From an optimization exercise on the open Yosys and OpenROAD flow, aimed at small area, a short achievable clock period and few clock cycles; shortcuts taken in it are not production practice.
Function was checked by simulation only, so behaviour that the tests miss may differ from the original.
Not every run is shown, and edits may drop behaviour that the tests do not exercise.

Figure 1. The metal 2 layer (run 1).
Scale: 4 px per um.
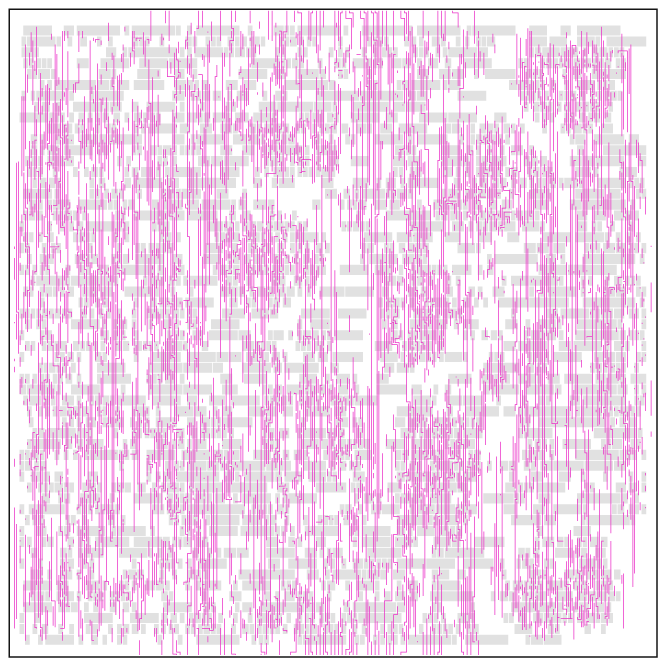
Figure 2. Signal wires by layer (run 1).
Scale: 4 px per um. Only two layers are drawn.
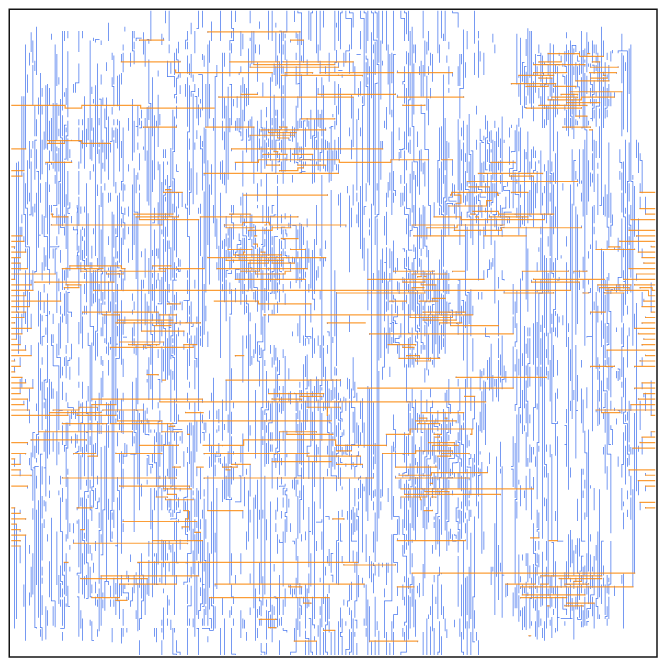
Figure 3. The clock network (run 1).
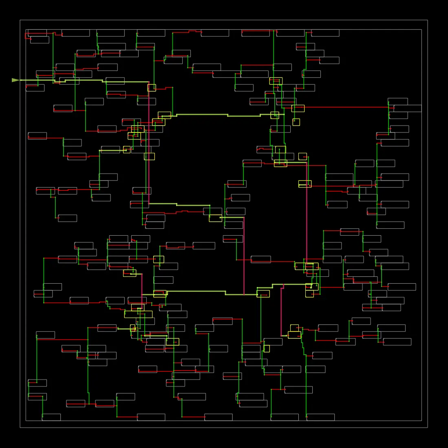
--- flow/design.v: outline only ---
// module IP: 12 lines
// module IP_ni: 11 lines
// module pc_1: 12 lines
// module s1_core: 136 lines
// module s1: 4 lines
// module s2_core: 134 lines
// module s2: 4 lines
// module s3_core: 118 lines
// module s3: 4 lines
// module s4_core: 128 lines
// module s4: 4 lines
// module s5_core: 151 lines
// module s5: 4 lines
// module s6_core: 140 lines
// module s6: 4 lines
// module s7_core: 134 lines
// module s7: 4 lines
// module s8_core: 138 lines
// module s8: 4 lines
// module key_get: 17 lines
// module des_f: 16 lines
// module contrl: 33 lines
// module des: 57 lines
module  des(input clk,
            input des_enable,
            input reset,
            input des_mode,
            input [1:64] data_i,
            input [1:64] key_i,
            output wire [1:64] data_o,
            output reg ready_o);
  // ...
==> flow/flow/run.sh <==
#!/bin/bash
# The standard layout, with the port buffers that the standard flow puts on
# every input and output made as sky130_fd_sc_hd__buf_1 cells (plain buffers)
# instead of the delay buffers buffer_ports picks by default.
set -euo pipefail
echo 'export BUFFER_PORTS_ARGS = -buffer_cell sky130_fd_sc_hd__buf_1' >> config.mk
bash standard.sh > standard.log 2>&1
==> flow/standard.sh <==
#!/bin/bash
# synth_recipe.tcl (not shown) runs the flow's synth.tcl, then flattens the netlist and writes it again
# the make line also repeats each setting of config.mk as NAME=value (left out here)
make -C /OpenROAD-flow-scripts/flow DESIGN_CONFIG=/design/flow/config.mk WORK_HOME=/design/flow/orfs CLKGATE_MAP_FILE= SYNTH_SCRIPT=/design/flow/synth_recipe.tcl "${@:-finish}"
==> flow/config.mk <==
export PLATFORM = sky130hd
export DESIGN_NAME = des
export DESIGN_NICKNAME = des
export VERILOG_FILES = /design/flow/design.v
export SDC_FILE = /design/flow/constraint.sdc
export NUM_CORES = 4
export LEC_CHECK = 0
export ABC_AREA = 1
export CAP_MARGIN = 20
export CORE_MARGIN = 2
export CORE_UTILIZATION = 55
export CTS_BUF_LIST = sky130_fd_sc_hd__clkbuf_8
export PLACE_DENSITY = 0.7
export SETUP_SLACK_MARGIN = 3.0
export SLEW_MARGIN = 20
export TNS_END_PERCENT = 0
export BUFFER_PORTS_ARGS = -buffer_cell sky130_fd_sc_hd__buf_1
==> flow/constraint.sdc <==
create_clock -name core_clock -period 5.0 [get_ports {clk}]
set_input_delay 1.0000 -clock core_clock [delete_from_list [all_inputs] [get_ports {clk}]]
set_output_delay 1.0000 -clock core_clock [all_outputs]
set_load 0.01 [all_outputs]
==> impl_metrics.yaml, run 1 <==
status:
  outcome: "timing/DRC/antenna clean"
logic_synthesis:
  synth.area.top_cells: "sky130_fd_sc_hd__dfxtp_1, sky130_fd_sc_hd__nand2_1, sky130_fd_sc_hd__edfxtp_1"
  syn-cell-area_mm2: 0.0136
  synthesis.nets: 2283
  netlist-cell-type-count: 64
  syn-instance-count: 2095
  synthArstFlopShare_pct: 1.68
  number_of_flops_mapped_to_enable_cells_by_yosys: 32
  yosys_warnings: 2
  post-synth-top-area-fraction_pct: 21.1
  postSynthAreaPerCell_um2: 6.52
  synth_flop_cell: "sky130_fd_sc_hd__dfxtp_1"
  netlist.top_cell.by_area: "sky130_fd_sc_hd__dfxtp_1"
  ys_seq_elements: 179
  yosysSeqAreaShare_pct: 28.7
sta:
  achievable-frequency_mhz: 478
  post_route_skew_ns: 0.0241
  setup_viol: 0
  final_hold_viol_count: 0
  period_share_pct: 41.9
  timing.max_slew.rel_slack_pct: 37.7
  grt_setup_unrepaired: "yes"
  fin_tns_setup_ns: 0
  post-route-min-period_ns: 2.09
  transition_at_the_pin_with_the_smallest_max_transition_slack_ns: 0.931
  slew_violations: 0
  final.setup.worst_slack_ns: 2.91
die:
  placement_rows: 57
  start_util_pct: 56.1
  boundaryPins: 197
  die-height_um: 162
  die-area_mm2: 0.0261
  placeableCoreArea_mm2: 0.0243
  die_boundary_width_um: 162
final_layout:
  area.growth.synth_to_final_pct: 11.0
  largest_register_ffs: 56
  most_frequent_standard_cell_in_the_layout_excluding_fill_and_tap_cells: "sky130_fd_sc_hd__nand2_1"
  antenna_cells_inserted: 0
  final_net_count: 2431
  layout_common_cells: "sky130_fd_sc_hd__nand2_1, sky130_fd_sc_hd__inv_1, sky130_fd_sc_hd__buf_1, sky130_fd_sc_hd__nand3_1, sky130_fd_sc_hd__dfxtp_1"
  post_route_cells_drive_above_1_share_pct: 9.40
global_routing:
  grt_pass1_wl_mm: 65.7
  grt_overflow: 0
  grt_max_degree: 82
  first_global_vias: 12700
  number_of_antenna_violations_at_the_first_check_in_global_routing: 2
setup_path:
  worst_setup_path_end_kind: "output pin"
  r2r_setup_slack_ns: 2.91
  critical_path_stages: 1
  critPathKind: "register to output pin"
  start_kind: "register"
  worstPathBufferInverterCount: 1
  r2r_worst_path_depth: 7
  path_delay_family: "flip-flops"
  path_cells: "buf_6"
  worst_path_largest_cell_delay_ns: 0.50
  cp.arrival_ns: 1.09
  crit_path_top_delay_cell: "sky130_fd_sc_hd__dfrtp_4"
  timing.critical_path.fanout_max: 2
  crit_required_ns: 4.00
placement:
  detailedPlacementHpwl_mm: 30.8
  finalWeightedCongestion: 0.961
  dp_slack_ns: 2.13
  port_buffers: 187
clock_tree:
  cts_tree: "done"
  cts-root-buf: "sky130_fd_sc_hd__clkbuf_8"
  htree_num_levels: 4
  clkSlewWorstSetupHoldPaths_ns: 0.09
  post_cts_hold_buffer_count: 0
  cts.path.max_buffers: 2
route:
  drt-initial-drc-count: 1494
  dr.pass1.iters: 6
  detail_route.drc_violations: 0
  drt-vias-per-instance: 5.57
  antenna_violating_nets_post_route: 0
run:
  max_cap_viol_count: 0
worst_hold_path:
  hold_path_class: "input port to asynchronous set/reset pin"
Testbench counts for the RTL of run 1, summed over its fixed seeds: cycles 43,200.
Back to the opening pictures, Figure 1:
- nets with wire on the layer: 1876
- main direction: vertical
- share of all routed wire: 45%
- wire length on this layer: 19800 um
detailed-route wire length: 43.8 mm
total number of vias: 14400

Back to the opening pictures, Figure 2:
- metal 3: orange (wire length 3870 um)
- metal 2: blue (wire length 19800 um)
overall routing resource usage: 31.6%
wire length per cell: 17.0 um

Back to the opening pictures, Figure 3:
clock net sink count: 179
total clock buffers created by CTS: 17
clock buffer count in the final layout: 17
clock latency at the later pin of the worst-skew pair: 0.49 ns
layout sequential cell count: 179

==> run 1: synthesized netlist by cell type, drive strengths merged, types with 6 or more instances <==
cell,count
edfxtp,32
o2111ai,6
or2,17
nand4,44
a221oi,6
ha,56
nor2,114
o211ai,33
nand2,763
xnor2,39
buf,76
nand3b,22
a21oi,67
nor3,29
o22ai,13
clkbuf,15
nand3,155
xor2,47
inv,232
dfxtp,144
o21ai,141
==> run 1: what timing repair did <==
action / in CTS / in global routing
cloned: 0 / 4
setup endpoints to repair: 216 / 176
gates resized for setup: 30 / 66
pin swaps: 1 / 4
buffers inserted: 8 / 12
==> run 1: metrics by stage <==
stage	util, %	instance area (um2)	hold slack (ns)	cells
after global routing	62.3	15200	0.302	2579
after detailed placement	58.5	14200	0.475	2524
after global placement	58.5	14200	0.470	2524
after floorplan	-	13700	0.445	2095
final	62.3	15200	0.311	2579
after CTS	60.7	14800	0.290	2563
==> run 1: metal layers <==
metal  up-vias  track usage [%]  share of wire [%]
met4         0             8.00                1.2
li1       7079                -                  -
met3        48             4.96                8.8
met1      6519             44.5                 45
met5         -                0                  0
met2       711             50.5                 45
==> run 1: layout make-up <==
type | instances | area (um2)
clock buffer | 17 | 234
tap | 324 | 405
timing repair buffer | 218 | 1100
inverter | 234 | 926
sequential | 179 | 3980
fill | 2355 | 9170
multi-input combinational | 1591 | 8330
timing repair inverter | 2 | 22.5
clock inverter | 14 | 145
==> run 1: cell families (layout without fill, tap and decap cells) <==
family,after synthesis,after routing,share of synthesized area (%)
AND/OR/NAND/NOR,1149,1149,36.2
buffers and inverters,325,485,11.0
AO/OA/AOI/OAI,300,300,13.3
flip-flops,179,179,28.7
XOR/XNOR,86,86,5.52
adder cells (fa/ha/maj),56,56,5.13
--- run 2 (diff from run 1) ---
--- a/flow/config.mk
+++ b/flow/config.mk
@@ -11,5 +11,4 @@
 export CORE_UTILIZATION = 55
-export CTS_BUF_LIST = sky130_fd_sc_hd__clkbuf_8
 export PLACE_DENSITY = 0.7
-export SETUP_SLACK_MARGIN = 3.0
+export SETUP_SLACK_MARGIN = 3.6
 export SLEW_MARGIN = 20
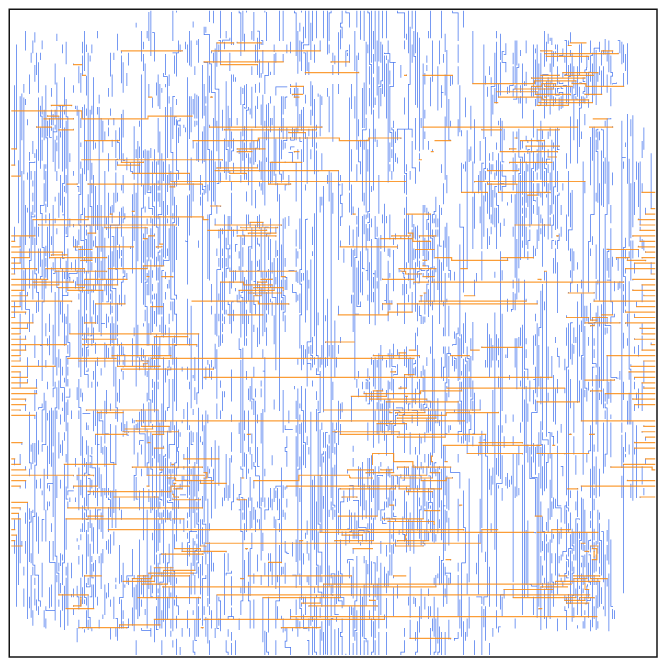
Figure 4: run 2, signal wires by layer.
Scale: 4 px per um. Only two layers are drawn.
- metal 2: blue (wire length 18900 um)
- metal 3: orange (wire length 4280 um)
overall routing resource usage: 32.9%
wire length per cell: 17.0 um
detailed-route wire length: 43.8 mm
total number of vias: 14500

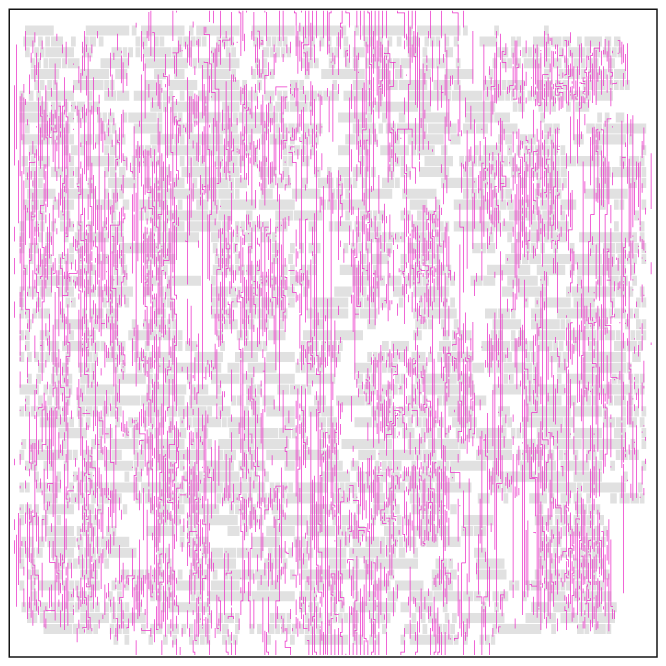
Figure 5: run 2, the metal 2 layer.
Scale: 4 px per um.
- share of all routed wire: 43%
- longest straight run: 81.3 um
- main direction: vertical
GR met2 Demand/Resource: 50.2%

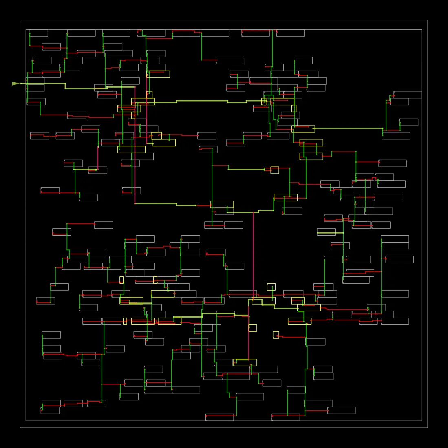
Figure 6: run 2, the clock network.
clock latency at the later pin of the worst-skew pair: 0.44 ns
clock buffer count in the final layout: 21
Post-Route Skew: 0.0211 ns

==> run 2 against run 1 <==
  * Utilization increased by 0.41 points
  * Via count increased by 1.1%
  * Global-route usage grew 1.3 points
  * Register-to-register slack gained 0.04 ns
  * Area after synthesis stayed put
  * Clock skew down 0.0030 ns
  * Cell count shrank 0.27%
  * Critical path type unchanged
==> impl_metrics.yaml, run 2 <==
sta:
  period_share_pct: 41.4
  achievable-frequency_mhz: 483
  setup_viol: 0
  timing.max_slew.rel_slack_pct: 33.8
  fin_tns_setup_ns: 0
  grt_setup_unrepaired: "yes"
  final_hold_viol_count: 0
setup_path:
  worst_setup_path_end_kind: "output pin"
  r2r_setup_slack_ns: 2.95
  critPathKind: "register to output pin"
  crit_required_ns: 4.00
  start_kind: "register"
  crit_path_top_delay_cell: "sky130_fd_sc_hd__edfxtp_1"
  critical_path_stages: 1
route:
  drt-initial-drc-count: 1691
  detail_route.drc_violations: 0
  antenna_violating_nets_post_route: 0
  drt-vias-per-instance: 5.64
logic_synthesis:
  ys_seq_elements: 179
  syn-cell-area_mm2: 0.0136
  syn-instance-count: 2095
  synthTopCellsByCount: "sky130_fd_sc_hd__nand2_1, sky130_fd_sc_hd__inv_1, sky130_fd_sc_hd__nand3_1"
  post-synth-top-count-cell: "sky130_fd_sc_hd__nand2_1"
  netlist.top_cell.by_area: "sky130_fd_sc_hd__dfxtp_1"
  synthesis.nets: 2283
  synthArstFlopShare_pct: 1.68
clock_tree:
  post_cts_hold_buffer_count: 0
  cts-buffers-inserted: 17
  cts_tree: "done"
  cts-root-buf: "sky130_fd_sc_hd__clkbuf_16"
  cts.path.max_buffers: 2
die:
  boundaryPins: 197
  start_util_pct: 56.1
  die_boundary_width_um: 162
  placeableCoreArea_mm2: 0.0243
placement:
  placed_cells_incl_taps: 2526
  port_buffers: 187
  detailedPlacementHpwl_mm: 31.4
run:
  max_cap_viol_count: 0
status:
  outcome: "timing/DRC/antenna clean"
global_routing:
  grt_max_degree: 62
  first_global_vias: 13000
  number_of_antenna_violations_at_the_first_check_in_global_routing: 1
  grt_pass1_wl_mm: 67.9
  grt_overflow: 0
final_layout:
  layout_common_cells: "sky130_fd_sc_hd__nand2_1, sky130_fd_sc_hd__inv_1, sky130_fd_sc_hd__buf_1, sky130_fd_sc_hd__nand3_1, sky130_fd_sc_hd__dfxtp_1"
  finish.cell_count_without_fillers: 2572
  largest_register_ffs: 56
==> run 2: changes by cell type in the layout (fill, tap and decap cells not counted), sizes merged <==
| cell | previous run | this run |
|---|---|---|
| inv | 240 | 237 |
| clkinv | 6 | 7 |
| clkbuf | 20 | 22 |
| buf | 215 | 211 |
| clkinvlp | 3 | 0 |
==> run 2: kinds of logic after synthesis <==
kind of cell,Yosys count,synth area share [%]
adders and majority gates,56,5.13
DFF,179,28.7
AOI/OAI and AO/OA,300,13.3
and+or+nand+nor,1149,36.2
xor gates and xnor gates,86,5.52
buffers and inverters,325,11.0
==> run 2: what timing repair did <==
| item | in CTS | in global routing |
|---|---|---|
| endpoints found under the setup margin | 272 | 271 |
| pin swaps | 0 | 7 |
| endpoints found under the hold margin | 0 | 0 |
| setup buffers | 12 | 2 |
| resized for setup | 36 | 50 |
==> run 2: routing by layer <==
| layer | wire length (um) | vias up | global-route usage [%] | part of all wire (%) |
|---|---|---|---|---|
| met2 | 18900 | 756 | 50.2 | 43 |
| li1 | - | 7085 | - | - |
| met1 | 18900 | 6568 | 45.2 | 43 |
| met3 | 4280 | 107 | 7.19 | 9.8 |
| met4 | 1660 | 0 | 13.4 | 3.8 |
| met5 | 0 | - | 0 | 0 |
==> run 2: worst register-to-register path, stage by stage (launching register included) <==
cell and delay [ns]:
sky130_fd_sc_hd__dfxtp_2 0.46, sky130_fd_sc_hd__inv_1 0.14, sky130_fd_sc_hd__ha_1 0.35, sky130_fd_sc_hd__nand3_1 0.09, sky130_fd_sc_hd__o21ai_0 0.11, sky130_fd_sc_hd__nor3_1 0.28
sky130_fd_sc_hd__nand2_1 0.24, sky130_fd_sc_hd__xnor2_1 0.28
==> run 2: per-stage QoR <==
stage               util (%)  instance area [um2]  setup WS (ns)  hold slack, ns
floorplan                  -                13700           3.14           0.445
finish                  62.7                15300           2.93           0.356
global route            62.7                15300           2.88           0.346
global placement        58.6                14200           2.08           0.469
detailed placement      58.6                14200           2.07           0.471
CTS                     62.0                15100           2.93           0.344
==> run 2: final cells by class <==
type / instances / area [um2]
Tap cell: 324 / 405
Clock buffer: 21 / 472
Timing Repair Buffer: 212 / 1000
Multi-Input combinational cell: 1591 / 8370
Clock inverter: 11 / 97.6
Fill cell: 2294 / 9070
Inverter: 234 / 918
Sequential cell: 179 / 3980
--- run 3 (diff from run 2) ---
--- a/flow/config.mk
+++ b/flow/config.mk
@@ -10,5 +10,5 @@
 export CORE_MARGIN = 2
-export CORE_UTILIZATION = 55
-export PLACE_DENSITY = 0.7
-export SETUP_SLACK_MARGIN = 3.6
+export CORE_UTILIZATION = 60
+export PLACE_DENSITY = 0.75
+export SETUP_SLACK_MARGIN = 3.0
 export SLEW_MARGIN = 20
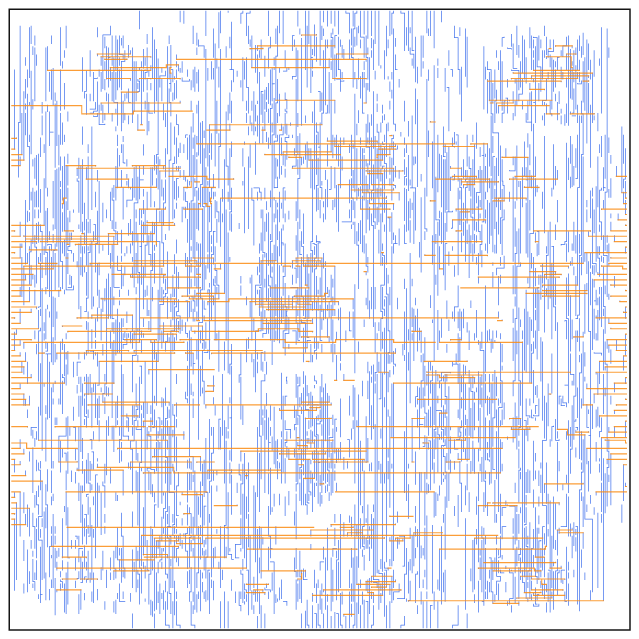
Figure 7: run 3, signal wires by layer.
Scale: 4 px per um. Only two layers are drawn.
- metal 2: blue (wire length 18500 um)
- metal 3: orange (wire length 4250 um)
total number of vias: 14400
overall routing resource usage: 34.0%
wire length per cell: 16.7 um
detailed-route wire length: 42.2 mm

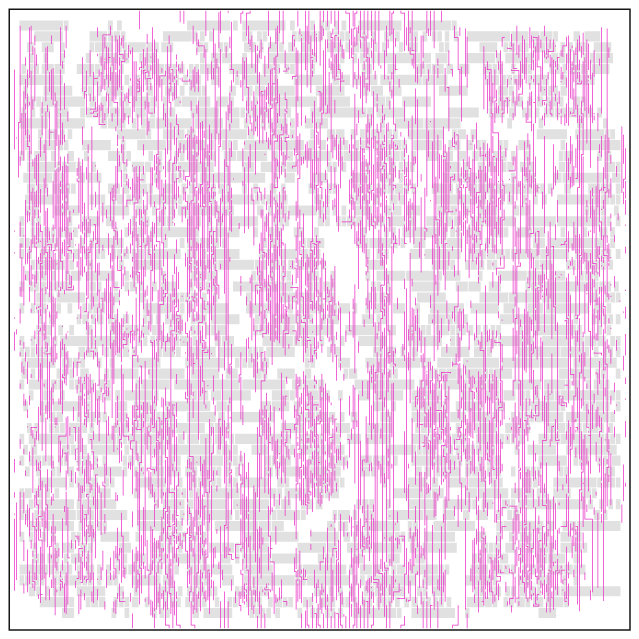
Figure 8: run 3, the metal 2 layer.
Scale: 4 px per um.
- share of all routed wire: 44%
- main direction: vertical
GR met2 Demand/Resource: 53.0%

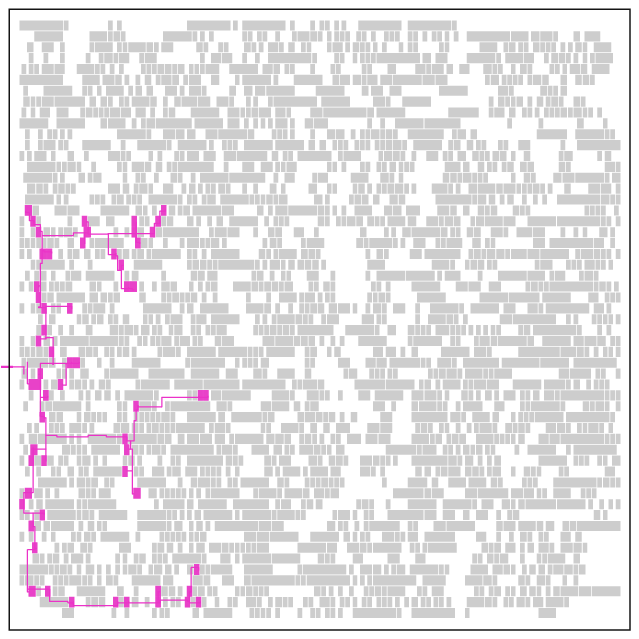
Figure 9: run 3, I/O nets highlighted.
Scale: 4 px per um.
- `des_mode`: magenta (direction input; end cells 58; buffers 2; wire 378 um)
# port buffers: 187
I/O pin count: 197

==> run 3 against run 2 <==
  * Synthesized cell count unchanged
  * Still clean
  * Highest routed layer unchanged
  * Cell area decreased by 1.2%
  * Critical endpoint is now A[19]
  * Clock-buffer cell count increased by 1
  * Setup slack got worse by 0.056 ns
  * Register-to-register slack got worse by 0.08 ns
  * Die area decreased by 8.1%
  * Critical path depth increased by 5
  * Critical path type is now register to register
==> impl_metrics.yaml, run 3 <==
status:
  outcome: "timing/DRC/antenna clean"
clock_tree:
  cts-buffers-inserted: 17
  clock_sink_count: 179
  clkSlewWorstSetupHoldPaths_ns: 0.07
  cts-root-buf: "sky130_fd_sc_hd__clkbuf_16"
  cts.path.max_buffers: 2
  cts_tree: "done"
  post_cts_hold_buffer_count: 0
worst_hold_path:
  hold_path_class: "input port to asynchronous set/reset pin"
sta:
  timing.max_slew.rel_slack_pct: 57.6
  grt_setup_unrepaired: "yes"
  achievable-frequency_mhz: 470
  period_share_pct: 42.5
  setup_viol: 0
  post-route-min-period_ns: 2.13
  slew_violations: 0
  final.setup.worst_slack_ns: 2.87
global_routing:
  number_of_antenna_violations_at_the_first_check_in_global_routing: 0
  grt_overflow: 0
  grt_max_degree: 77
  first_global_vias: 12800
  grt_pass1_wl_mm: 64.7
logic_synthesis:
  yosys_warnings: 2
  synthArstFlopShare_pct: 1.68
  netlist-cell-type-count: 64
  yosysSeqAreaShare_pct: 28.7
  synth_flop_cell: "sky130_fd_sc_hd__dfxtp_1"
  ys_seq_elements: 179
  number_of_flops_mapped_to_enable_cells_by_yosys: 32
  syn-cell-area_mm2: 0.0136
  post-synth-top-area-fraction_pct: 21.1
  synthTopCellsByCount: "sky130_fd_sc_hd__nand2_1, sky130_fd_sc_hd__inv_1, sky130_fd_sc_hd__nand3_1"
  synth.area.top_cells: "sky130_fd_sc_hd__dfxtp_1, sky130_fd_sc_hd__nand2_1, sky130_fd_sc_hd__edfxtp_1"
  post-synth-top-count-cell: "sky130_fd_sc_hd__nand2_1"
  synthesis.nets: 2283
final_layout:
  post-route-util_pct: 67.0
  layout.cell_area.non_filler_mm2: 0.0151
  post_route_cells_drive_above_1_share_pct: 7.93
  layout_common_cells: "sky130_fd_sc_hd__nand2_1, sky130_fd_sc_hd__inv_1, sky130_fd_sc_hd__buf_1, sky130_fd_sc_hd__nand3_1, sky130_fd_sc_hd__dfxtp_1"
  largest_register_ffs: 56
  flip_flop_and_latch_area_mm2: 0.00395
  antenna_cells_inserted: 0
  final_net_count: 2421
  number_of_fillers_in_the_final_layout: 2055
  area.growth.synth_to_final_pct: 10.4
  most_frequent_standard_cell_in_the_layout_excluding_fill_and_tap_cells: "sky130_fd_sc_hd__nand2_1"
setup_path:
  r2r_setup_slack_ns: 2.87
  timing.critical_path.fanout_max: 67
  start_kind: "register"
  worst_setup_path_end_kind: "register"
  cp.arrival_ns: 2.43
  crit_required_ns: 5.31
die:
  placement_rows: 55
  start_util_pct: 60.7
  die-area_mm2: 0.0240
  die_boundary_width_um: 155
  placeableCoreArea_mm2: 0.0225
route:
  drt-vias-per-instance: 5.67
  antenna_violating_nets_post_route: 0
run:
  max_cap_viol_count: 0
placement:
  dp_slack_ns: 2.13
  dpl-instance-area_mm2: 0.0142
  detailedPlacementHpwl_mm: 30.4
  finalWeightedCongestion: 1.06
run 3: what timing repair did:
action,in CTS,in global routing
setup buffers,3,10
pin swaps,0,2
gates resized for setup,11,44
gates cloned,0,1
setup endpoints to repair,171,147
run 3: area by class of cell:
type,count,area share [%]
Inverter,234,6.05
Tap cell,285,2.37
Multi-Input combinational cell,1591,55.0
Clock inverter,10,0.822
Timing Repair Buffer,210,6.44
Clock buffer,22,3.08
Sequential cell,179,26.2
run 3: logic make-up after synthesis:
| kind of cell | after synthesis | synth area share (%) |
|---|---|---|
| simple gates | 1149 | 36.2 |
| compound gates | 300 | 13.3 |
| flops | 179 | 28.7 |
| buf+inv | 325 | 11.0 |
| fa+ha+maj | 56 | 5.13 |
| xor+xnor | 86 | 5.52 |
run 3: metrics by stage:
stage	hold slack [ns]
after CTS	0.358
final	0.375
after global placement	0.464
after floorplan	0.445
after global routing	0.387
after detailed placement	0.470
run 3: worst max-delay path, cell delays in order (launching register included):
cell and delay (ns):
sky130_fd_sc_hd__dfstp_4 0.81, sky130_fd_sc_hd__inv_16 0.15, sky130_fd_sc_hd__buf_8 0.23, sky130_fd_sc_hd__o211ai_1 0.11, sky130_fd_sc_hd__nand2_1 0.14, sky130_fd_sc_hd__xnor2_1 0.39, sky130_fd_sc_hd__xnor2_1 0.13
run 3: layer usage:
| layer | vias up | wire length, um | global-route usage (%) |
|---|---|---|---|
| met5 | - | 0 | 0 |
| met4 | 0 | 1310 | 13.4 |
| met3 | 78 | 4250 | 7.45 |
| met2 | 729 | 18500 | 53.0 |
| met1 | 6472 | 18200 | 46.0 |
| li1 | 7076 | - | - |
--- run 4 (diff from run 3) ---
==> flow/flow/run.sh (replaced) <==
#!/bin/bash
# The standard layout, with the port buffers that the standard flow puts on
# every input and output made as sky130_fd_sc_hd__buf_2 cells (plain buffers)
# instead of the delay buffers buffer_ports picks by default.
set -euo pipefail
echo 'export BUFFER_PORTS_ARGS = -buffer_cell sky130_fd_sc_hd__buf_2' >> config.mk
bash standard.sh > standard.log 2>&1
==> flow/config.mk (replaced) <==
export PLATFORM = sky130hd
export DESIGN_NAME = des
export DESIGN_NICKNAME = des
export VERILOG_FILES = /design/flow/design.v
export SDC_FILE = /design/flow/constraint.sdc
export NUM_CORES = 4
export LEC_CHECK = 0
export CAP_MARGIN = 20
export CORE_MARGIN = 2
export CORE_UTILIZATION = 40
export PLACE_DENSITY = 0.6
export SETUP_SLACK_MARGIN = 3.0
export SLEW_MARGIN = 20
export TNS_END_PERCENT = 0
export BUFFER_PORTS_ARGS = -buffer_cell sky130_fd_sc_hd__buf_2
==> run 4 against run 3 <==
  * Critical path type unchanged
  * Wire length decreased by 5.5%
  * First-iteration DRC count shrank 26%
  * Critical endpoint is now A[9]
  * Still clean on timing, DRC and antenna
  * Synthesized cell count down 31%
  * Cell area increased by 4.4%
  * Critical path depth grew 3
  * Global-route usage fell by 10 points
==> impl_metrics.yaml, run 4 <==
status:
  outcome: "timing/DRC/antenna clean"
sta:
  achievable-frequency_mhz: 441
  grt_setup_unrepaired: "yes"
  period_share_pct: 45.3
  slew_violations: 0
  post-route-min-period_ns: 2.27
  timing.max_slew.rel_slack_pct: 44.3
  fin_tns_setup_ns: 0
  final.setup.worst_slack_ns: 2.73
  setup_viol: 0
  final_hold_viol_count: 0
  transition_at_the_pin_with_the_smallest_max_transition_slack_ns: 0.835
  finalHoldWorstSlack_ns: 0.350
die:
  die-height_um: 182
  start_util_pct: 40.3
  die-area_mm2: 0.0330
  placement_rows: 65
  boundaryPins: 197
  placeableCoreArea_mm2: 0.0313
  die_boundary_width_um: 182
global_routing:
  use_met1_pct: 32.5
  grt_max_degree: 63
  global_routing_s_busiest_layer: "met2"
  grt_use_met3_pct: 4.27
  grt_overflow: 0
  grt_pass1_wl_mm: 61.9
  number_of_antenna_violations_at_the_first_check_in_global_routing: 0
  use_met2_pct: 37.0
  first_global_vias: 11200
final_layout:
  post_route_cells_drive_above_1_share_pct: 31.1
  area.growth.synth_to_final_pct: 24.5
  number_of_fillers_in_the_final_layout: 2936
  largest_register_ffs: 56
  most_frequent_standard_cell_in_the_layout_excluding_fill_and_tap_cells: "sky130_fd_sc_hd__buf_2"
  final_net_count: 1810
  layout_common_cells: "sky130_fd_sc_hd__buf_2, sky130_fd_sc_hd__a21oi_1, sky130_fd_sc_hd__a22o_1, sky130_fd_sc_hd__dfxtp_1, sky130_fd_sc_hd__mux2i_1"
  antenna_cells_inserted: 0
clock_tree:
  cts.path.max_buffers: 2
  cts_tree: "done"
  clock_sink_count: 179
  clkSlewWorstSetupHoldPaths_ns: 0.07
  cts-root-buf: "sky130_fd_sc_hd__clkbuf_16"
  clkLatencyLatePin_ns: 0.44
  cts-buffers-inserted: 17
  htree_num_levels: 4
logic_synthesis:
  netlist.top_cell.by_area: "sky130_fd_sc_hd__dfxtp_1"
  post-synth-top-count-cell: "sky130_fd_sc_hd__dfxtp_1"
  synth.area.top_cells: "sky130_fd_sc_hd__dfxtp_1, sky130_fd_sc_hd__a22o_1, sky130_fd_sc_hd__edfxtp_1"
  synthArstFlopShare_pct: 1.68
  post-synth-top-area-fraction_pct: 22.8
  syn-instance-count: 1440
  yosys_warnings: 2
  ys_seq_elements: 179
  number_of_flops_mapped_to_enable_cells_by_yosys: 32
  synthTopCellsByCount: "sky130_fd_sc_hd__dfxtp_1, sky130_fd_sc_hd__a21oi_1, sky130_fd_sc_hd__a22o_1"
  yosysSeqAreaShare_pct: 31.0
  syn-cell-area_mm2: 0.0126
  netlist-cell-type-count: 95
  postSynthAreaPerCell_um2: 8.77
  synthesis.nets: 1628
  synth_flop_cell: "sky130_fd_sc_hd__dfxtp_1"
placement:
  port_buffers: 187
  dp_slack_ns: 2.06
  detailedPlacementHpwl_mm: 27.3
  finalWeightedCongestion: 0.882
route:
  routed-via-count: 11900
  detail_route.drc_violations: 0
  drt_wl_total_mm: 39.9
  drt-vias-per-instance: 5.84
  antenna_violating_nets_post_route: 0
  dr.pass1.iters: 5
  drt-initial-drc-count: 1113
setup_path:
  r2r_worst_path_depth: 9
  r2r_setup_slack_ns: 2.73
  critPathKind: "register to register"
  timing.critical_path.fanout_max: 6
  crit_required_ns: 5.36
  start_kind: "register"
  cp.arrival_ns: 2.62
  worst_setup_path_end_kind: "register"
worst_hold_path:
  hold_path_class: "input port to asynchronous set/reset pin"
run:
  max_cap_viol_count: 0
## run 4: cell count changes in the layout (fill, tap and decap cells not counted), moves of 62 or more
cell / change
sky130_fd_sc_hd__nand2_1: -671
sky130_fd_sc_hd__buf_2: +187
sky130_fd_sc_hd__buf_1: -186
sky130_fd_sc_hd__inv_1: -168
sky130_fd_sc_hd__nand3_1: -130
sky130_fd_sc_hd__a22o_1: +110
sky130_fd_sc_hd__mux2i_1: +91
sky130_fd_sc_hd__buf_4: +62
## run 4: timing repair
| item | CTS | global route |
|---|---|---|
| gates resized for setup | 178 | 19 |
| setup buffers | 62 | 12 |
| endpoints found under the setup margin | 183 | 127 |
| pin swaps | 47 | 16 |
| hold buffers | 0 | 0 |
## run 4: kinds of logic after synthesis
logic type	after synthesis	share of synthesized area (%)
buffers and inverters	160	5.41
adders and majority gates	59	5.79
muxes	128	10.5
AOI/OAI and AO/OA	436	24.5
DFF	179	31.0
xor gates and xnor gates	99	7.34
and+or+nand+nor	379	15.4
## run 4: stage by stage
stage	util, %	area, um2	instances
3_5_place_dp	43.9	13700	1931
2_1_floorplan	-	12700	1440
3_3_place_gp	43.9	13700	1931
4_1_cts	49.7	15500	2023
6_report	50.2	15700	2035
5_1_grt	50.2	15700	2035
## run 4: critical path, stage by stage (launching register included)
cell and delay [ns]:
sky130_fd_sc_hd__dfxtp_4 0.39, sky130_fd_sc_hd__clkinvlp_4 0.14, sky130_fd_sc_hd__ha_4 0.24, sky130_fd_sc_hd__nand2b_4 0.14, sky130_fd_sc_hd__mux2_4 0.30, sky130_fd_sc_hd__a31oi_2 0.17
sky130_fd_sc_hd__a31oi_1 0.08, sky130_fd_sc_hd__o21ai_2 0.22, sky130_fd_sc_hd__xor2_2 0.31, sky130_fd_sc_hd__xor2_1 0.19
## run 4: per-layer routing
| layer | wire (um) | vias up | share of wire (%) |
|---|---|---|---|
| li1 | - | 5700 | - |
| met1 | 18100 | 5625 | 45 |
| met2 | 17900 | 492 | 45 |
| met3 | 2760 | 65 | 6.9 |
| met4 | 1130 | 0 | 2.8 |
| met5 | 0 | - | 0 |
## run 4: area by class of cell
| class | instances | area, um2 | share of cell area, % |
|---|---|---|---|
| inverter | 52 | 216 | 1.38 |
| sequential | 179 | 4070 | 25.9 |
| clock buffer | 20 | 447 | 2.84 |
| tap | 402 | 503 | 3.20 |
| multi-input combinational | 1101 | 8750 | 55.6 |
| clock inverter | 10 | 77.6 | 0.493 |
| timing repair buffer | 271 | 1670 | 10.6 |
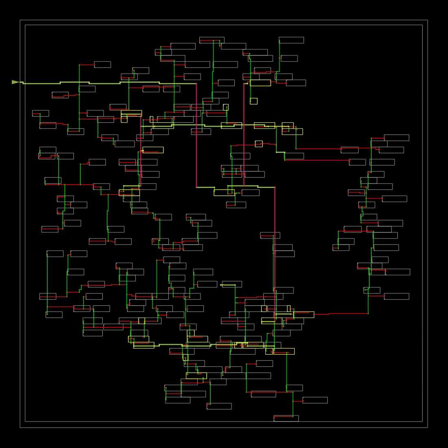
Figure 10: run 4, the clock network.
Post-Route Skew: 0.0154 ns

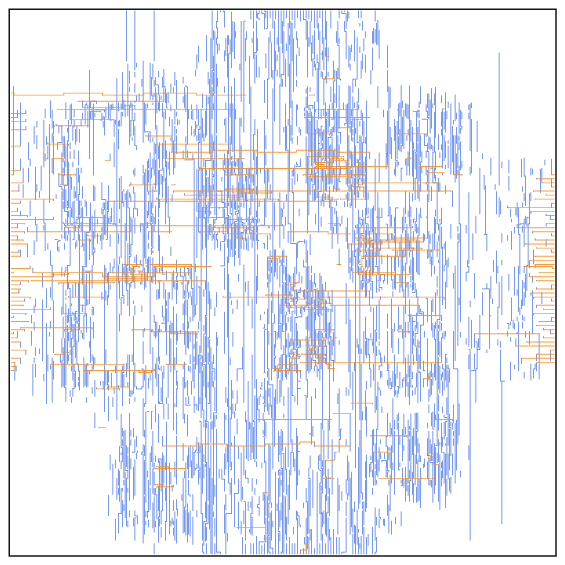
Figure 11: run 4, signal wires by layer.
Scale: 3 px per um. Only two layers are drawn.
- metal 2: blue (wire length 17900 um)
- metal 3: orange (wire length 2760 um)
overall routing resource usage: 23.5%
wire length per cell: 19.6 um

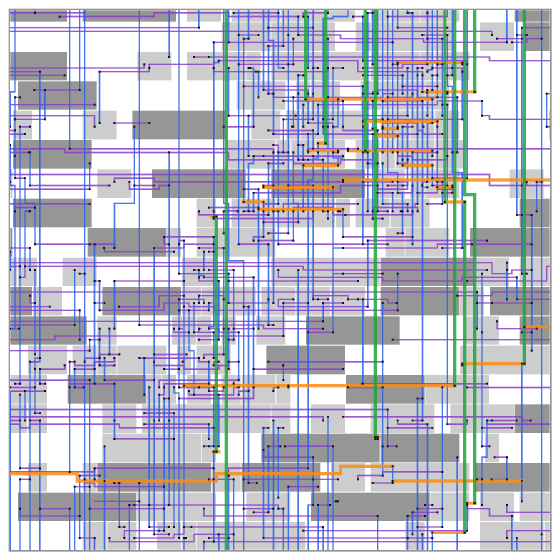
Figure 12: run 4, a small window of the routed layout.
Window x 66 to 116, y 30 to 80 um. Cells in gray, sequential cells in the stronger gray; small squares are vias.
- metal 1: purple
- metal 4: green
- metal 3: orange
- metal 2: blue
- most frequent: dfxtp_1 (13), xor2_1 (12), buf_4 (9)
- sequential cells in the window: 25
- cells with their middle in the window: 138

--- run 5 (diff from run 4) ---
--- a/flow/design.v
+++ b/flow/design.v
@@ -1184,2 +1184,3 @@
               output reg idle,
+              output reg first,
               output reg active,
@@ -1206,2 +1207,3 @@
 		cnt <= cnt_n;
+		first <= idle;
 		one_l <= one_n & ~des_mode;
@@ -1227,3 +1229,3 @@
 	reg [1:56] K;
-	wire idle, active, one_l, one_r, two_l, two_r;
+	wire idle, first, active, one_l, one_r, two_l, two_r;
 	IP IP1(.in(data_i), .L_i_var(L_i_var), .R_i_var(R_i_var));
@@ -1235,3 +1237,3 @@
 	                .K_next(Key_next));
-	wire [1:32] L_sel = idle ? R_i_var : (ready_o ? R : L);
+	wire [1:32] L_sel = idle ? R_i_var : first ? L_i_var : (ready_o ? R : L);
 	wire [1:32] g = f & {32{active}};
@@ -1242,3 +1244,3 @@
 		A <= A_pre ^ expand(g);
-		L <= idle ? L_i_var : (ready_o ? L : R);
+		if (!ready_o) L <= R;
 		K <= Key_next;
@@ -1246,3 +1248,3 @@
 	contrl contrl1(.clk(clk), .reset(reset), .des_enable(des_enable), .des_mode(des_mode),
-	               .idle(idle), .active(active), .ready_o(ready_o),
+	               .idle(idle), .first(first), .active(active), .ready_o(ready_o),
 	               .one_l(one_l), .one_r(one_r), .two_l(two_l), .two_r(two_r));
==> flow/flow/run.sh (replaced) <==
#!/bin/bash
# The standard layout, with the port buffers that the standard flow puts on
# every input and output made as sky130_fd_sc_hd__buf_1 cells (plain buffers)
# instead of the delay buffers buffer_ports picks by default.
set -euo pipefail
echo 'export BUFFER_PORTS_ARGS = -buffer_cell sky130_fd_sc_hd__buf_1' >> config.mk
bash standard.sh > standard.log 2>&1
--- a/flow/config.mk
+++ b/flow/config.mk
@@ -9,4 +9,4 @@
 export CORE_MARGIN = 2
-export CORE_UTILIZATION = 40
-export PLACE_DENSITY = 0.6
+export CORE_UTILIZATION = 55
+export PLACE_DENSITY = 0.7
 export SETUP_SLACK_MARGIN = 3.0
@@ -14,2 +14,2 @@
 export TNS_END_PERCENT = 0
-export BUFFER_PORTS_ARGS = -buffer_cell sky130_fd_sc_hd__buf_2
+export BUFFER_PORTS_ARGS = -buffer_cell sky130_fd_sc_hd__buf_1
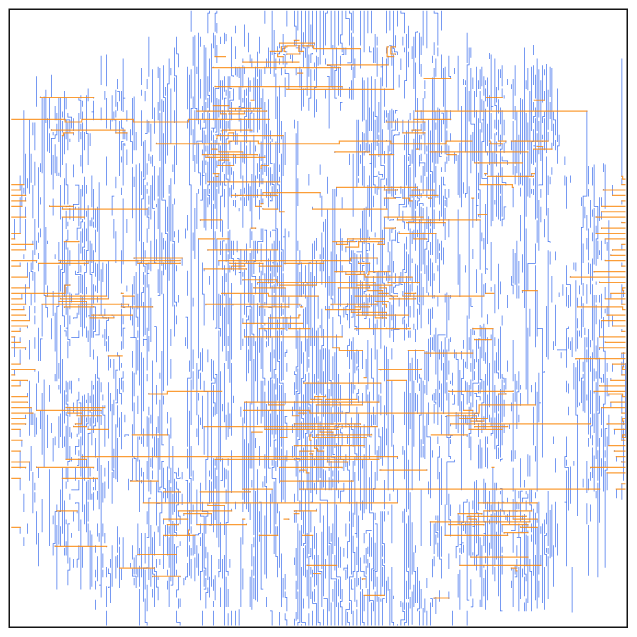
Figure 13: run 5, signal wires by layer.
Scale: 4 px per um. Only two layers are drawn.
- metal 2: blue (wire length 17800 um)
- metal 3: orange (wire length 3060 um)
wire length per cell: 20.1 um
overall routing resource usage: 31.9%
detailed-route wire length: 38.6 mm
total number of vias: 12200

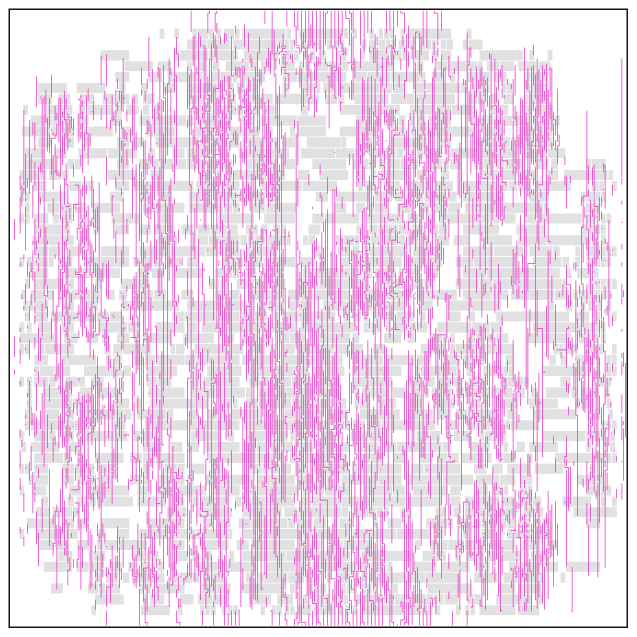
Figure 14: run 5, the metal 2 layer.
Scale: 4 px per um.
- wire length on this layer: 17800 um
- longest straight run: 64.9 um
GR met2 Demand/Resource: 51.4%

==> run 5 against run 4 <==
  * Critical path type unchanged
  * Critical path depth shrank 1
  * Synthesized cell count increased by 1.7%
==> impl_metrics.yaml, run 5 <==
final_layout:
  most_frequent_standard_cell_in_the_layout_excluding_fill_and_tap_cells: "sky130_fd_sc_hd__buf_1"
  layout.cell_area.non_filler_mm2: 0.0149
  layout_common_cells: "sky130_fd_sc_hd__buf_1, sky130_fd_sc_hd__a21oi_1, sky130_fd_sc_hd__a22o_1, sky130_fd_sc_hd__dfxtp_1, sky130_fd_sc_hd__mux2i_1"
  post_route_cells_drive_above_1_share_pct: 16.3
  area.growth.synth_to_final_pct: 20.5
  final_net_count: 1816
  finish.cell_count_without_fillers: 1922
sta:
  period_share_pct: 45.9
  fin_tns_setup_ns: 0
  timing.max_slew.rel_slack_pct: 51.0
  final_hold_viol_count: 0
  finalHoldWorstSlack_ns: 0.358
  final.setup.worst_slack_ns: 2.71
  post-route-min-period_ns: 2.29
  slew_violations: 0
global_routing:
  grt_use_met3_pct: 5.52
  grt_pass1_wl_mm: 61.0
  number_of_antenna_violations_at_the_first_check_in_global_routing: 0
  grt_max_degree: 63
  first_global_vias: 11500
setup_path:
  r2r_worst_path_depth: 8
  crit_required_ns: 5.34
  r2r_setup_slack_ns: 2.71
  critPathKind: "register to register"
  worst_setup_path_end_kind: "register"
  cp.arrival_ns: 2.63
logic_synthesis:
  post-synth-top-area-fraction_pct: 23.4
  synth.area.top_cells: "sky130_fd_sc_hd__dfxtp_1, sky130_fd_sc_hd__a22o_1, sky130_fd_sc_hd__edfxtp_1"
  ys_seq_elements: 180
  synth_flop_cell: "sky130_fd_sc_hd__dfxtp_1"
  yosysSeqAreaShare_pct: 31.8
  number_of_flops_mapped_to_enable_cells_by_yosys: 32
  netlist-cell-type-count: 83
  syn-instance-count: 1464
  netlist.top_cell.by_area: "sky130_fd_sc_hd__dfxtp_1"
  postSynthAreaPerCell_um2: 8.47
  synthesis.nets: 1652
  syn-cell-area_mm2: 0.0124
  post-synth-top-count-cell: "sky130_fd_sc_hd__dfxtp_1"
  synthTopCellsByCount: "sky130_fd_sc_hd__dfxtp_1, sky130_fd_sc_hd__a21oi_1, sky130_fd_sc_hd__a22o_1"
worst_hold_path:
  hold_path_class: "input port to asynchronous set/reset pin"
clock_tree:
  cts-buffers-inserted: 17
  cts_tree: "done"
  clock_sink_count: 180
  post_cts_hold_buffer_count: 0
  htree_num_levels: 4
  cts.path.max_buffers: 2
  clkLatencyLatePin_ns: 0.45
run:
  max_cap_viol_count: 0
route:
  drt-initial-drc-count: 1258
  drt-vias-per-instance: 6.33
placement:
  detailedPlacementHpwl_mm: 25.3
  placed_cells_incl_taps: 1827
  dpl-instance-area_mm2: 0.0131
  finalWeightedCongestion: 0.936
  dp_slack_ns: 1.97
  port_buffers: 187
die:
  boundaryPins: 197
  die-area_mm2: 0.0238
  placeableCoreArea_mm2: 0.0220
  start_util_pct: 56.5
status:
  outcome: "timing/DRC/antenna clean"
Testbench counts for the RTL of run 5, summed over its fixed seeds: cycles 43,200.
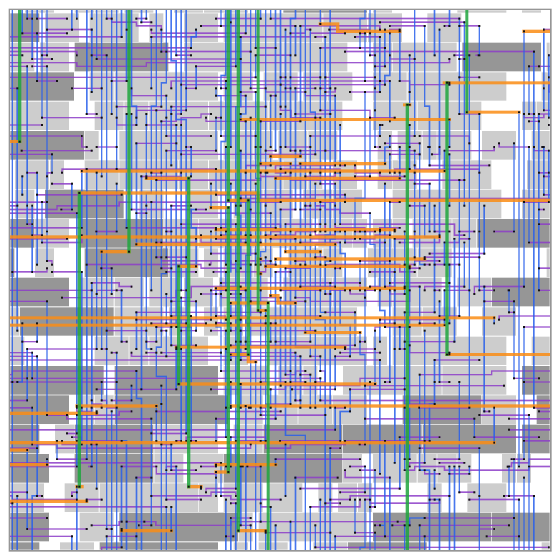
Figure 15: run 5, a small window of the routed layout.
Window x 52 to 102, y 21 to 71 um. Cells in gray, sequential cells in the stronger gray; small squares are vias.
- metal 4: green
- metal 3: orange
- metal 1: purple
- metal 2: blue
- sequential cells in the window: 25
- cells with their middle in the window: 180
- most frequent: buf_4 (23), nand2_1 (12), xor2_1 (12)

-- run 5: worst max-delay path: stages (launching register included) --
cell	delay [ns]
sky130_fd_sc_hd__dfxtp_2	0.50
sky130_fd_sc_hd__inv_1	0.15
sky130_fd_sc_hd__ha_1	0.33
sky130_fd_sc_hd__nor3_1	0.34
sky130_fd_sc_hd__a31oi_1	0.11
sky130_fd_sc_hd__nor2_1	0.16
sky130_fd_sc_hd__o41ai_2	0.10
sky130_fd_sc_hd__xnor2_1	0.26
sky130_fd_sc_hd__xor2_1	0.25
-- run 5: cells by family (layout without fill, tap and decap cells) --
logic type | after synthesis | after routing | share of synthesized area, %
AOI/OAI and AO/OA | 468 | 468 | 25.6
and+or+nand+nor | 386 | 386 | 15.6
DFF | 180 | 180 | 31.8
buffers and inverters | 171 | 348 | 5.72
xor gates and xnor gates | 104 | 104 | 7.47
muxes | 97 | 97 | 7.95
adders and majority gates | 58 | 58 | 5.81
other | 0 | 1 | 0
-- run 5: cell type report --
type | count | area (um2)
well taps | 280 | 350
flip-flops and latches | 180 | 4090
fillers | 1767 | 7020
diodes | 1 | 2.50
clock buffers | 18 | 429
repair buffers | 260 | 1320
inverters | 56 | 235
clock inverters | 14 | 146
multi-input cells | 1113 | 8370
-- run 5: layer usage --
layer | vias to the layer above | wire length [um]
met1 | 5744 | 16700
met2 | 606 | 17800
met3 | 75 | 3060
li1 | 5739 | -
met4 | 0 | 1060
met5 | - | 0
-- run 5: repair_timing --
action                     CTS  global route
resized for setup          166            28
pin swaps                   51            23
cloned                       0             0
setup endpoints to repair  133           170
buffers inserted            56             6
--- run 6 (diff from run 5) ---
--- a/flow/config.mk
+++ b/flow/config.mk
@@ -7,2 +7,3 @@
 export LEC_CHECK = 0
+export ABC_AREA = 1
 export CAP_MARGIN = 20
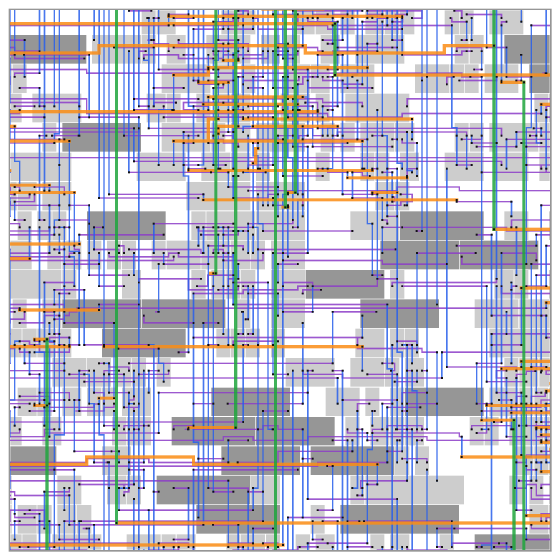
Figure 16: run 6, a small window of the routed layout.
Window x 55 to 105, y 23 to 73 um. Cells in gray, sequential cells in the stronger gray; small squares are vias.
- metal 2: blue
- metal 4: green
- metal 1: purple
- metal 3: orange
- sequential cells in the window: 23
- cells with their middle in the window: 223
- most frequent: nand2_1 (62), inv_1 (27), nand3_1 (22)

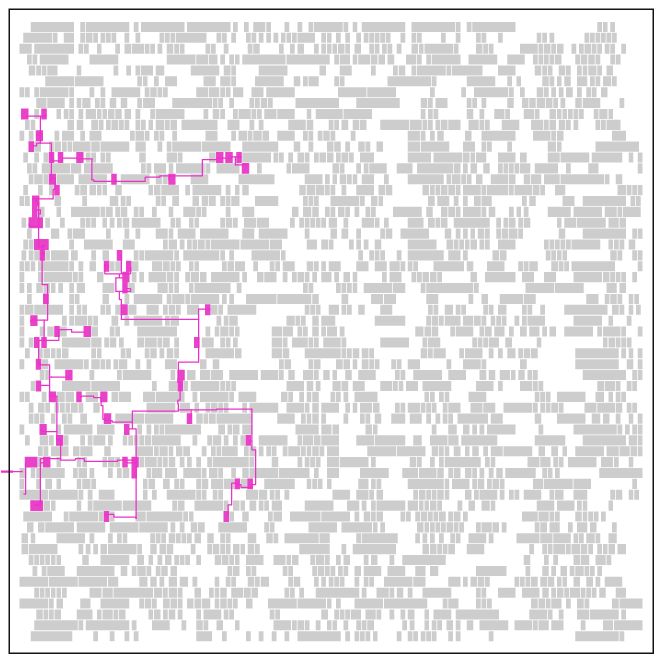
Figure 17: run 6, I/O nets highlighted.
Scale: 4 px per um.
- `des_mode`: magenta (direction input; end cells 61; buffers 2; wire 493 um)

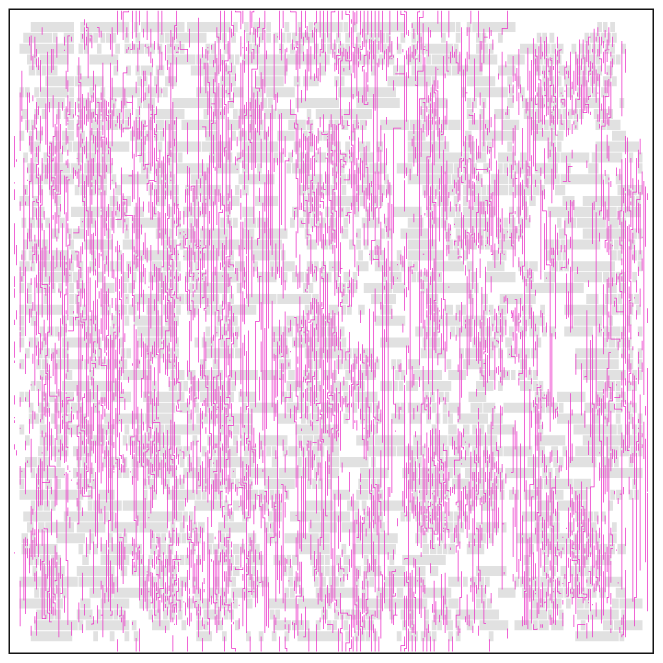
Figure 18: run 6, the metal 2 layer.
Scale: 4 px per um.
- nets with wire on the layer: 1877
- share of all routed wire: 44%
- longest straight run: 74.1 um
detailed-route wire length: 45.6 mm
GR met2 Demand/Resource: 52.9%
total number of vias: 14500

==> run 6 against run 5 <==
  * Flip-flop and latch count did not move
  * Critical path type is now register to output pin
  * Global-route usage rose by 2.4 points
  * Cell area rose by 2.3%
  * First-iteration DRC count rose by 29%
  * Sequential share of layout area fell by 1.3 points
  * Critical path depth fell by 6
  * Largest cell class unchanged
==> impl_metrics.yaml, run 6 <==
clock_tree:
  clkSlewWorstSetupHoldPaths_ns: 0.07
  clkLatencyLatePin_ns: 0.46
  cts-root-buf: "sky130_fd_sc_hd__clkbuf_16"
  clock_sink_count: 180
  htree_num_levels: 4
  cts-buffers-inserted: 17
  cts.path.max_buffers: 2
  cts_tree: "done"
global_routing:
  grt.total_usage_pct: 34.3
  grt_overflow: 0
  number_of_antenna_violations_at_the_first_check_in_global_routing: 0
  grt_max_degree: 66
  grt_pass1_wl_mm: 69.7
  first_global_vias: 12900
setup_path:
  start_kind: "register"
  crit_required_ns: 4.00
  critPathKind: "register to output pin"
  worst_setup_path_end_kind: "output pin"
  timing.critical_path.fanout_max: 5
  r2r_worst_path_depth: 7
  cp.arrival_ns: 1.15
  r2r_setup_slack_ns: 2.92
logic_synthesis:
  synthArstFlopShare_pct: 1.67
  synth_flop_cell: "sky130_fd_sc_hd__dfxtp_1"
  number_of_flops_mapped_to_enable_cells_by_yosys: 32
  syn-instance-count: 2070
  postSynthAreaPerCell_um2: 6.52
  ys_seq_elements: 180
  synth.area.top_cells: "sky130_fd_sc_hd__dfxtp_1, sky130_fd_sc_hd__nand2_1, sky130_fd_sc_hd__edfxtp_1"
  post-synth-top-count-cell: "sky130_fd_sc_hd__nand2_1"
  post-synth-top-area-fraction_pct: 21.5
  synthTopCellsByCount: "sky130_fd_sc_hd__nand2_1, sky130_fd_sc_hd__inv_1, sky130_fd_sc_hd__nor2_1"
  yosys_warnings: 2
  netlist-cell-type-count: 61
  synthesis.nets: 2258
  netlist.top_cell.by_area: "sky130_fd_sc_hd__dfxtp_1"
  syn-cell-area_mm2: 0.0135
  yosysSeqAreaShare_pct: 29.2
route:
  drt-vias-per-instance: 5.68
  dr.pass1.iters: 6
  drt-initial-drc-count: 1618
  detail_route.drc_violations: 0
  antenna_violating_nets_post_route: 0
  detail_route.wl_per_cell_um: 17.8
sta:
  final_hold_viol_count: 0
  post_route_skew_ns: 0.0137
  timing.max_slew.rel_slack_pct: 57.1
  post-route-min-period_ns: 2.15
  fin_tns_setup_ns: 0
  period_share_pct: 43.0
  transition_at_the_pin_with_the_smallest_max_transition_slack_ns: 0.633
  grt_setup_unrepaired: "yes"
  slew_violations: 0
  achievable-frequency_mhz: 465
  setup_viol: 0
final_layout:
  post_route_cells_drive_above_1_share_pct: 8.78
  final_net_count: 2407
  finish.cell_count_without_fillers: 2557
  most_frequent_standard_cell_in_the_layout_excluding_fill_and_tap_cells: "sky130_fd_sc_hd__nand2_1"
  largest_register_ffs: 56
  layout_common_cells: "sky130_fd_sc_hd__nand2_1, sky130_fd_sc_hd__inv_1, sky130_fd_sc_hd__nor2_1, sky130_fd_sc_hd__buf_1, sky130_fd_sc_hd__nand3_1"
  area.growth.synth_to_final_pct: 13.3
  number_of_fillers_in_the_final_layout: 2332
  post-route-util_pct: 63.2
die:
  start_util_pct: 55.8
  die-area_mm2: 0.0258
  placement_rows: 57
  die-height_um: 161
  die_boundary_width_um: 161
  boundaryPins: 197
  placeableCoreArea_mm2: 0.0242
worst_hold_path:
  hold_path_class: "input port to asynchronous set/reset pin"
placement:
  finalWeightedCongestion: 1.00
  port_buffers: 187
  detailedPlacementHpwl_mm: 32.4
  placed_cells_incl_taps: 2501
run:
  max_cap_viol_count: 0
status:
  outcome: "timing/DRC/antenna clean"
==> run 6: area by class of cell <==
cell class | instances | area, um2 | share of cell area, %
multi-input combinational | 1583 | 8350 | 54.6
sequential | 180 | 3980 | 26.1
timing repair buffer | 220 | 1140 | 7.43
inverter | 217 | 852 | 5.57
clock buffer | 17 | 425 | 2.78
tap | 324 | 405 | 2.65
clock inverter | 15 | 135 | 0.884
antenna | 1 | 2.50 | 0.0164
==> run 6: routing by layer <==
| layer | vias up | GRT usage, % | wire (um) |
|---|---|---|---|
| li1 | 7082 | - | - |
| met1 | 6607 | 47.6 | 19700 |
| met5 | - | 0 | 0 |
| met3 | 80 | 6.84 | 4430 |
| met2 | 759 | 52.9 | 20000 |
| met4 | 0 | 12.9 | 1450 |
==> run 6: cells by family (layout without fill, tap and decap cells) <==
kind of cell,after synthesis,in the layout,share of synthesized area [%]
other cells,0,1,0
buf+inv,307,469,10.5
fa+ha+maj,56,56,5.19
flops,180,180,29.2
compound gates,358,358,16.3
simple gates,1096,1096,33.9
xor+xnor,73,73,4.79
==> run 6: metrics by stage <==
step / instance area (um2) / hold slack [ns] / worst slack (ns)
final: 15300 / 0.359 / 2.85
after global routing: 15300 / 0.362 / 2.81
after CTS: 15000 / 0.353 / 2.86
after detailed placement: 14100 / 0.444 / 2.08
after global placement: 14100 / 0.438 / 2.11
after floorplan: 13500 / 0.402 / 2.98
==> run 6: worst max-delay path, stage by stage, from the launching register on <==
cell	delay [ns]
sky130_fd_sc_hd__dfrtp_2	0.43
sky130_fd_sc_hd__buf_12	0.15
sky130_fd_sc_hd__buf_6	0.12
==> run 6: repair_timing <==
action | in CTS | in global routing
hold buffers | 0 | 0
resized for setup | 42 | 58
endpoints found under the setup margin | 91 | 126
pin swaps | 5 | 2
gates cloned | 2 | 1
setup buffers | 10 | 10
Figure 19. The clock network (run 6).
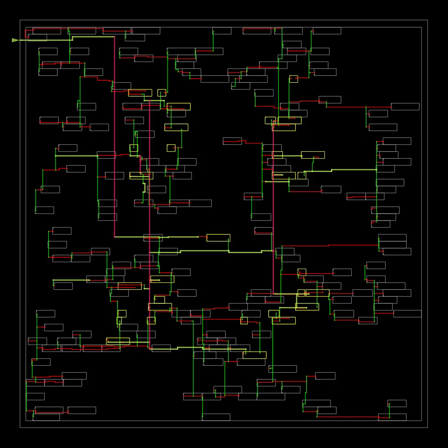

--- run 7 (diff from run 6) ---
--- a/flow/config.mk
+++ b/flow/config.mk
@@ -7,3 +7,2 @@
 export LEC_CHECK = 0
-export ABC_AREA = 1
 export CAP_MARGIN = 20
@@ -11,2 +10,3 @@
 export CORE_UTILIZATION = 55
+export CTS_BUF_LIST = sky130_fd_sc_hd__clkbuf_8
 export PLACE_DENSITY = 0.7
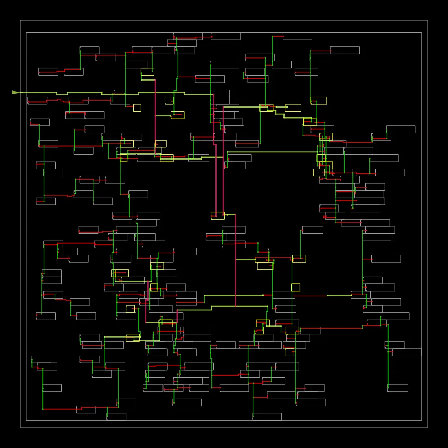
Figure 20: run 7, the clock network.
layout sequential cell count: 180
clock net sink count: 180

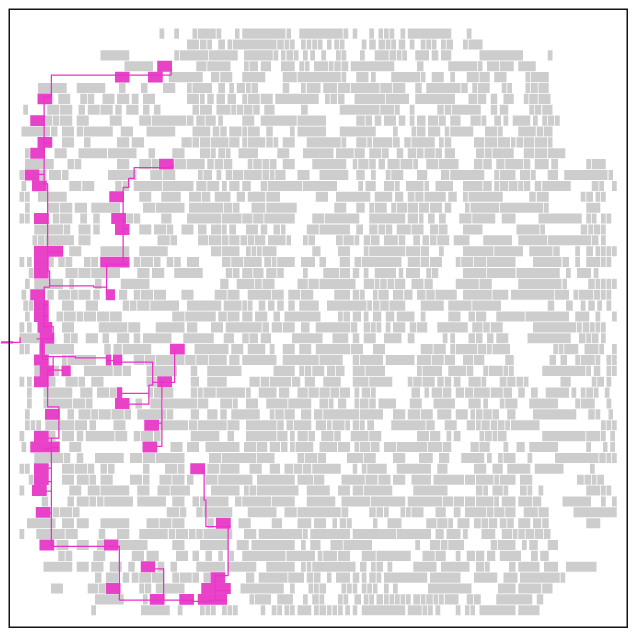
Figure 21: run 7, I/O nets highlighted.
Scale: 4 px per um.
- `des_mode`: magenta (direction input; end cells 62; buffers 1; wire 460 um)

==> run 7 against run 6 <==
  * Critical path type is now register to register
  * Cell count is 25% lower
  * Still clean on timing, DRC and antenna
  * Non-clock buffer count is 35 higher
  * Cell area shrank 4.6%
  * Flip-flop and latch count is the same
==> impl_metrics.yaml, run 7 <==
status:
  outcome: "timing/DRC/antenna clean"
final_layout:
  post_route_cells_drive_above_1_share_pct: 14.7
  area.growth.synth_to_final_pct: 17.7
  largest_register_ffs: 56
  finish.cell_count_without_fillers: 1916
  most_frequent_standard_cell_in_the_layout_excluding_fill_and_tap_cells: "sky130_fd_sc_hd__buf_1"
logic_synthesis:
  netlist-cell-type-count: 83
  synthArstFlopShare_pct: 1.67
  post-synth-top-count-cell: "sky130_fd_sc_hd__dfxtp_1"
  yosysSeqAreaShare_pct: 31.8
  syn-cell-area_mm2: 0.0124
  number_of_flops_mapped_to_enable_cells_by_yosys: 32
  synthTopCellsByCount: "sky130_fd_sc_hd__dfxtp_1, sky130_fd_sc_hd__a21oi_1, sky130_fd_sc_hd__a22o_1"
  synth.area.top_cells: "sky130_fd_sc_hd__dfxtp_1, sky130_fd_sc_hd__a22o_1, sky130_fd_sc_hd__edfxtp_1"
  syn-instance-count: 1464
die:
  die-height_um: 154
route:
  antenna_violating_nets_post_route: 0
  detail_route.wl_per_cell_um: 19.7
  drt-vias-per-instance: 6.32
  drt-initial-drc-count: 1233
  drt_wl_total_mm: 37.7
sta:
  setup_viol: 0
  post_route_skew_ns: 0.0147
  slew_violations: 0
  achievable-frequency_mhz: 432
  period_share_pct: 46.3
clock_tree:
  clkLatencyLatePin_ns: 0.49
  post_cts_hold_buffer_count: 0
global_routing:
  grt_pass1_wl_mm: 60.2
run:
  max_cap_viol_count: 0
setup_path:
  cp.arrival_ns: 2.73
  r2r_worst_path_depth: 9
  r2r_setup_slack_ns: 2.68
  start_kind: "register"
  critPathKind: "register to register"
placement:
  placed_cells_incl_taps: 1827
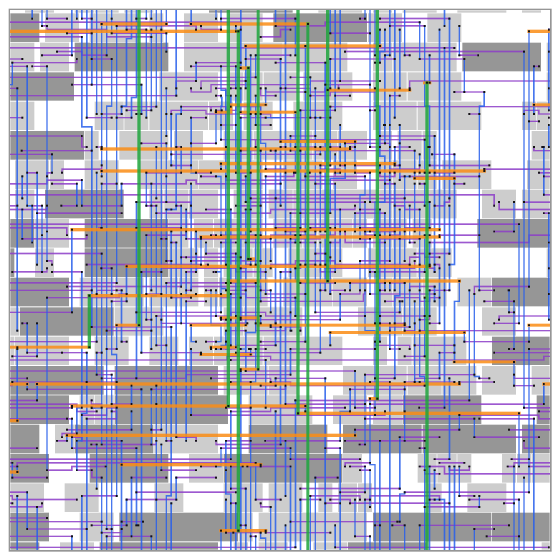
Figure 22: run 7, a small window of the routed layout.
Window x 52 to 102, y 21 to 71 um. Cells in gray, sequential cells in the stronger gray; small squares are vias.
- metal 1: purple
- metal 4: green
- metal 2: blue
- metal 3: orange
- cells with their middle in the window: 175
- sequential cells in the window: 27
- most frequent: buf_4 (15), xor2_1 (12), nand2_1 (11)

## run 7: cell count changes in the layout (fill, tap and decap cells not counted), sizes merged, moves of 54 or more
cell / change
a22o: +106
nor2: -113
o21ai: -71
inv: -168
nand3: -144
nor3: +54
mux2i: +88
nand2: -572
## run 7: kinds of logic after synthesis
| group | count (synthesis) | synth area share, % |
|---|---|---|
| AO/OA/AOI/OAI | 468 | 25.6 |
| XOR/XNOR | 104 | 7.47 |
| adder cells (fa/ha/maj) | 58 | 5.81 |
| buffers and inverters | 171 | 5.72 |
| flip-flops | 180 | 31.8 |
| multiplexers | 97 | 7.95 |
| AND/OR/NAND/NOR | 386 | 15.6 |
## run 7: timing repair
action                     4_1_cts  5_1_grt
setup endpoints to repair      189      155
gates resized for setup        141       18
setup buffers                   51        6
pin swaps                       42        5
## run 7: through the flow
stage / hold slack, ns / cell area (um2) / utilization [%]
floorplan: 0.394 / 12500 / -
global placement: 0.436 / 13100 / 59.8
detailed placement: 0.446 / 13100 / 59.8
CTS: 0.304 / 14500 / 65.9
global route: 0.302 / 14600 / 66.4
finish: 0.310 / 14600 / 66.4
## run 7: layout make-up
type / count / area [um2] / area share [%]
inverters: 56 / 236 / 1.62
flip-flops and latches: 180 / 4080 / 28.0
clock buffers: 17 / 234 / 1.60
multi-input cells: 1113 / 8250 / 56.5
repair buffers: 255 / 1290 / 8.83
well taps: 280 / 350 / 2.40
clock inverters: 15 / 150 / 1.03
## run 7: critical path, cell delays in order (launching register included)
cell	delay (ns)
sky130_fd_sc_hd__dfxtp_4	0.38
sky130_fd_sc_hd__clkinvlp_4	0.14
sky130_fd_sc_hd__ha_4	0.22
sky130_fd_sc_hd__xor2_2	0.18
sky130_fd_sc_hd__o21ai_1	0.10
sky130_fd_sc_hd__nor3_1	0.06
sky130_fd_sc_hd__or3_1	0.38
sky130_fd_sc_hd__a311o_1	0.32
sky130_fd_sc_hd__xnor2_2	0.29
sky130_fd_sc_hd__xor2_1	0.17
## run 7: per-layer routing
layer	up-vias	track usage, %	part of all wire (%)
met3	54	4.37	7.7
met1	5751	44.3	44
met5	-	0	0
met2	596	50.1	45
met4	0	10.5	2.7
li1	5712	-	-
Figure 23. Signal wires by layer (run 7).
Scale: 4 px per um. Only two layers are drawn.
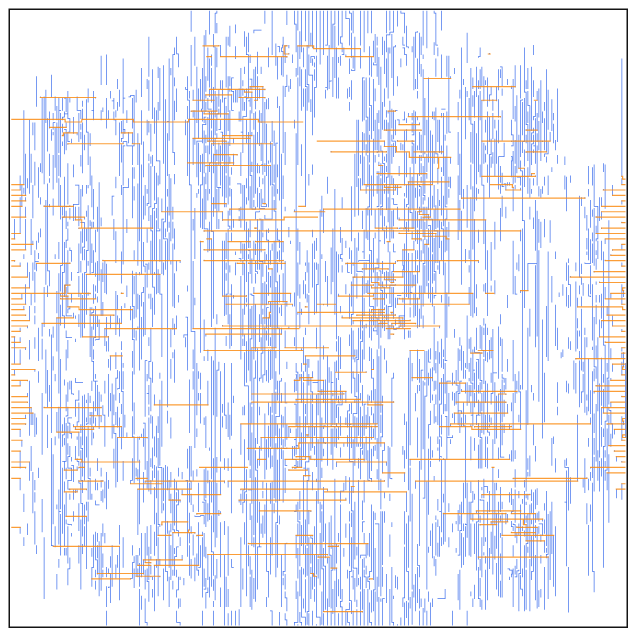

--- run 8 (diff from run 7) ---
--- a/flow/config.mk
+++ b/flow/config.mk
@@ -7,2 +7,3 @@
 export LEC_CHECK = 0
+export ABC_AREA = 1
 export CAP_MARGIN = 20
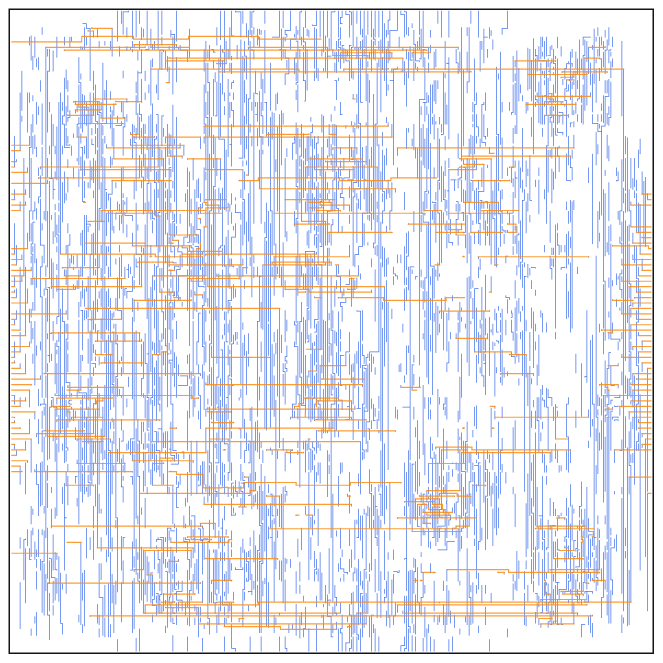
Figure 24: run 8, signal wires by layer.
Scale: 4 px per um. Only two layers are drawn.
- metal 3: orange (wire length 4310 um)
- metal 2: blue (wire length 19700 um)
wire length per cell: 17.5 um
detailed-route wire length: 44.6 mm
overall routing resource usage: 33.7%
total number of vias: 14400

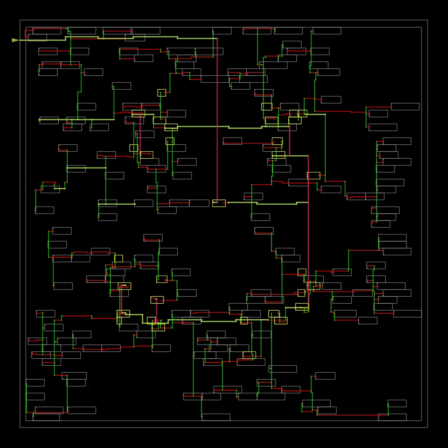
Figure 25: run 8, the clock network.
Post-Route Skew: 0.0233 ns
clock latency at the later pin of the worst-skew pair: 0.49 ns

==> run 8 against run 7 <==
  * Still clean on timing, DRC and antenna
  * Clock skew increased by 0.0086 ns
  * Wire length grew 18%
  * Cell area grew 2.5%
  * Area after synthesis rose by 8.8%
  * First-iteration DRC count rose by 31%
  * Fmax rose by 5.4%
  * Cell count increased by 33%
  * Via count rose by 19%
  * Critical path depth fell by 7
  * Non-clock buffer count fell by 42
==> impl_metrics.yaml, run 8 <==
status:
  outcome: "timing/DRC/antenna clean"
clock_tree:
  cts_tree: "done"
  htree_num_levels: 4
  cts-root-buf: "sky130_fd_sc_hd__clkbuf_8"
  clkSlewWorstSetupHoldPaths_ns: 0.11
setup_path:
  critPathKind: "register to output pin"
  worst_setup_path_end_kind: "output pin"
  timing.critical_path.fanout_max: 4
  worst_path_largest_cell_delay_ns: 0.44
  start_kind: "register"
  path_delay_family: "flip-flops"
  path_cells: "buf_12, buf_6"
  worstPathBufferInverterCount: 2
  crit_required_ns: 4.00
  cp.arrival_ns: 1.20
route:
  drt-vias-per-instance: 5.66
  detail_route.drc_violations: 0
  dr.pass1.iters: 6
  drt-initial-drc-count: 1614
  antenna_violating_nets_post_route: 0
sta:
  setup_viol: 0
  timing.max_slew.rel_slack_pct: 57.1
  achievable-frequency_mhz: 455
  post-route-min-period_ns: 2.20
  grt_setup_unrepaired: "yes"
  slew_violations: 0
  final.setup.worst_slack_ns: 2.80
  fin_tns_setup_ns: 0
die:
  die_boundary_width_um: 161
  boundaryPins: 197
  die-height_um: 161
  start_util_pct: 55.8
  placeableCoreArea_mm2: 0.0242
  die-area_mm2: 0.0258
logic_synthesis:
  yosysSeqAreaShare_pct: 29.2
  synthTopCellsByCount: "sky130_fd_sc_hd__nand2_1, sky130_fd_sc_hd__inv_1, sky130_fd_sc_hd__nor2_1"
  synth.area.top_cells: "sky130_fd_sc_hd__dfxtp_1, sky130_fd_sc_hd__nand2_1, sky130_fd_sc_hd__edfxtp_1"
  yosys_warnings: 2
  number_of_flops_mapped_to_enable_cells_by_yosys: 32
  syn-cell-area_mm2: 0.0135
  post-synth-top-area-fraction_pct: 21.5
  synthesis.nets: 2258
  post-synth-top-count-cell: "sky130_fd_sc_hd__nand2_1"
  ys_seq_elements: 180
  synthArstFlopShare_pct: 1.67
placement:
  dpl-instance-area_mm2: 0.0141
  finalWeightedCongestion: 1.00
global_routing:
  number_of_antenna_violations_at_the_first_check_in_global_routing: 0
  first_global_vias: 12800
  grt_pass1_wl_mm: 68.5
final_layout:
  area.growth.synth_to_final_pct: 10.8
  final_net_count: 2400
  layout_common_cells: "sky130_fd_sc_hd__nand2_1, sky130_fd_sc_hd__inv_1, sky130_fd_sc_hd__nor2_1, sky130_fd_sc_hd__buf_1, sky130_fd_sc_hd__nand3_1"
  layout.cell_area.non_filler_mm2: 0.0150
  finish.cell_count_without_fillers: 2550
  most_frequent_standard_cell_in_the_layout_excluding_fill_and_tap_cells: "sky130_fd_sc_hd__nand2_1"
worst_hold_path:
  hold_path_class: "input port to asynchronous set/reset pin"
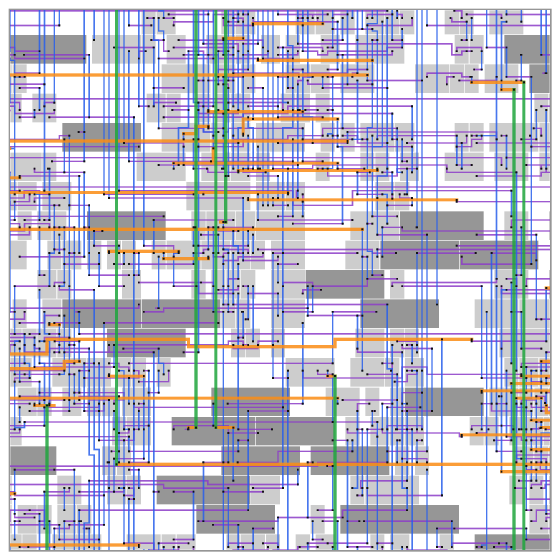
Figure 26: run 8, a small window of the routed layout.
Window x 55 to 105, y 23 to 73 um. Cells in gray, sequential cells in the stronger gray; small squares are vias.
- metal 3: orange
- metal 2: blue
- metal 1: purple
- metal 4: green
- sequential cells in the window: 23
- cells with their middle in the window: 222
- most frequent: nand2_1 (62), inv_1 (27), nand3_1 (22)

-- run 8: cell types whose count changed after synthesis, sizes merged, moves of 54 or more --
cell | before | now
nor2 | 81 | 194
o21ai | 88 | 159
inv | 54 | 216
nand2 | 87 | 659
nor3 | 79 | 25
clkbuf | 61 | 5
nand3 | 18 | 162
a22o | 113 | 7
mux2i | 88 | 0
-- run 8: layout make-up --
class	count	area [um2]	share of cell area (%)
multi-input cells	1583	8290	55.5
clock inverters	15	135	0.904
repair buffers	213	1060	7.10
well taps	324	405	2.71
inverters	217	850	5.68
diodes	1	2.50	0.0167
clock buffers	17	234	1.56
flip-flops and latches	180	3970	26.6
-- run 8: logic make-up (layout without fill, tap and decap cells) --
logic type / after synthesis / count (layout) / share of synthesized area (%)
and+or+nand+nor: 1096 / 1096 / 33.9
AOI/OAI and AO/OA: 358 / 358 / 16.3
buffers and inverters: 307 / 462 / 10.5
DFF: 180 / 180 / 29.2
xor gates and xnor gates: 73 / 73 / 4.79
adders and majority gates: 56 / 56 / 5.19
other: 0 / 1 / 0
-- run 8: metal layers --
layer	vias to the layer above	global-route usage (%)	share of wire, %
met1	6582	48.2	44
li1	7062	-	-
met3	69	5.71	9.7
met5	-	0	0
met4	0	10.4	2.5
met2	715	52.0	44
-- run 8: repair_timing --
action	in CTS	in global routing
cloned	2	0
setup endpoints to repair	148	149
pin swaps	1	3
buffers inserted	4	10
gates resized for setup	30	43
hold endpoints to repair	0	0
-- run 8: metrics by stage --
stage               hold slack [ns]  util [%]
floorplan                     0.402         -
global placement              0.438      58.3
detailed placement            0.444      58.3
CTS                           0.294      60.8
global route                  0.307      61.8
finish                        0.311      61.9
-- run 8: worst reg2reg max path, cell delays in order, from the launching register on --
cell,delay [ns]
sky130_fd_sc_hd__dfstp_4,0.68
sky130_fd_sc_hd__buf_12,0.12
sky130_fd_sc_hd__buf_16,0.23
sky130_fd_sc_hd__o21ai_0,0.17
sky130_fd_sc_hd__o21ai_2,0.36
sky130_fd_sc_hd__xnor2_1,0.18
sky130_fd_sc_hd__nand3b_1,0.13
sky130_fd_sc_hd__nand2_1,0.12
--- run 9 (diff from run 8) ---
--- a/flow/config.mk
+++ b/flow/config.mk
@@ -11,5 +11,4 @@
 export CORE_UTILIZATION = 55
-export CTS_BUF_LIST = sky130_fd_sc_hd__clkbuf_8
 export PLACE_DENSITY = 0.7
-export SETUP_SLACK_MARGIN = 3.0
+export SETUP_SLACK_MARGIN = 3.3
 export SLEW_MARGIN = 20
==> run 9 against run 8 <==
  * Global-route usage decreased by 0.27 points
  * Critical path depth unchanged
  * Clock-buffer cell count unchanged
  * Register-to-register slack about the same
  * Still clean
  * Fmax decreased by 0.44%
  * Via count increased by 0.80%
  * Non-clock buffer count increased by 3
  * First-iteration DRC count increased by 4.3%
==> impl_metrics.yaml, run 9 <==
status:
  outcome: "timing/DRC/antenna clean"
clock_tree:
  cts_tree: "done"
  htree_num_levels: 4
  cts-root-buf: "sky130_fd_sc_hd__clkbuf_16"
  clock_sink_count: 180
  cts-buffers-inserted: 17
  cts.path.max_buffers: 2
route:
  drt-initial-drc-count: 1684
  antenna_violating_nets_post_route: 0
  detail_route.wl_per_cell_um: 17.4
  detail_route.drc_violations: 0
  dr.pass1.iters: 6
logic_synthesis:
  post-synth-top-area-fraction_pct: 21.5
  ys_seq_elements: 180
  yosys.area_share.xor_xnor_pct: 4.79
  yosys_warnings: 2
  synthTopCellsByCount: "sky130_fd_sc_hd__nand2_1, sky130_fd_sc_hd__inv_1, sky130_fd_sc_hd__nor2_1"
  post_synth_and_or_nand_nor_area_fraction_pct: 33.9
  postSynthAreaPerCell_um2: 6.52
  synth_flop_cell: "sky130_fd_sc_hd__dfxtp_1"
  synthesis.nets: 2258
  synthArstFlopShare_pct: 1.67
final_layout:
  multi_input_comb_area_mm2: 0.00830
  final_net_count: 2403
  post-route-util_pct: 62.7
  area.growth.synth_to_final_pct: 12.3
  flip_flop_and_latch_area_mm2: 0.00398
  antenna_cells_inserted: 0
  number_of_fillers_in_the_final_layout: 2288
  layout_common_cells: "sky130_fd_sc_hd__nand2_1, sky130_fd_sc_hd__inv_1, sky130_fd_sc_hd__nor2_1, sky130_fd_sc_hd__buf_1, sky130_fd_sc_hd__nand3_1"
placement:
  detailedPlacementHpwl_mm: 32.1
  finalWeightedCongestion: 0.984
  port_buffers: 187
worst_hold_path:
  hold_path_class: "input port to asynchronous set/reset pin"
setup_path:
  crit_path_top_delay_cell: "sky130_fd_sc_hd__dfrtp_4"
  path_cells: "buf_12, buf_6"
  cp.arrival_ns: 1.21
  worst_path_largest_cell_delay_ns: 0.52
  critPathKind: "register to output pin"
  r2r_setup_slack_ns: 2.85
  worst_setup_path_end_kind: "output pin"
run:
  max_cap_viol_count: 0
die:
  die-height_um: 161
  die_boundary_width_um: 161
  placeableCoreArea_mm2: 0.0242
sta:
  achievable-frequency_mhz: 453
  post-route-min-period_ns: 2.21
  post_route_skew_ns: 0.0160
  period_share_pct: 44.1
  fin_tns_setup_ns: 0
  setup_viol: 0
  finalHoldWorstSlack_ns: 0.342
global_routing:
  first_global_vias: 13100
## run 9: cell counts after synthesis
Identical to the previous run, type by type.
## run 9: cell families after synthesis
group / Yosys count
and+or+nand+nor: 1096
AOI/OAI and AO/OA: 358
buffers and inverters: 307
DFF: 180
xor gates and xnor gates: 73
adders and majority gates: 56
## run 9: layout make-up
class | count | area share [%]
Multi-Input combinational cell | 1583 | 54.8
Sequential cell | 180 | 26.3
Timing Repair Buffer | 216 | 6.91
Inverter | 217 | 5.62
Clock buffer | 17 | 2.81
Tap cell | 324 | 2.68
Clock inverter | 15 | 0.892
## run 9: repair_timing
item / in CTS / in global routing
setup endpoints to repair: 230 / 200
hold buffers: 0 / 0
gates cloned: 2 / 0
pin swaps: 3 / 5
setup buffers: 7 / 10
gates resized for setup: 39 / 37
## run 9: per-stage QoR
step / cells
final: 2552
after global routing: 2552
after CTS: 2542
after detailed placement: 2501
after global placement: 2501
after floorplan: 2070
## run 9: critical path, delay by kind of cell (launching register included)
| kind | cells | cell delay, ns |
|---|---|---|
| DFF | 1 | 0.52 |
| buffers and inverters | 2 | 0.25 |
## run 9: layer usage
layer	up-vias	wire length, um	GRT usage [%]
li1	7068	-	-
met1	6652	19100	46.6
met2	741	19600	52.9
met3	83	4040	3.69
met4	0	1550	13.7
met5	-	0	0
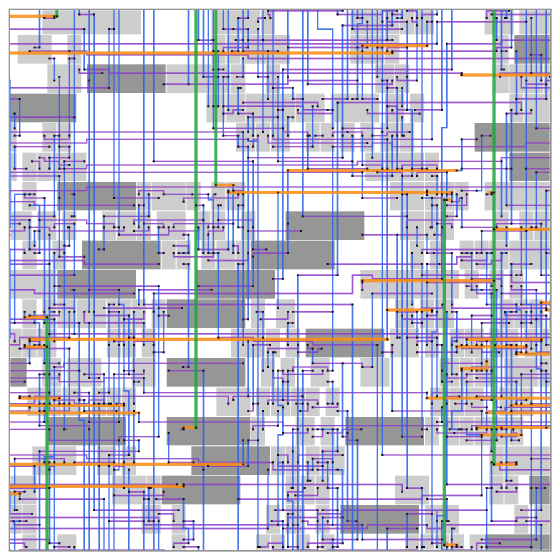
Figure 27: run 9, a small window of the routed layout.
Window x 55 to 105, y 23 to 73 um. Cells in gray, sequential cells in the stronger gray; small squares are vias.
- metal 1: purple
- metal 4: green
- metal 3: orange
- metal 2: blue
- cells with their middle in the window: 225
- most frequent: nand2_1 (73), inv_1 (33), nand3_1 (21)
- sequential cells in the window: 20

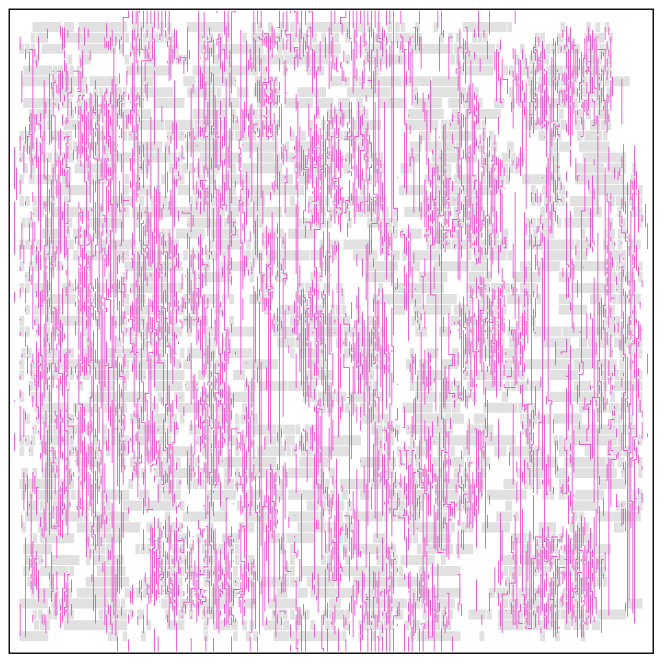
Figure 28: run 9, the metal 2 layer.
Scale: 4 px per um.
- longest straight run: 142 um
- wire length on this layer: 19600 um
- nets with wire on the layer: 1864
- main direction: vertical
total number of vias: 14500
GR met2 Demand/Resource: 52.9%
detailed-route wire length: 44.3 mm

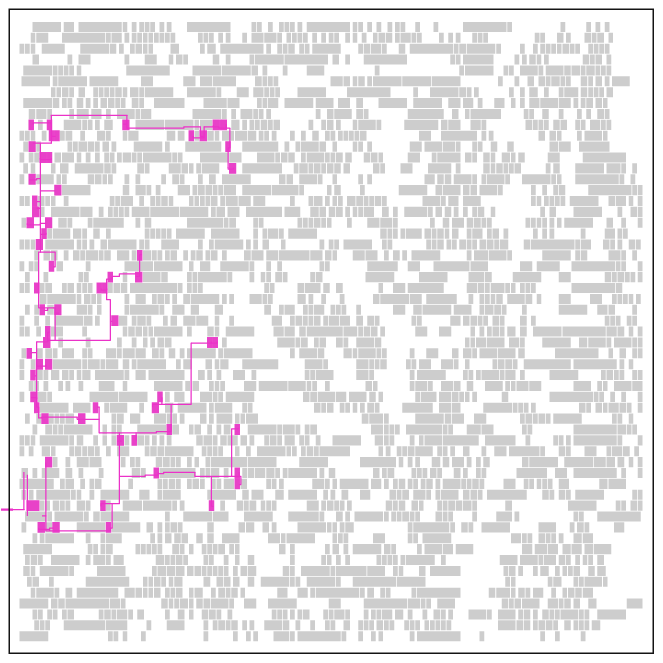
Figure 29: run 9, I/O nets highlighted.
Scale: 4 px per um.
- `des_mode`: magenta (direction input; end cells 61; buffers 2; wire 491 um)

==> run 10: too many edits to list; what changed since run 9 <==
flow/design.v: 1271 -> 1516 lines; modules unchanged: 15
  s1_core: edited, 136 -> 164 lines
  s2_core: edited, 134 -> 161 lines
  s3_core: edited, 118 -> 167 lines
  s4_core: edited, 128 -> 161 lines
  s5_core: edited, 151 -> 162 lines
  s6_core: edited, 140 -> 168 lines
  s7_core: edited, 134 -> 174 lines
  s8_core: edited, 138 -> 167 lines
==> module s3_core as of run 10 <==
module s3_core ( 
    x5, x4, x3, x2, x1, x0,
    y3, y2, y1, y0  );
  input  x5, x4, x3, x2, x1, x0;
  output y3, y2, y1, y0;
  wire new_n11, new_n12, new_n13, new_n14, new_n15, new_n16, new_n17,
    new_n18, new_n19, new_n20, new_n21, new_n22, new_n23, new_n24, new_n25,
    new_n26, new_n27, new_n28, new_n29, new_n30, new_n31, new_n32, new_n33,
    new_n34, new_n35, new_n36, new_n37, new_n38, new_n39, new_n40, new_n41,
    new_n42, new_n43, new_n44, new_n45, new_n46, new_n47, new_n48, new_n49,
    new_n50, new_n51, new_n52, new_n53, new_n54, new_n55, new_n56, new_n57,
    new_n58, new_n59, new_n60, new_n61, new_n62, new_n63, new_n64, new_n65,
    new_n67, new_n68, new_n69, new_n70, new_n71, new_n72, new_n73, new_n74,
    new_n75, new_n76, new_n77, new_n78, new_n79, new_n80, new_n81, new_n82,
    new_n83, new_n84, new_n85, new_n86, new_n87, new_n88, new_n89, new_n90,
    new_n91, new_n92, new_n93, new_n94, new_n95, new_n97, new_n98, new_n99,
    new_n100, new_n101, new_n102, new_n103, new_n104, new_n105, new_n106,
    new_n107, new_n108, new_n109, new_n110, new_n111, new_n112, new_n113,
    new_n114, new_n115, new_n116, new_n117, new_n118, new_n119, new_n120,
    new_n121, new_n122, new_n123, new_n124, new_n125, new_n126, new_n128,
    new_n129, new_n130, new_n131, new_n132, new_n133, new_n134, new_n135,
    new_n136, new_n137, new_n138, new_n139, new_n140, new_n141, new_n142,
    new_n143, new_n144, new_n145, new_n146, new_n147, new_n148, new_n149,
    new_n150, new_n151;
  assign new_n11 = x5 & x4;
  assign new_n12 = x3 & x1;
  assign new_n13 = ~x2 & x0;
  assign new_n14 = new_n12 & new_n13;
  assign new_n15 = x3 & ~x1;
  assign new_n16 = x2 & x0;
  assign new_n17 = ~x2 & ~x0;
  assign new_n18 = ~new_n16 & ~new_n17;
  assign new_n19 = new_n15 & ~new_n18;
  assign new_n20 = ~new_n14 & ~new_n19;
  assign new_n21 = new_n11 & ~new_n20;
  assign new_n22 = x5 & x2;
  assign new_n23 = ~x3 & ~x1;
  assign new_n24 = x0 & new_n23;
  assign new_n25 = x4 & ~new_n22;
  assign new_n26 = new_n24 & new_n25;
  assign new_n27 = ~x3 & x1;
  assign new_n28 = x5 & new_n17;
  assign new_n29 = new_n27 & new_n28;
  assign new_n30 = ~x0 & new_n22;
  assign new_n31 = new_n23 & new_n30;
  assign new_n32 = x4 & x2;
  assign new_n33 = ~x5 & ~x0;
  assign new_n34 = new_n12 & new_n33;
  assign new_n35 = ~new_n32 & new_n34;
  assign new_n36 = x3 & ~x0;
  assign new_n37 = ~x3 & x0;
  assign new_n38 = ~new_n36 & ~new_n37;
  assign new_n39 = x1 & new_n38;
  assign new_n40 = ~x0 & new_n15;
  assign new_n41 = ~new_n39 & ~new_n40;
  assign new_n42 = ~x5 & new_n32;
  assign new_n43 = ~new_n41 & new_n42;
  assign new_n44 = ~x5 & ~x4;
  assign new_n45 = ~new_n23 & ~new_n44;
  assign new_n46 = ~x5 & x4;
  assign new_n47 = new_n23 & ~new_n46;
  assign new_n48 = ~x2 & ~new_n45;
  assign new_n49 = ~new_n47 & new_n48;
  assign new_n50 = x5 & ~x4;
  assign new_n51 = new_n18 & new_n50;
  assign new_n52 = new_n16 & new_n44;
  assign new_n53 = ~new_n51 & ~new_n52;
  assign new_n54 = ~x1 & ~new_n53;
  assign new_n55 = ~x4 & x0;
  assign new_n56 = new_n38 & ~new_n55;
  assign new_n57 = x1 & new_n22;
  assign new_n58 = ~new_n56 & new_n57;
  assign new_n59 = ~new_n26 & ~new_n29;
  assign new_n60 = ~new_n31 & ~new_n35;
  assign new_n61 = new_n59 & new_n60;
  assign new_n62 = ~new_n49 & ~new_n58;
  assign new_n63 = new_n61 & new_n62;
  assign new_n64 = ~new_n21 & ~new_n43;
  assign new_n65 = ~new_n54 & new_n64;
  assign y3 = new_n63 & new_n65;
  assign new_n67 = new_n15 & new_n44;
  assign new_n68 = new_n23 & new_n50;
  assign new_n69 = ~new_n67 & ~new_n68;
  assign new_n70 = ~x0 & ~new_n69;
  assign new_n71 = ~x5 & x3;
  assign new_n72 = x5 & ~new_n15;
  assign new_n73 = ~x4 & new_n13;
  assign new_n74 = ~new_n71 & new_n73;
  assign new_n75 = ~new_n72 & new_n74;
  assign new_n76 = ~x5 & x2;
  assign new_n77 = ~x3 & new_n76;
  assign new_n78 = x5 & ~x1;
  assign new_n79 = ~new_n38 & new_n78;
  assign new_n80 = ~new_n77 & ~new_n79;
  assign new_n81 = x4 & ~new_n80;
  assign new_n82 = ~new_n12 & ~new_n23;
  assign new_n83 = new_n22 & ~new_n82;
  assign new_n84 = ~new_n46 & ~new_n76;
  assign new_n85 = new_n15 & ~new_n84;
  assign new_n86 = ~new_n83 & ~new_n85;
  assign new_n87 = x0 & ~new_n86;
  assign new_n88 = ~new_n46 & ~new_n50;
  assign new_n89 = ~new_n17 & ~new_n88;
  assign new_n90 = ~new_n18 & new_n88;
  assign new_n91 = x1 & ~new_n89;
  assign new_n92 = ~new_n90 & new_n91;
  assign new_n93 = ~new_n70 & ~new_n75;
  assign new_n94 = ~new_n81 & new_n93;
  assign new_n95 = ~new_n87 & ~new_n92;
  assign y2 = ~new_n94 | ~new_n95;
  assign new_n97 = ~x5 & new_n27;
  assign new_n98 = ~new_n55 & new_n97;
  assign new_n99 = ~new_n79 & ~new_n98;
  assign new_n100 = ~x2 & ~new_n99;
  assign new_n101 = x4 & new_n12;
  assign new_n102 = new_n16 & new_n101;
  assign new_n103 = ~x2 & x1;
  assign new_n104 = ~x3 & new_n55;
  assign new_n105 = ~new_n103 & new_n104;
  assign new_n106 = ~new_n50 & ~new_n76;
  assign new_n107 = new_n23 & ~new_n106;
  assign new_n108 = ~x0 & new_n46;
  assign new_n109 = ~new_n82 & new_n108;
  assign new_n110 = x1 & ~x0;
  assign new_n111 = ~x1 & x0;
  assign new_n112 = ~new_n110 & ~new_n111;
  assign new_n113 = ~x4 & new_n22;
  assign new_n114 = ~new_n112 & new_n113;
  assign new_n115 = new_n11 & new_n39;
  assign new_n116 = ~x4 & new_n12;
  assign new_n117 = new_n18 & new_n116;
  assign new_n118 = new_n13 & new_n15;
  assign new_n119 = new_n46 & new_n118;
  assign new_n120 = ~new_n102 & ~new_n105;
  assign new_n121 = ~new_n107 & ~new_n109;
  assign new_n122 = ~new_n114 & ~new_n117;
  assign new_n123 = ~new_n119 & new_n122;
  assign new_n124 = new_n120 & new_n121;
  assign new_n125 = ~new_n115 & new_n124;
  assign new_n126 = ~new_n100 & new_n123;
  assign y1 = new_n125 & new_n126;
  assign new_n128 = ~new_n23 & ~new_n116;
  assign new_n129 = new_n30 & ~new_n128;
  assign new_n130 = x5 & x0;
  assign new_n131 = ~x1 & new_n18;
  assign new_n132 = x4 & ~new_n130;
  assign new_n133 = new_n131 & new_n132;
  assign new_n134 = ~new_n17 & ~new_n130;
  assign new_n135 = ~x4 & new_n82;
  assign new_n136 = ~new_n134 & new_n135;
  assign new_n137 = new_n17 & new_n101;
  assign new_n138 = new_n11 & new_n24;
  assign new_n139 = ~new_n22 & new_n38;
  assign new_n140 = ~x5 & x1;
  assign new_n141 = ~new_n38 & ~new_n140;
  assign new_n142 = x4 & ~new_n139;
  assign new_n143 = ~new_n141 & new_n142;
  assign new_n144 = x1 & ~new_n38;
  assign new_n145 = new_n44 & ~new_n131;
  assign new_n146 = ~new_n144 & new_n145;
  assign new_n147 = ~new_n137 & ~new_n138;
  assign new_n148 = ~new_n129 & new_n147;
  assign new_n149 = ~new_n133 & ~new_n136;
  assign new_n150 = new_n148 & new_n149;
  assign new_n151 = ~new_n143 & ~new_n146;
  assign y0 = new_n150 & new_n151;
endmodule
==> flow/run.sh (new file) <==
#!/bin/bash
# synth_recipe.tcl (not shown) runs the flow's synth.tcl, then flattens the netlist and writes it again
# the make line also repeats each setting of config.mk as NAME=value (left out here)
make -C /OpenROAD-flow-scripts/flow DESIGN_CONFIG=/design/flow/config.mk WORK_HOME=/design/flow/orfs CLKGATE_MAP_FILE= SYNTH_SCRIPT=/design/flow/synth_recipe.tcl finish
==> flow/config.mk (replaced) <==
export PLATFORM = sky130hd
export DESIGN_NAME = des
export DESIGN_NICKNAME = des
export VERILOG_FILES = /design/flow/design.v
export SDC_FILE = /design/flow/constraint.sdc
export NUM_CORES = 4
export LEC_CHECK = 0
export CAP_MARGIN = 20
export CORE_MARGIN = 2
export CORE_UTILIZATION = 40
export PLACE_DENSITY = 0.6
export SETUP_SLACK_MARGIN = 3.0
export SLEW_MARGIN = 20
export TNS_END_PERCENT = 0
removed: flow/flow/run.sh
removed: flow/standard.sh
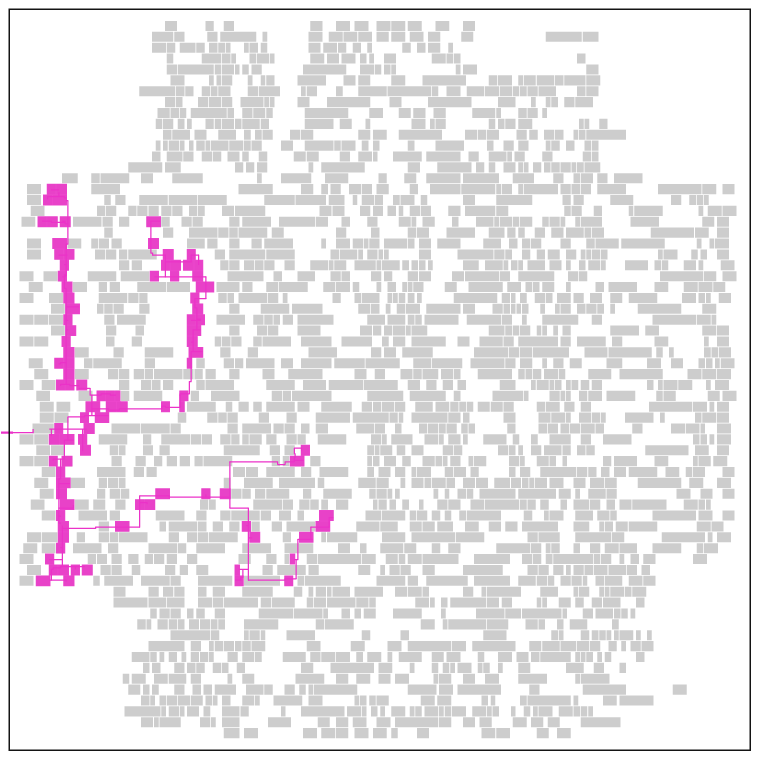
Figure 30: run 10, I/O nets highlighted.
Scale: 4 px per um.
- `des_mode`: magenta (direction input; end cells 96; buffers 1; wire 476 um)

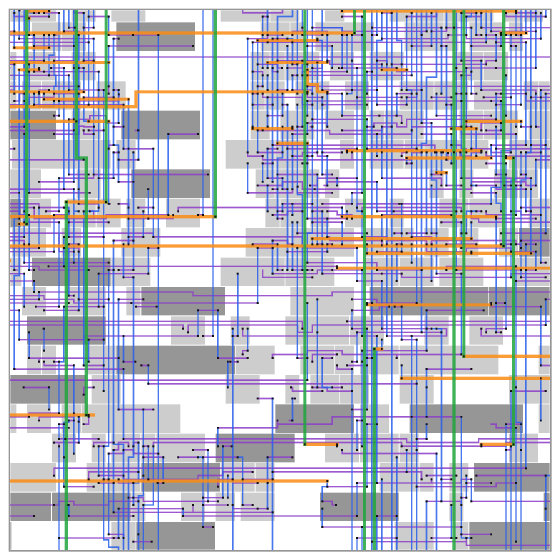
Figure 31: run 10, a small window of the routed layout.
Window x 67 to 117, y 30 to 80 um. Cells in gray, sequential cells in the stronger gray; small squares are vias.
- metal 4: green
- metal 1: purple
- metal 2: blue
- metal 3: orange
- most frequent: dfxtp_1 (14)
- cells with their middle in the window: 161
- sequential cells in the window: 20

==> run 10 against run 9 <==
  * Highest routed layer unchanged
  * First-iteration DRC count down 12%
  * Critical endpoint is now A[30]
  * Via count down 10%
  * Global-route usage down 8.3 points
  * Area after synthesis down 3.0%
==> impl_metrics.yaml, run 10 <==
clock_tree:
  cts-root-buf: "sky130_fd_sc_hd__clkbuf_16"
  cts-buffers-inserted: 17
  cts.path.max_buffers: 2
  clkSlewWorstSetupHoldPaths_ns: 0.07
  htree_num_levels: 4
  clkLatencyLatePin_ns: 0.44
die:
  die-height_um: 185
  placement_rows: 66
  die_boundary_width_um: 185
  die-area_mm2: 0.0342
  start_util_pct: 40.4
route:
  dr.pass1.iters: 5
  drt-initial-drc-count: 1482
  detail_route.drc_violations: 0
  routed-wl-met3_mm: 3.16
  highest_layer: "met4"
placement:
  dp_slack_ns: 1.80
  finalWeightedCongestion: 0.925
  detailedPlacementHpwl_mm: 29.9
logic_synthesis:
  post-synth-top-area-fraction_pct: 22.2
  synthesis.nets: 1763
  syn-instance-count: 1572
  netlist.top_cell.by_area: "sky130_fd_sc_hd__dfxtp_1"
  synth_flop_cell: "sky130_fd_sc_hd__dfxtp_1"
  synth.area.top_cells: "sky130_fd_sc_hd__dfxtp_1, sky130_fd_sc_hd__edfxtp_1, sky130_fd_sc_hd__a22oi_1"
  number_of_flops_mapped_to_enable_cells_by_yosys: 32
  synthArstFlopShare_pct: 1.67
  yosysSeqAreaShare_pct: 30.1
  syn-cell-area_mm2: 0.0131
  yosys_warnings: 2
  ys_seq_elements: 180
  postSynthAreaPerCell_um2: 8.32
global_routing:
  number_of_antenna_violations_at_the_first_check_in_global_routing: 1
  first_global_vias: 12000
  grt_overflow: 0
setup_path:
  crit_path_top_delay_cell: "sky130_fd_sc_hd__dfxtp_4"
  critPathKind: "register to register"
  worst_path_largest_cell_delay_ns: 0.37
  start_kind: "register"
  worst_setup_path_end_kind: "register"
  r2r_setup_slack_ns: 2.78
final_layout:
  multi_input_comb_area_mm2: 0.00898
  final_net_count: 1913
  number_of_fillers_in_the_final_layout: 3049
  post-route-util_pct: 52.5
  post_route_cells_drive_above_1_share_pct: 16.0
  layout_common_cells: "sky130_fd_sc_hd__clkdlybuf4s50_1, sky130_fd_sc_hd__a22oi_1, sky130_fd_sc_hd__dfxtp_1, sky130_fd_sc_hd__nand2_1, sky130_fd_sc_hd__a21oi_1"
sta:
  timing.max_slew.rel_slack_pct: 52.5
  final.setup.worst_slack_ns: 2.78
  setup_viol: 0
  final_hold_viol_count: 0
  post_route_skew_ns: 0.0136
  slew_violations: 0
  fin_tns_setup_ns: 0
  post-route-min-period_ns: 2.22
  grt_setup_unrepaired: "yes"
  transition_at_the_pin_with_the_smallest_max_transition_slack_ns: 0.693
  period_share_pct: 44.4
  achievable-frequency_mhz: 450
status:
  outcome: "timing/DRC/antenna clean"
Testbench counts for the RTL of run 10, summed over its fixed seeds: cycles 43,200.
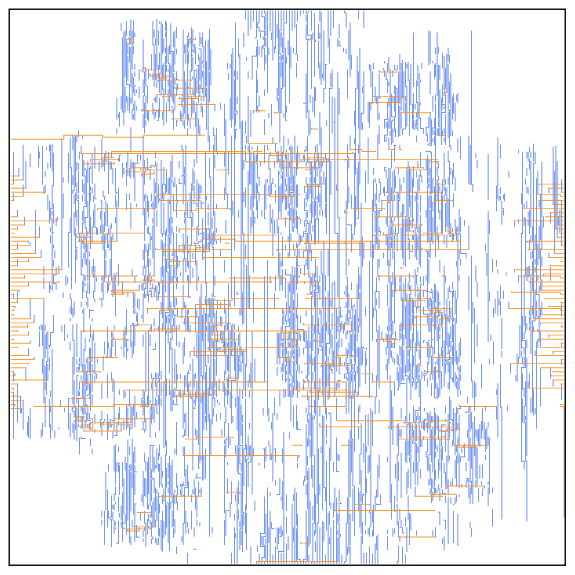
Figure 32: run 10, signal wires by layer.
Scale: 3 px per um. Only two layers are drawn.
- metal 2: blue (wire length 19400 um)
- metal 3: orange (wire length 3160 um)
overall routing resource usage: 25.1%
wire length per cell: 20.1 um
detailed-route wire length: 43.9 mm
total number of vias: 13100

run 10: cell types whose count changed after synthesis, moves of 91 or more:
| cell | delta |
|---|---|
| sky130_fd_sc_hd__nand2_1 | -556 |
| sky130_fd_sc_hd__inv_1 | -134 |
| sky130_fd_sc_hd__nand3_1 | -128 |
| sky130_fd_sc_hd__nor2_1 | -128 |
| sky130_fd_sc_hd__a22oi_1 | +116 |
| sky130_fd_sc_hd__clkbuf_1 | +91 |
run 10: through the flow:
| stage | cell area (um2) | instances | hold WS (ns) |
|---|---|---|---|
| after floorplan | 13200 | 1572 | 0.394 |
| after global placement | 15100 | 2074 | 0.442 |
| after detailed placement | 15100 | 2074 | 0.451 |
| after CTS | 16900 | 2172 | 0.458 |
| after global routing | 17000 | 2177 | 0.470 |
| final | 17000 | 2178 | 0.458 |
run 10: layout make-up:
type / instances / share of cell area (%)
multi-input cells: 1191 / 52.9
flip-flops and latches: 180 / 24.1
repair buffers: 269 / 14.8
well taps: 442 / 3.26
clock buffers: 19 / 2.67
inverters: 63 / 1.65
clock inverters: 13 / 0.707
diodes: 1 / 0.0147
run 10: per-layer routing:
metal / global-route usage [%] / up-vias
met1: 34.5 / 6273
met4: 9.59 / 0
met5: 0 / -
li1: - / 6165
met3: 4.97 / 73
met2: 38.9 / 564
run 10: logic make-up after synthesis:
logic type               synth area share (%)
flip-flops                               30.1
AND/OR/NAND/NOR                          16.7
AO/OA/AOI/OAI                            28.9
XOR/XNOR                                 6.43
adder cells (fa/ha/maj)                  5.87
multiplexers                             5.84
buffers and inverters                    6.15
run 10: timing repair:
| item | in CTS | in global routing |
|---|---|---|
| buffers inserted | 66 | 5 |
| resized for setup | 267 | 8 |
| pin swaps | 39 | 10 |
| endpoints found under the setup margin | 199 | 145 |
| hold buffers | 0 | 0 |
run 10: critical path, delay by kind of cell, from the launching register on:
kind | cells | cell delay [ns]
AO/OA/AOI/OAI | 3 | 0.68
XOR/XNOR | 2 | 0.33
adder cells (fa/ha/maj) | 1 | 0.34
buffers and inverters | 3 | 0.38
flip-flops | 1 | 0.37
Figure 33. The clock network (run 10).
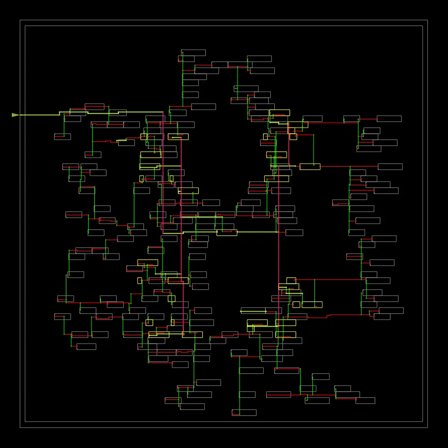

--- run 11 (diff from run 10) ---
--- a/flow/design.v
+++ b/flow/design.v
@@ -1429,3 +1429,2 @@
               output reg idle,
-              output reg first,
               output reg active,
@@ -1452,3 +1451,2 @@
 		cnt <= cnt_n;
-		first <= idle;
 		one_l <= one_n & ~des_mode;
@@ -1474,3 +1472,3 @@
 	reg [1:56] K;
-	wire idle, first, active, one_l, one_r, two_l, two_r;
+	wire idle, active, one_l, one_r, two_l, two_r;
 	IP IP1(.in(data_i), .L_i_var(L_i_var), .R_i_var(R_i_var));
@@ -1482,3 +1480,3 @@
 	                .K_next(Key_next));
-	wire [1:32] L_sel = idle ? R_i_var : first ? L_i_var : (ready_o ? R : L);
+	wire [1:32] L_sel = idle ? R_i_var : (ready_o ? R : L);
 	wire [1:32] g = f & {32{active}};
@@ -1489,3 +1487,3 @@
 		A <= A_pre ^ expand(g);
-		if (!ready_o) L <= R;
+		L <= idle ? L_i_var : (ready_o ? L : R);
 		K <= Key_next;
@@ -1493,3 +1491,3 @@
 	contrl contrl1(.clk(clk), .reset(reset), .des_enable(des_enable), .des_mode(des_mode),
-	               .idle(idle), .first(first), .active(active), .ready_o(ready_o),
+	               .idle(idle), .active(active), .ready_o(ready_o),
 	               .one_l(one_l), .one_r(one_r), .two_l(two_l), .two_r(two_r));
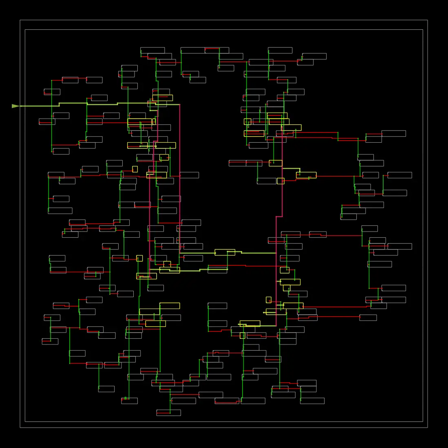
Figure 34: run 11, the clock network.
clock net sink count: 179
layout sequential cell count: 179
clock latency at the later pin of the worst-skew pair: 0.45 ns
Post-Route Skew: 0.0203 ns

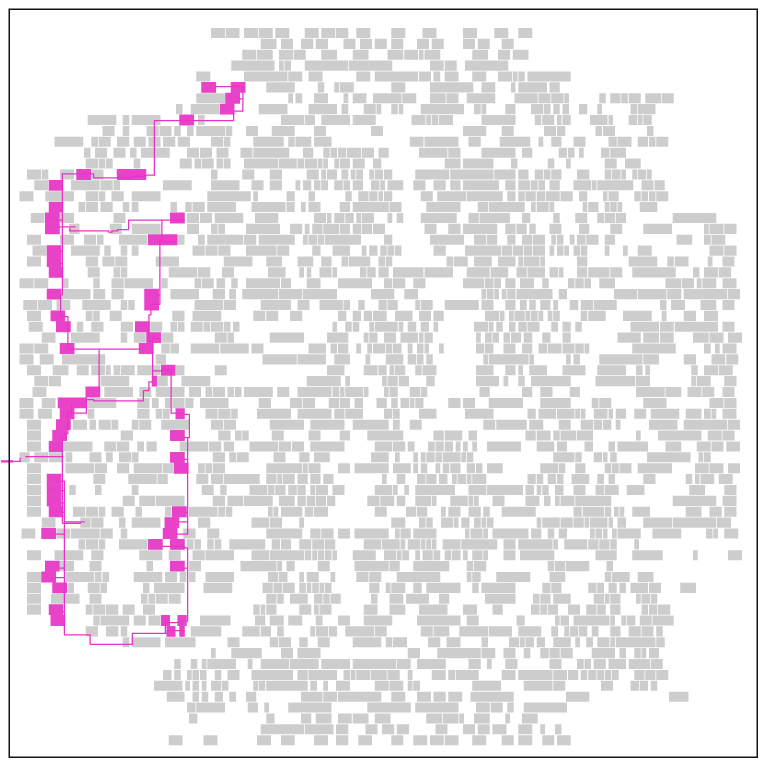
Figure 35: run 11, I/O nets highlighted.
Scale: 4 px per um.
- `des_mode`: magenta (direction input; end cells 62; buffers 3; wire 504 um)

==> run 11 against run 10 <==
  * Flip-flop and latch count fell by 1
  * Fmax fell by 1.2%
  * Area after synthesis rose by 2.0%
  * Synthesized cell count fell by 1.0%
==> impl_metrics.yaml, run 11 <==
status:
  outcome: "timing/DRC/antenna clean"
clock_tree:
  cts-root-buf: "sky130_fd_sc_hd__clkbuf_16"
  cts.path.max_buffers: 2
  cts_tree: "done"
  clkSlewWorstSetupHoldPaths_ns: 0.08
  cts-buffers-inserted: 17
global_routing:
  grt_max_degree: 71
  grt.total_usage_pct: 23.8
placement:
  port_buffers: 187
  detailedPlacementHpwl_mm: 29.7
  finalWeightedCongestion: 0.916
  dpl-instance-area_mm2: 0.0153
  placed_cells_incl_taps: 2065
logic_synthesis:
  ys_seq_elements: 179
  syn-cell-area_mm2: 0.0133
  syn-instance-count: 1556
  post-synth-top-area-fraction_pct: 21.6
  synth.area.top_cells: "sky130_fd_sc_hd__dfxtp_1, sky130_fd_sc_hd__a22o_1, sky130_fd_sc_hd__edfxtp_1"
  postSynthAreaPerCell_um2: 8.57
  synthArstFlopShare_pct: 1.68
  synth-compound-area-share_pct: 26.9
  post_synth_mux_area_share_pct: 10.3
  synth_flop_cell: "sky130_fd_sc_hd__dfxtp_1"
  netlist-cell-type-count: 88
  yosys_warnings: 2
  number_of_flops_mapped_to_enable_cells_by_yosys: 32
  post-synth-top-count-cell: "sky130_fd_sc_hd__dfxtp_1"
  synth_fa_ha_area_share_pct: 5.61
sta:
  grt_setup_unrepaired: "yes"
  final_hold_viol_count: 0
  finalHoldWorstSlack_ns: 0.504
  fin_tns_setup_ns: 0
  timing.max_slew.rel_slack_pct: 56.8
  achievable-frequency_mhz: 445
  setup_viol: 0
  slew_violations: 0
  post-route-min-period_ns: 2.25
die:
  start_util_pct: 40.8
  boundaryPins: 197
  die-height_um: 187
setup_path:
  worstPathBufferInverterCount: 2
  crit_required_ns: 5.31
  crit_path_top_delay_cell: "sky130_fd_sc_hd__o41ai_4"
  critical_path_stages: 9
  timing.critical_path.fanout_max: 4
  worst_setup_path_end_kind: "register"
  critPathKind: "register to register"
final_layout:
  post_route_cells_drive_above_1_share_pct: 17.0
  flip_flop_and_latch_area_mm2: 0.00408
  final_net_count: 1887
  most_frequent_standard_cell_in_the_layout_excluding_fill_and_tap_cells: "sky130_fd_sc_hd__clkdlybuf4s50_1"
  layout.cell_area.non_filler_mm2: 0.0169
  finish.cell_count_without_fillers: 2151
  largest_register_ffs: 56
  area.growth.synth_to_final_pct: 26.7
route:
  drt_wl_total_mm: 42.9
  drt-vias-per-instance: 5.91
  detail_route.drc_violations: 0
  dr.pass1.iters: 5
run:
  max_cap_viol_count: 0
Testbench counts for the RTL of run 11, summed over its fixed seeds: cycles 43,200.
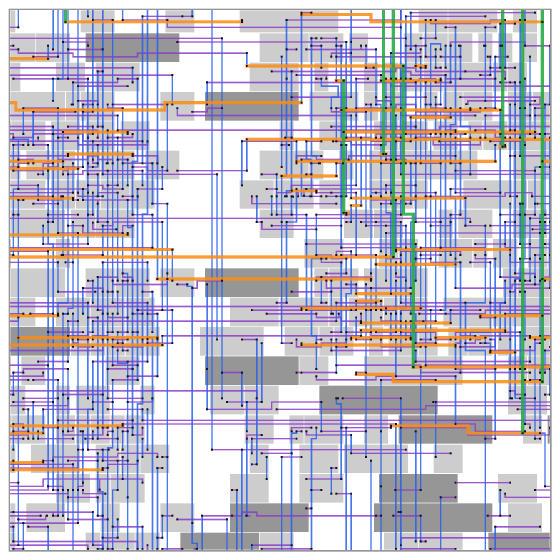
Figure 36: run 11, a small window of the routed layout.
Window x 68 to 118, y 31 to 81 um. Cells in gray, sequential cells in the stronger gray; small squares are vias.
- metal 1: purple
- metal 3: orange
- metal 4: green
- metal 2: blue
- cells with their middle in the window: 192
- sequential cells in the window: 12
- most frequent: nand2_1 (15), inv_1 (14), ha_1 (12)

-- run 11: cell types whose count changed in the layout (fill, tap and decap cells not counted), moves of 10 or more --
cell and delta:
sky130_fd_sc_hd__a22oi_1 -109, sky130_fd_sc_hd__mux2_2 +38, sky130_fd_sc_hd__o31ai_1 -10, sky130_fd_sc_hd__a21oi_1 +34, sky130_fd_sc_hd__nand2_1 -12, sky130_fd_sc_hd__nor3_1 +62, sky130_fd_sc_hd__a211oi_1 -30, sky130_fd_sc_hd__a31oi_1 -31
sky130_fd_sc_hd__a22o_1 +112, sky130_fd_sc_hd__and3_1 -22, sky130_fd_sc_hd__nor2b_1 -48, sky130_fd_sc_hd__mux2i_1 +18
-- run 11: what timing repair did --
action                                  CTS  global route
pin swaps                                29             9
resized for setup                       235            13
hold buffers                              0             0
setup buffers                            44            10
endpoints found under the setup margin  232           160
-- run 11: area by class of cell --
| class | instances | area share, % |
|---|---|---|
| Clock buffer | 20 | 2.83 |
| Clock inverter | 12 | 0.770 |
| Inverter | 65 | 1.56 |
| Multi-Input combinational cell | 1179 | 53.5 |
| Sequential cell | 179 | 24.1 |
| Tap cell | 442 | 3.27 |
| Timing Repair Buffer | 254 | 13.9 |
-- run 11: kinds of logic after synthesis --
| kind of cell | after synthesis |
|---|---|
| DFF | 179 |
| xor gates and xnor gates | 92 |
| AOI/OAI and AO/OA | 507 |
| and+or+nand+nor | 388 |
| buffers and inverters | 198 |
| adders and majority gates | 60 |
| muxes | 132 |
-- run 11: metal layers --
metal	vias to the layer above	global-route usage, %	part of all wire (%)
met3	61	3.42	6.1
li1	6081	-	-
met2	510	37.3	45
met4	0	6.56	2.0
met5	-	0	0
met1	6055	34.2	47
-- run 11: through the flow --
stage	util (%)	worst slack (ns)
floorplan	-	2.87
global placement	46.8	2.07
detailed placement	46.8	2.06
CTS	51.3	2.81
global route	51.7	2.70
finish	51.7	2.75

==> layout pictures side by side <==
Signal wires by layer.
shot_01.png
Scale: 3 px per um. Only two layers are drawn.
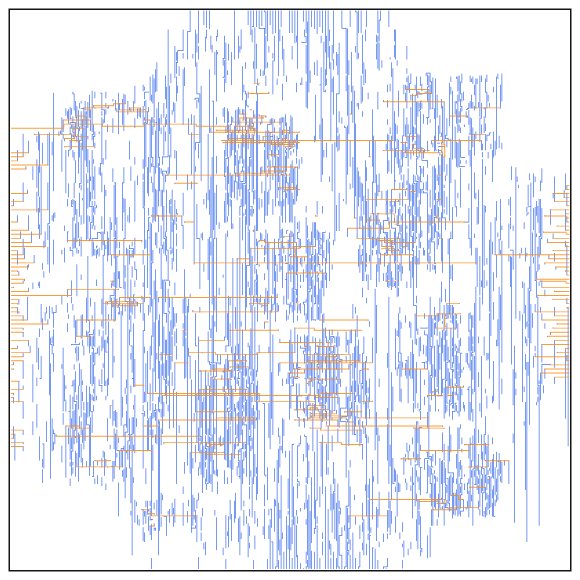
shot_02.png
Scale: 4 px per um. Only two layers are drawn.
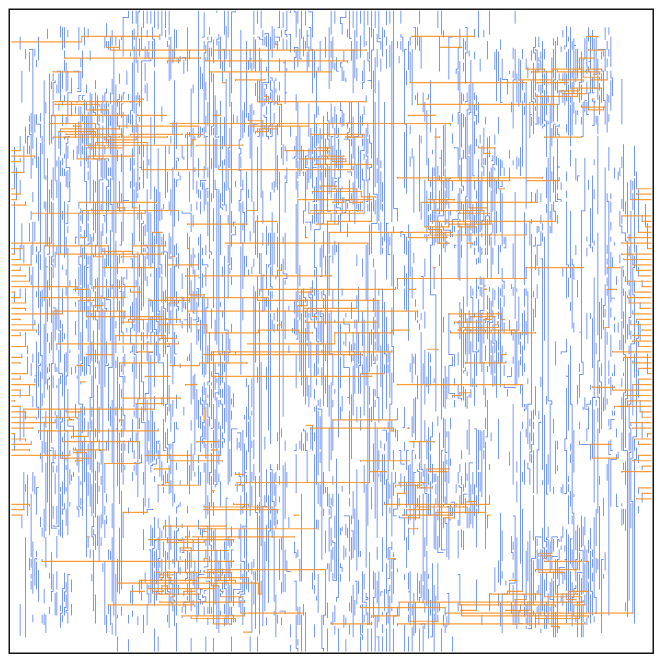
shot_03.png
Scale: 4 px per um. Only two layers are drawn.
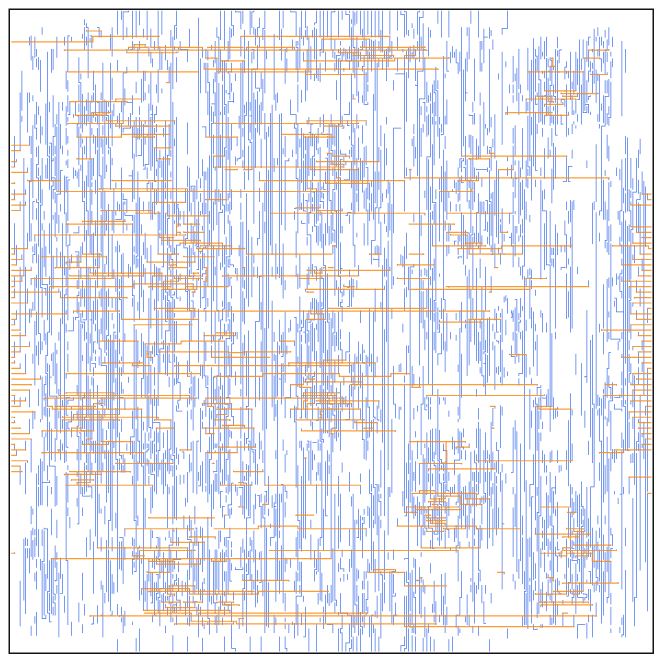
| from | picture |
|---|---|
| run 11 | shot_01.png |
| run 6 | shot_03.png |
| run 9 | shot_02.png |
- largest die: shot_01.png

Key to shot_02.png:
- metal 3: orange (wire length 4040 um)
- metal 2: blue (wire length 19600 um)


==> screenshots <==
I/O nets highlighted.
Scale: 4 px per um.
picture 1
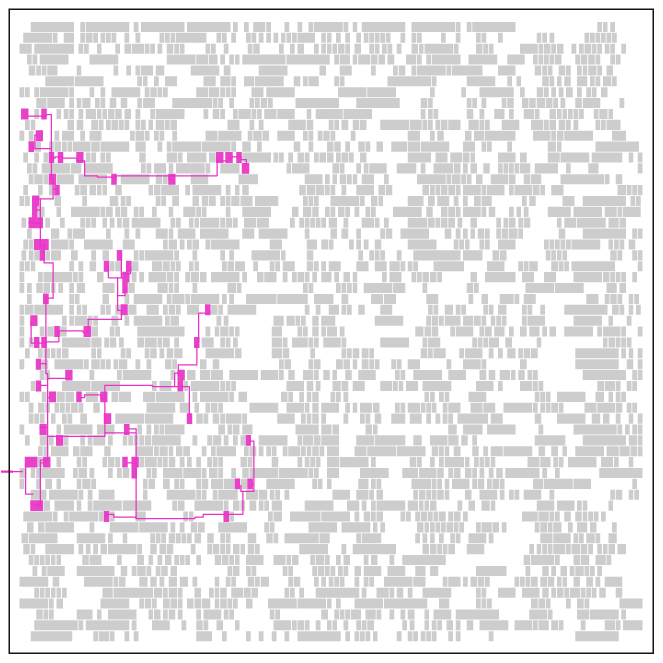
picture 2
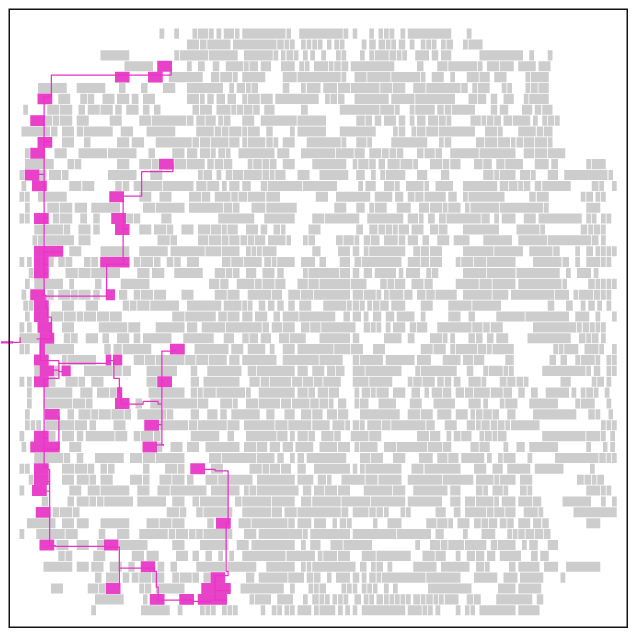
picture 3
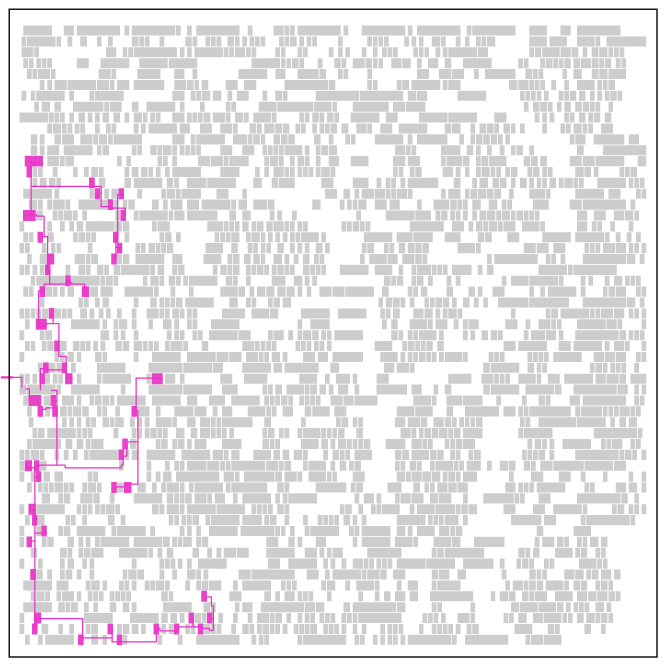
picture 4
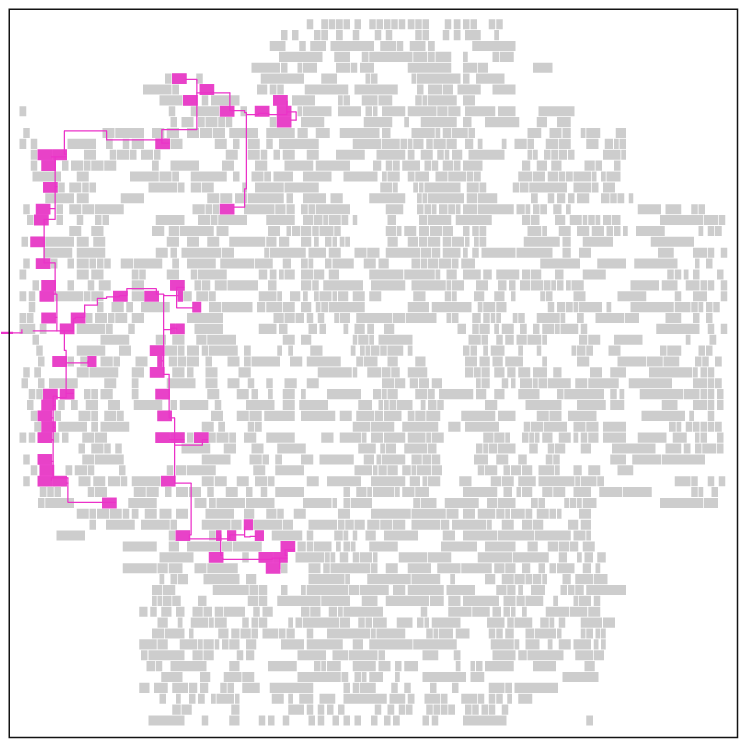
| picture | from |
|---|---|
| picture 2 | run 5 |
| picture 3 | run 1 |
| picture 4 | run 4 |
| picture 1 | run 8 |
The one with the largest die is picture 4.

Key to picture 4:
- `des_mode`: magenta (direction input; end cells 62; buffers 1; wire 457 um)

what the ideal ports hide:
In the flow no input, the clock included, has a driving cell. The finished layouts below were timed again as built, in two steps.
Step 1, drivers: a clkbuf_16 drives clk and a buf_2 each remaining input, both assumed.
Step 2 adds t to the input delays and takes it off the output delays; t is the mean of the earliest and latest rising clock arrival at the registers after step 1. Input paths then give back, and output paths get back, about the clock's delay inside the block.
a / b / c = ideal ports / drivers / drivers and shift; a / b = the first two.
run | shift t [ns] | setup slack, ns | worst hold slack (ns)
run 1 | 0.521 | 2.906 / 2.864 / 2.459 | 0.311 / 0.307 / 0.496
run 2 | 0.479 | 2.930 / 2.883 / 2.552 | 0.356 / 0.355 / 0.487
run 3 | 0.483 | 2.874 / 2.874 / 2.512 | 0.375 / 0.355 / 0.481
run 4 | 0.481 | 2.735 / 2.735 / 2.413 | 0.350 / 0.340 / 0.522
run 5 | 0.490 | 2.707 / 2.707 / 2.453 | 0.358 / 0.339 / 0.457
run 6 | 0.499 | 2.848 / 2.797 / 2.456 | 0.359 / 0.340 / 0.457
run 7 | 0.524 | 2.685 / 2.685 / 2.455 | 0.310 / 0.298 / 0.465
run 8 | 0.528 | 2.802 / 2.756 / 2.331 | 0.311 / 0.298 / 0.461
run 9 | 0.485 | 2.793 / 2.742 / 2.433 | 0.342 / 0.328 / 0.462
run 10 | 0.483 | 2.778 / 2.778 / 2.373 | 0.458 / 0.458 / 0.458
run 11 | 0.487 | 2.751 / 2.751 / 2.324 | 0.504 / 0.504 / 0.504
After both steps every run listed still meets setup and hold. For run 8, which loses most, drivers alone change the setup slack by -0.046 ns; drivers and shift together by -0.471 ns.
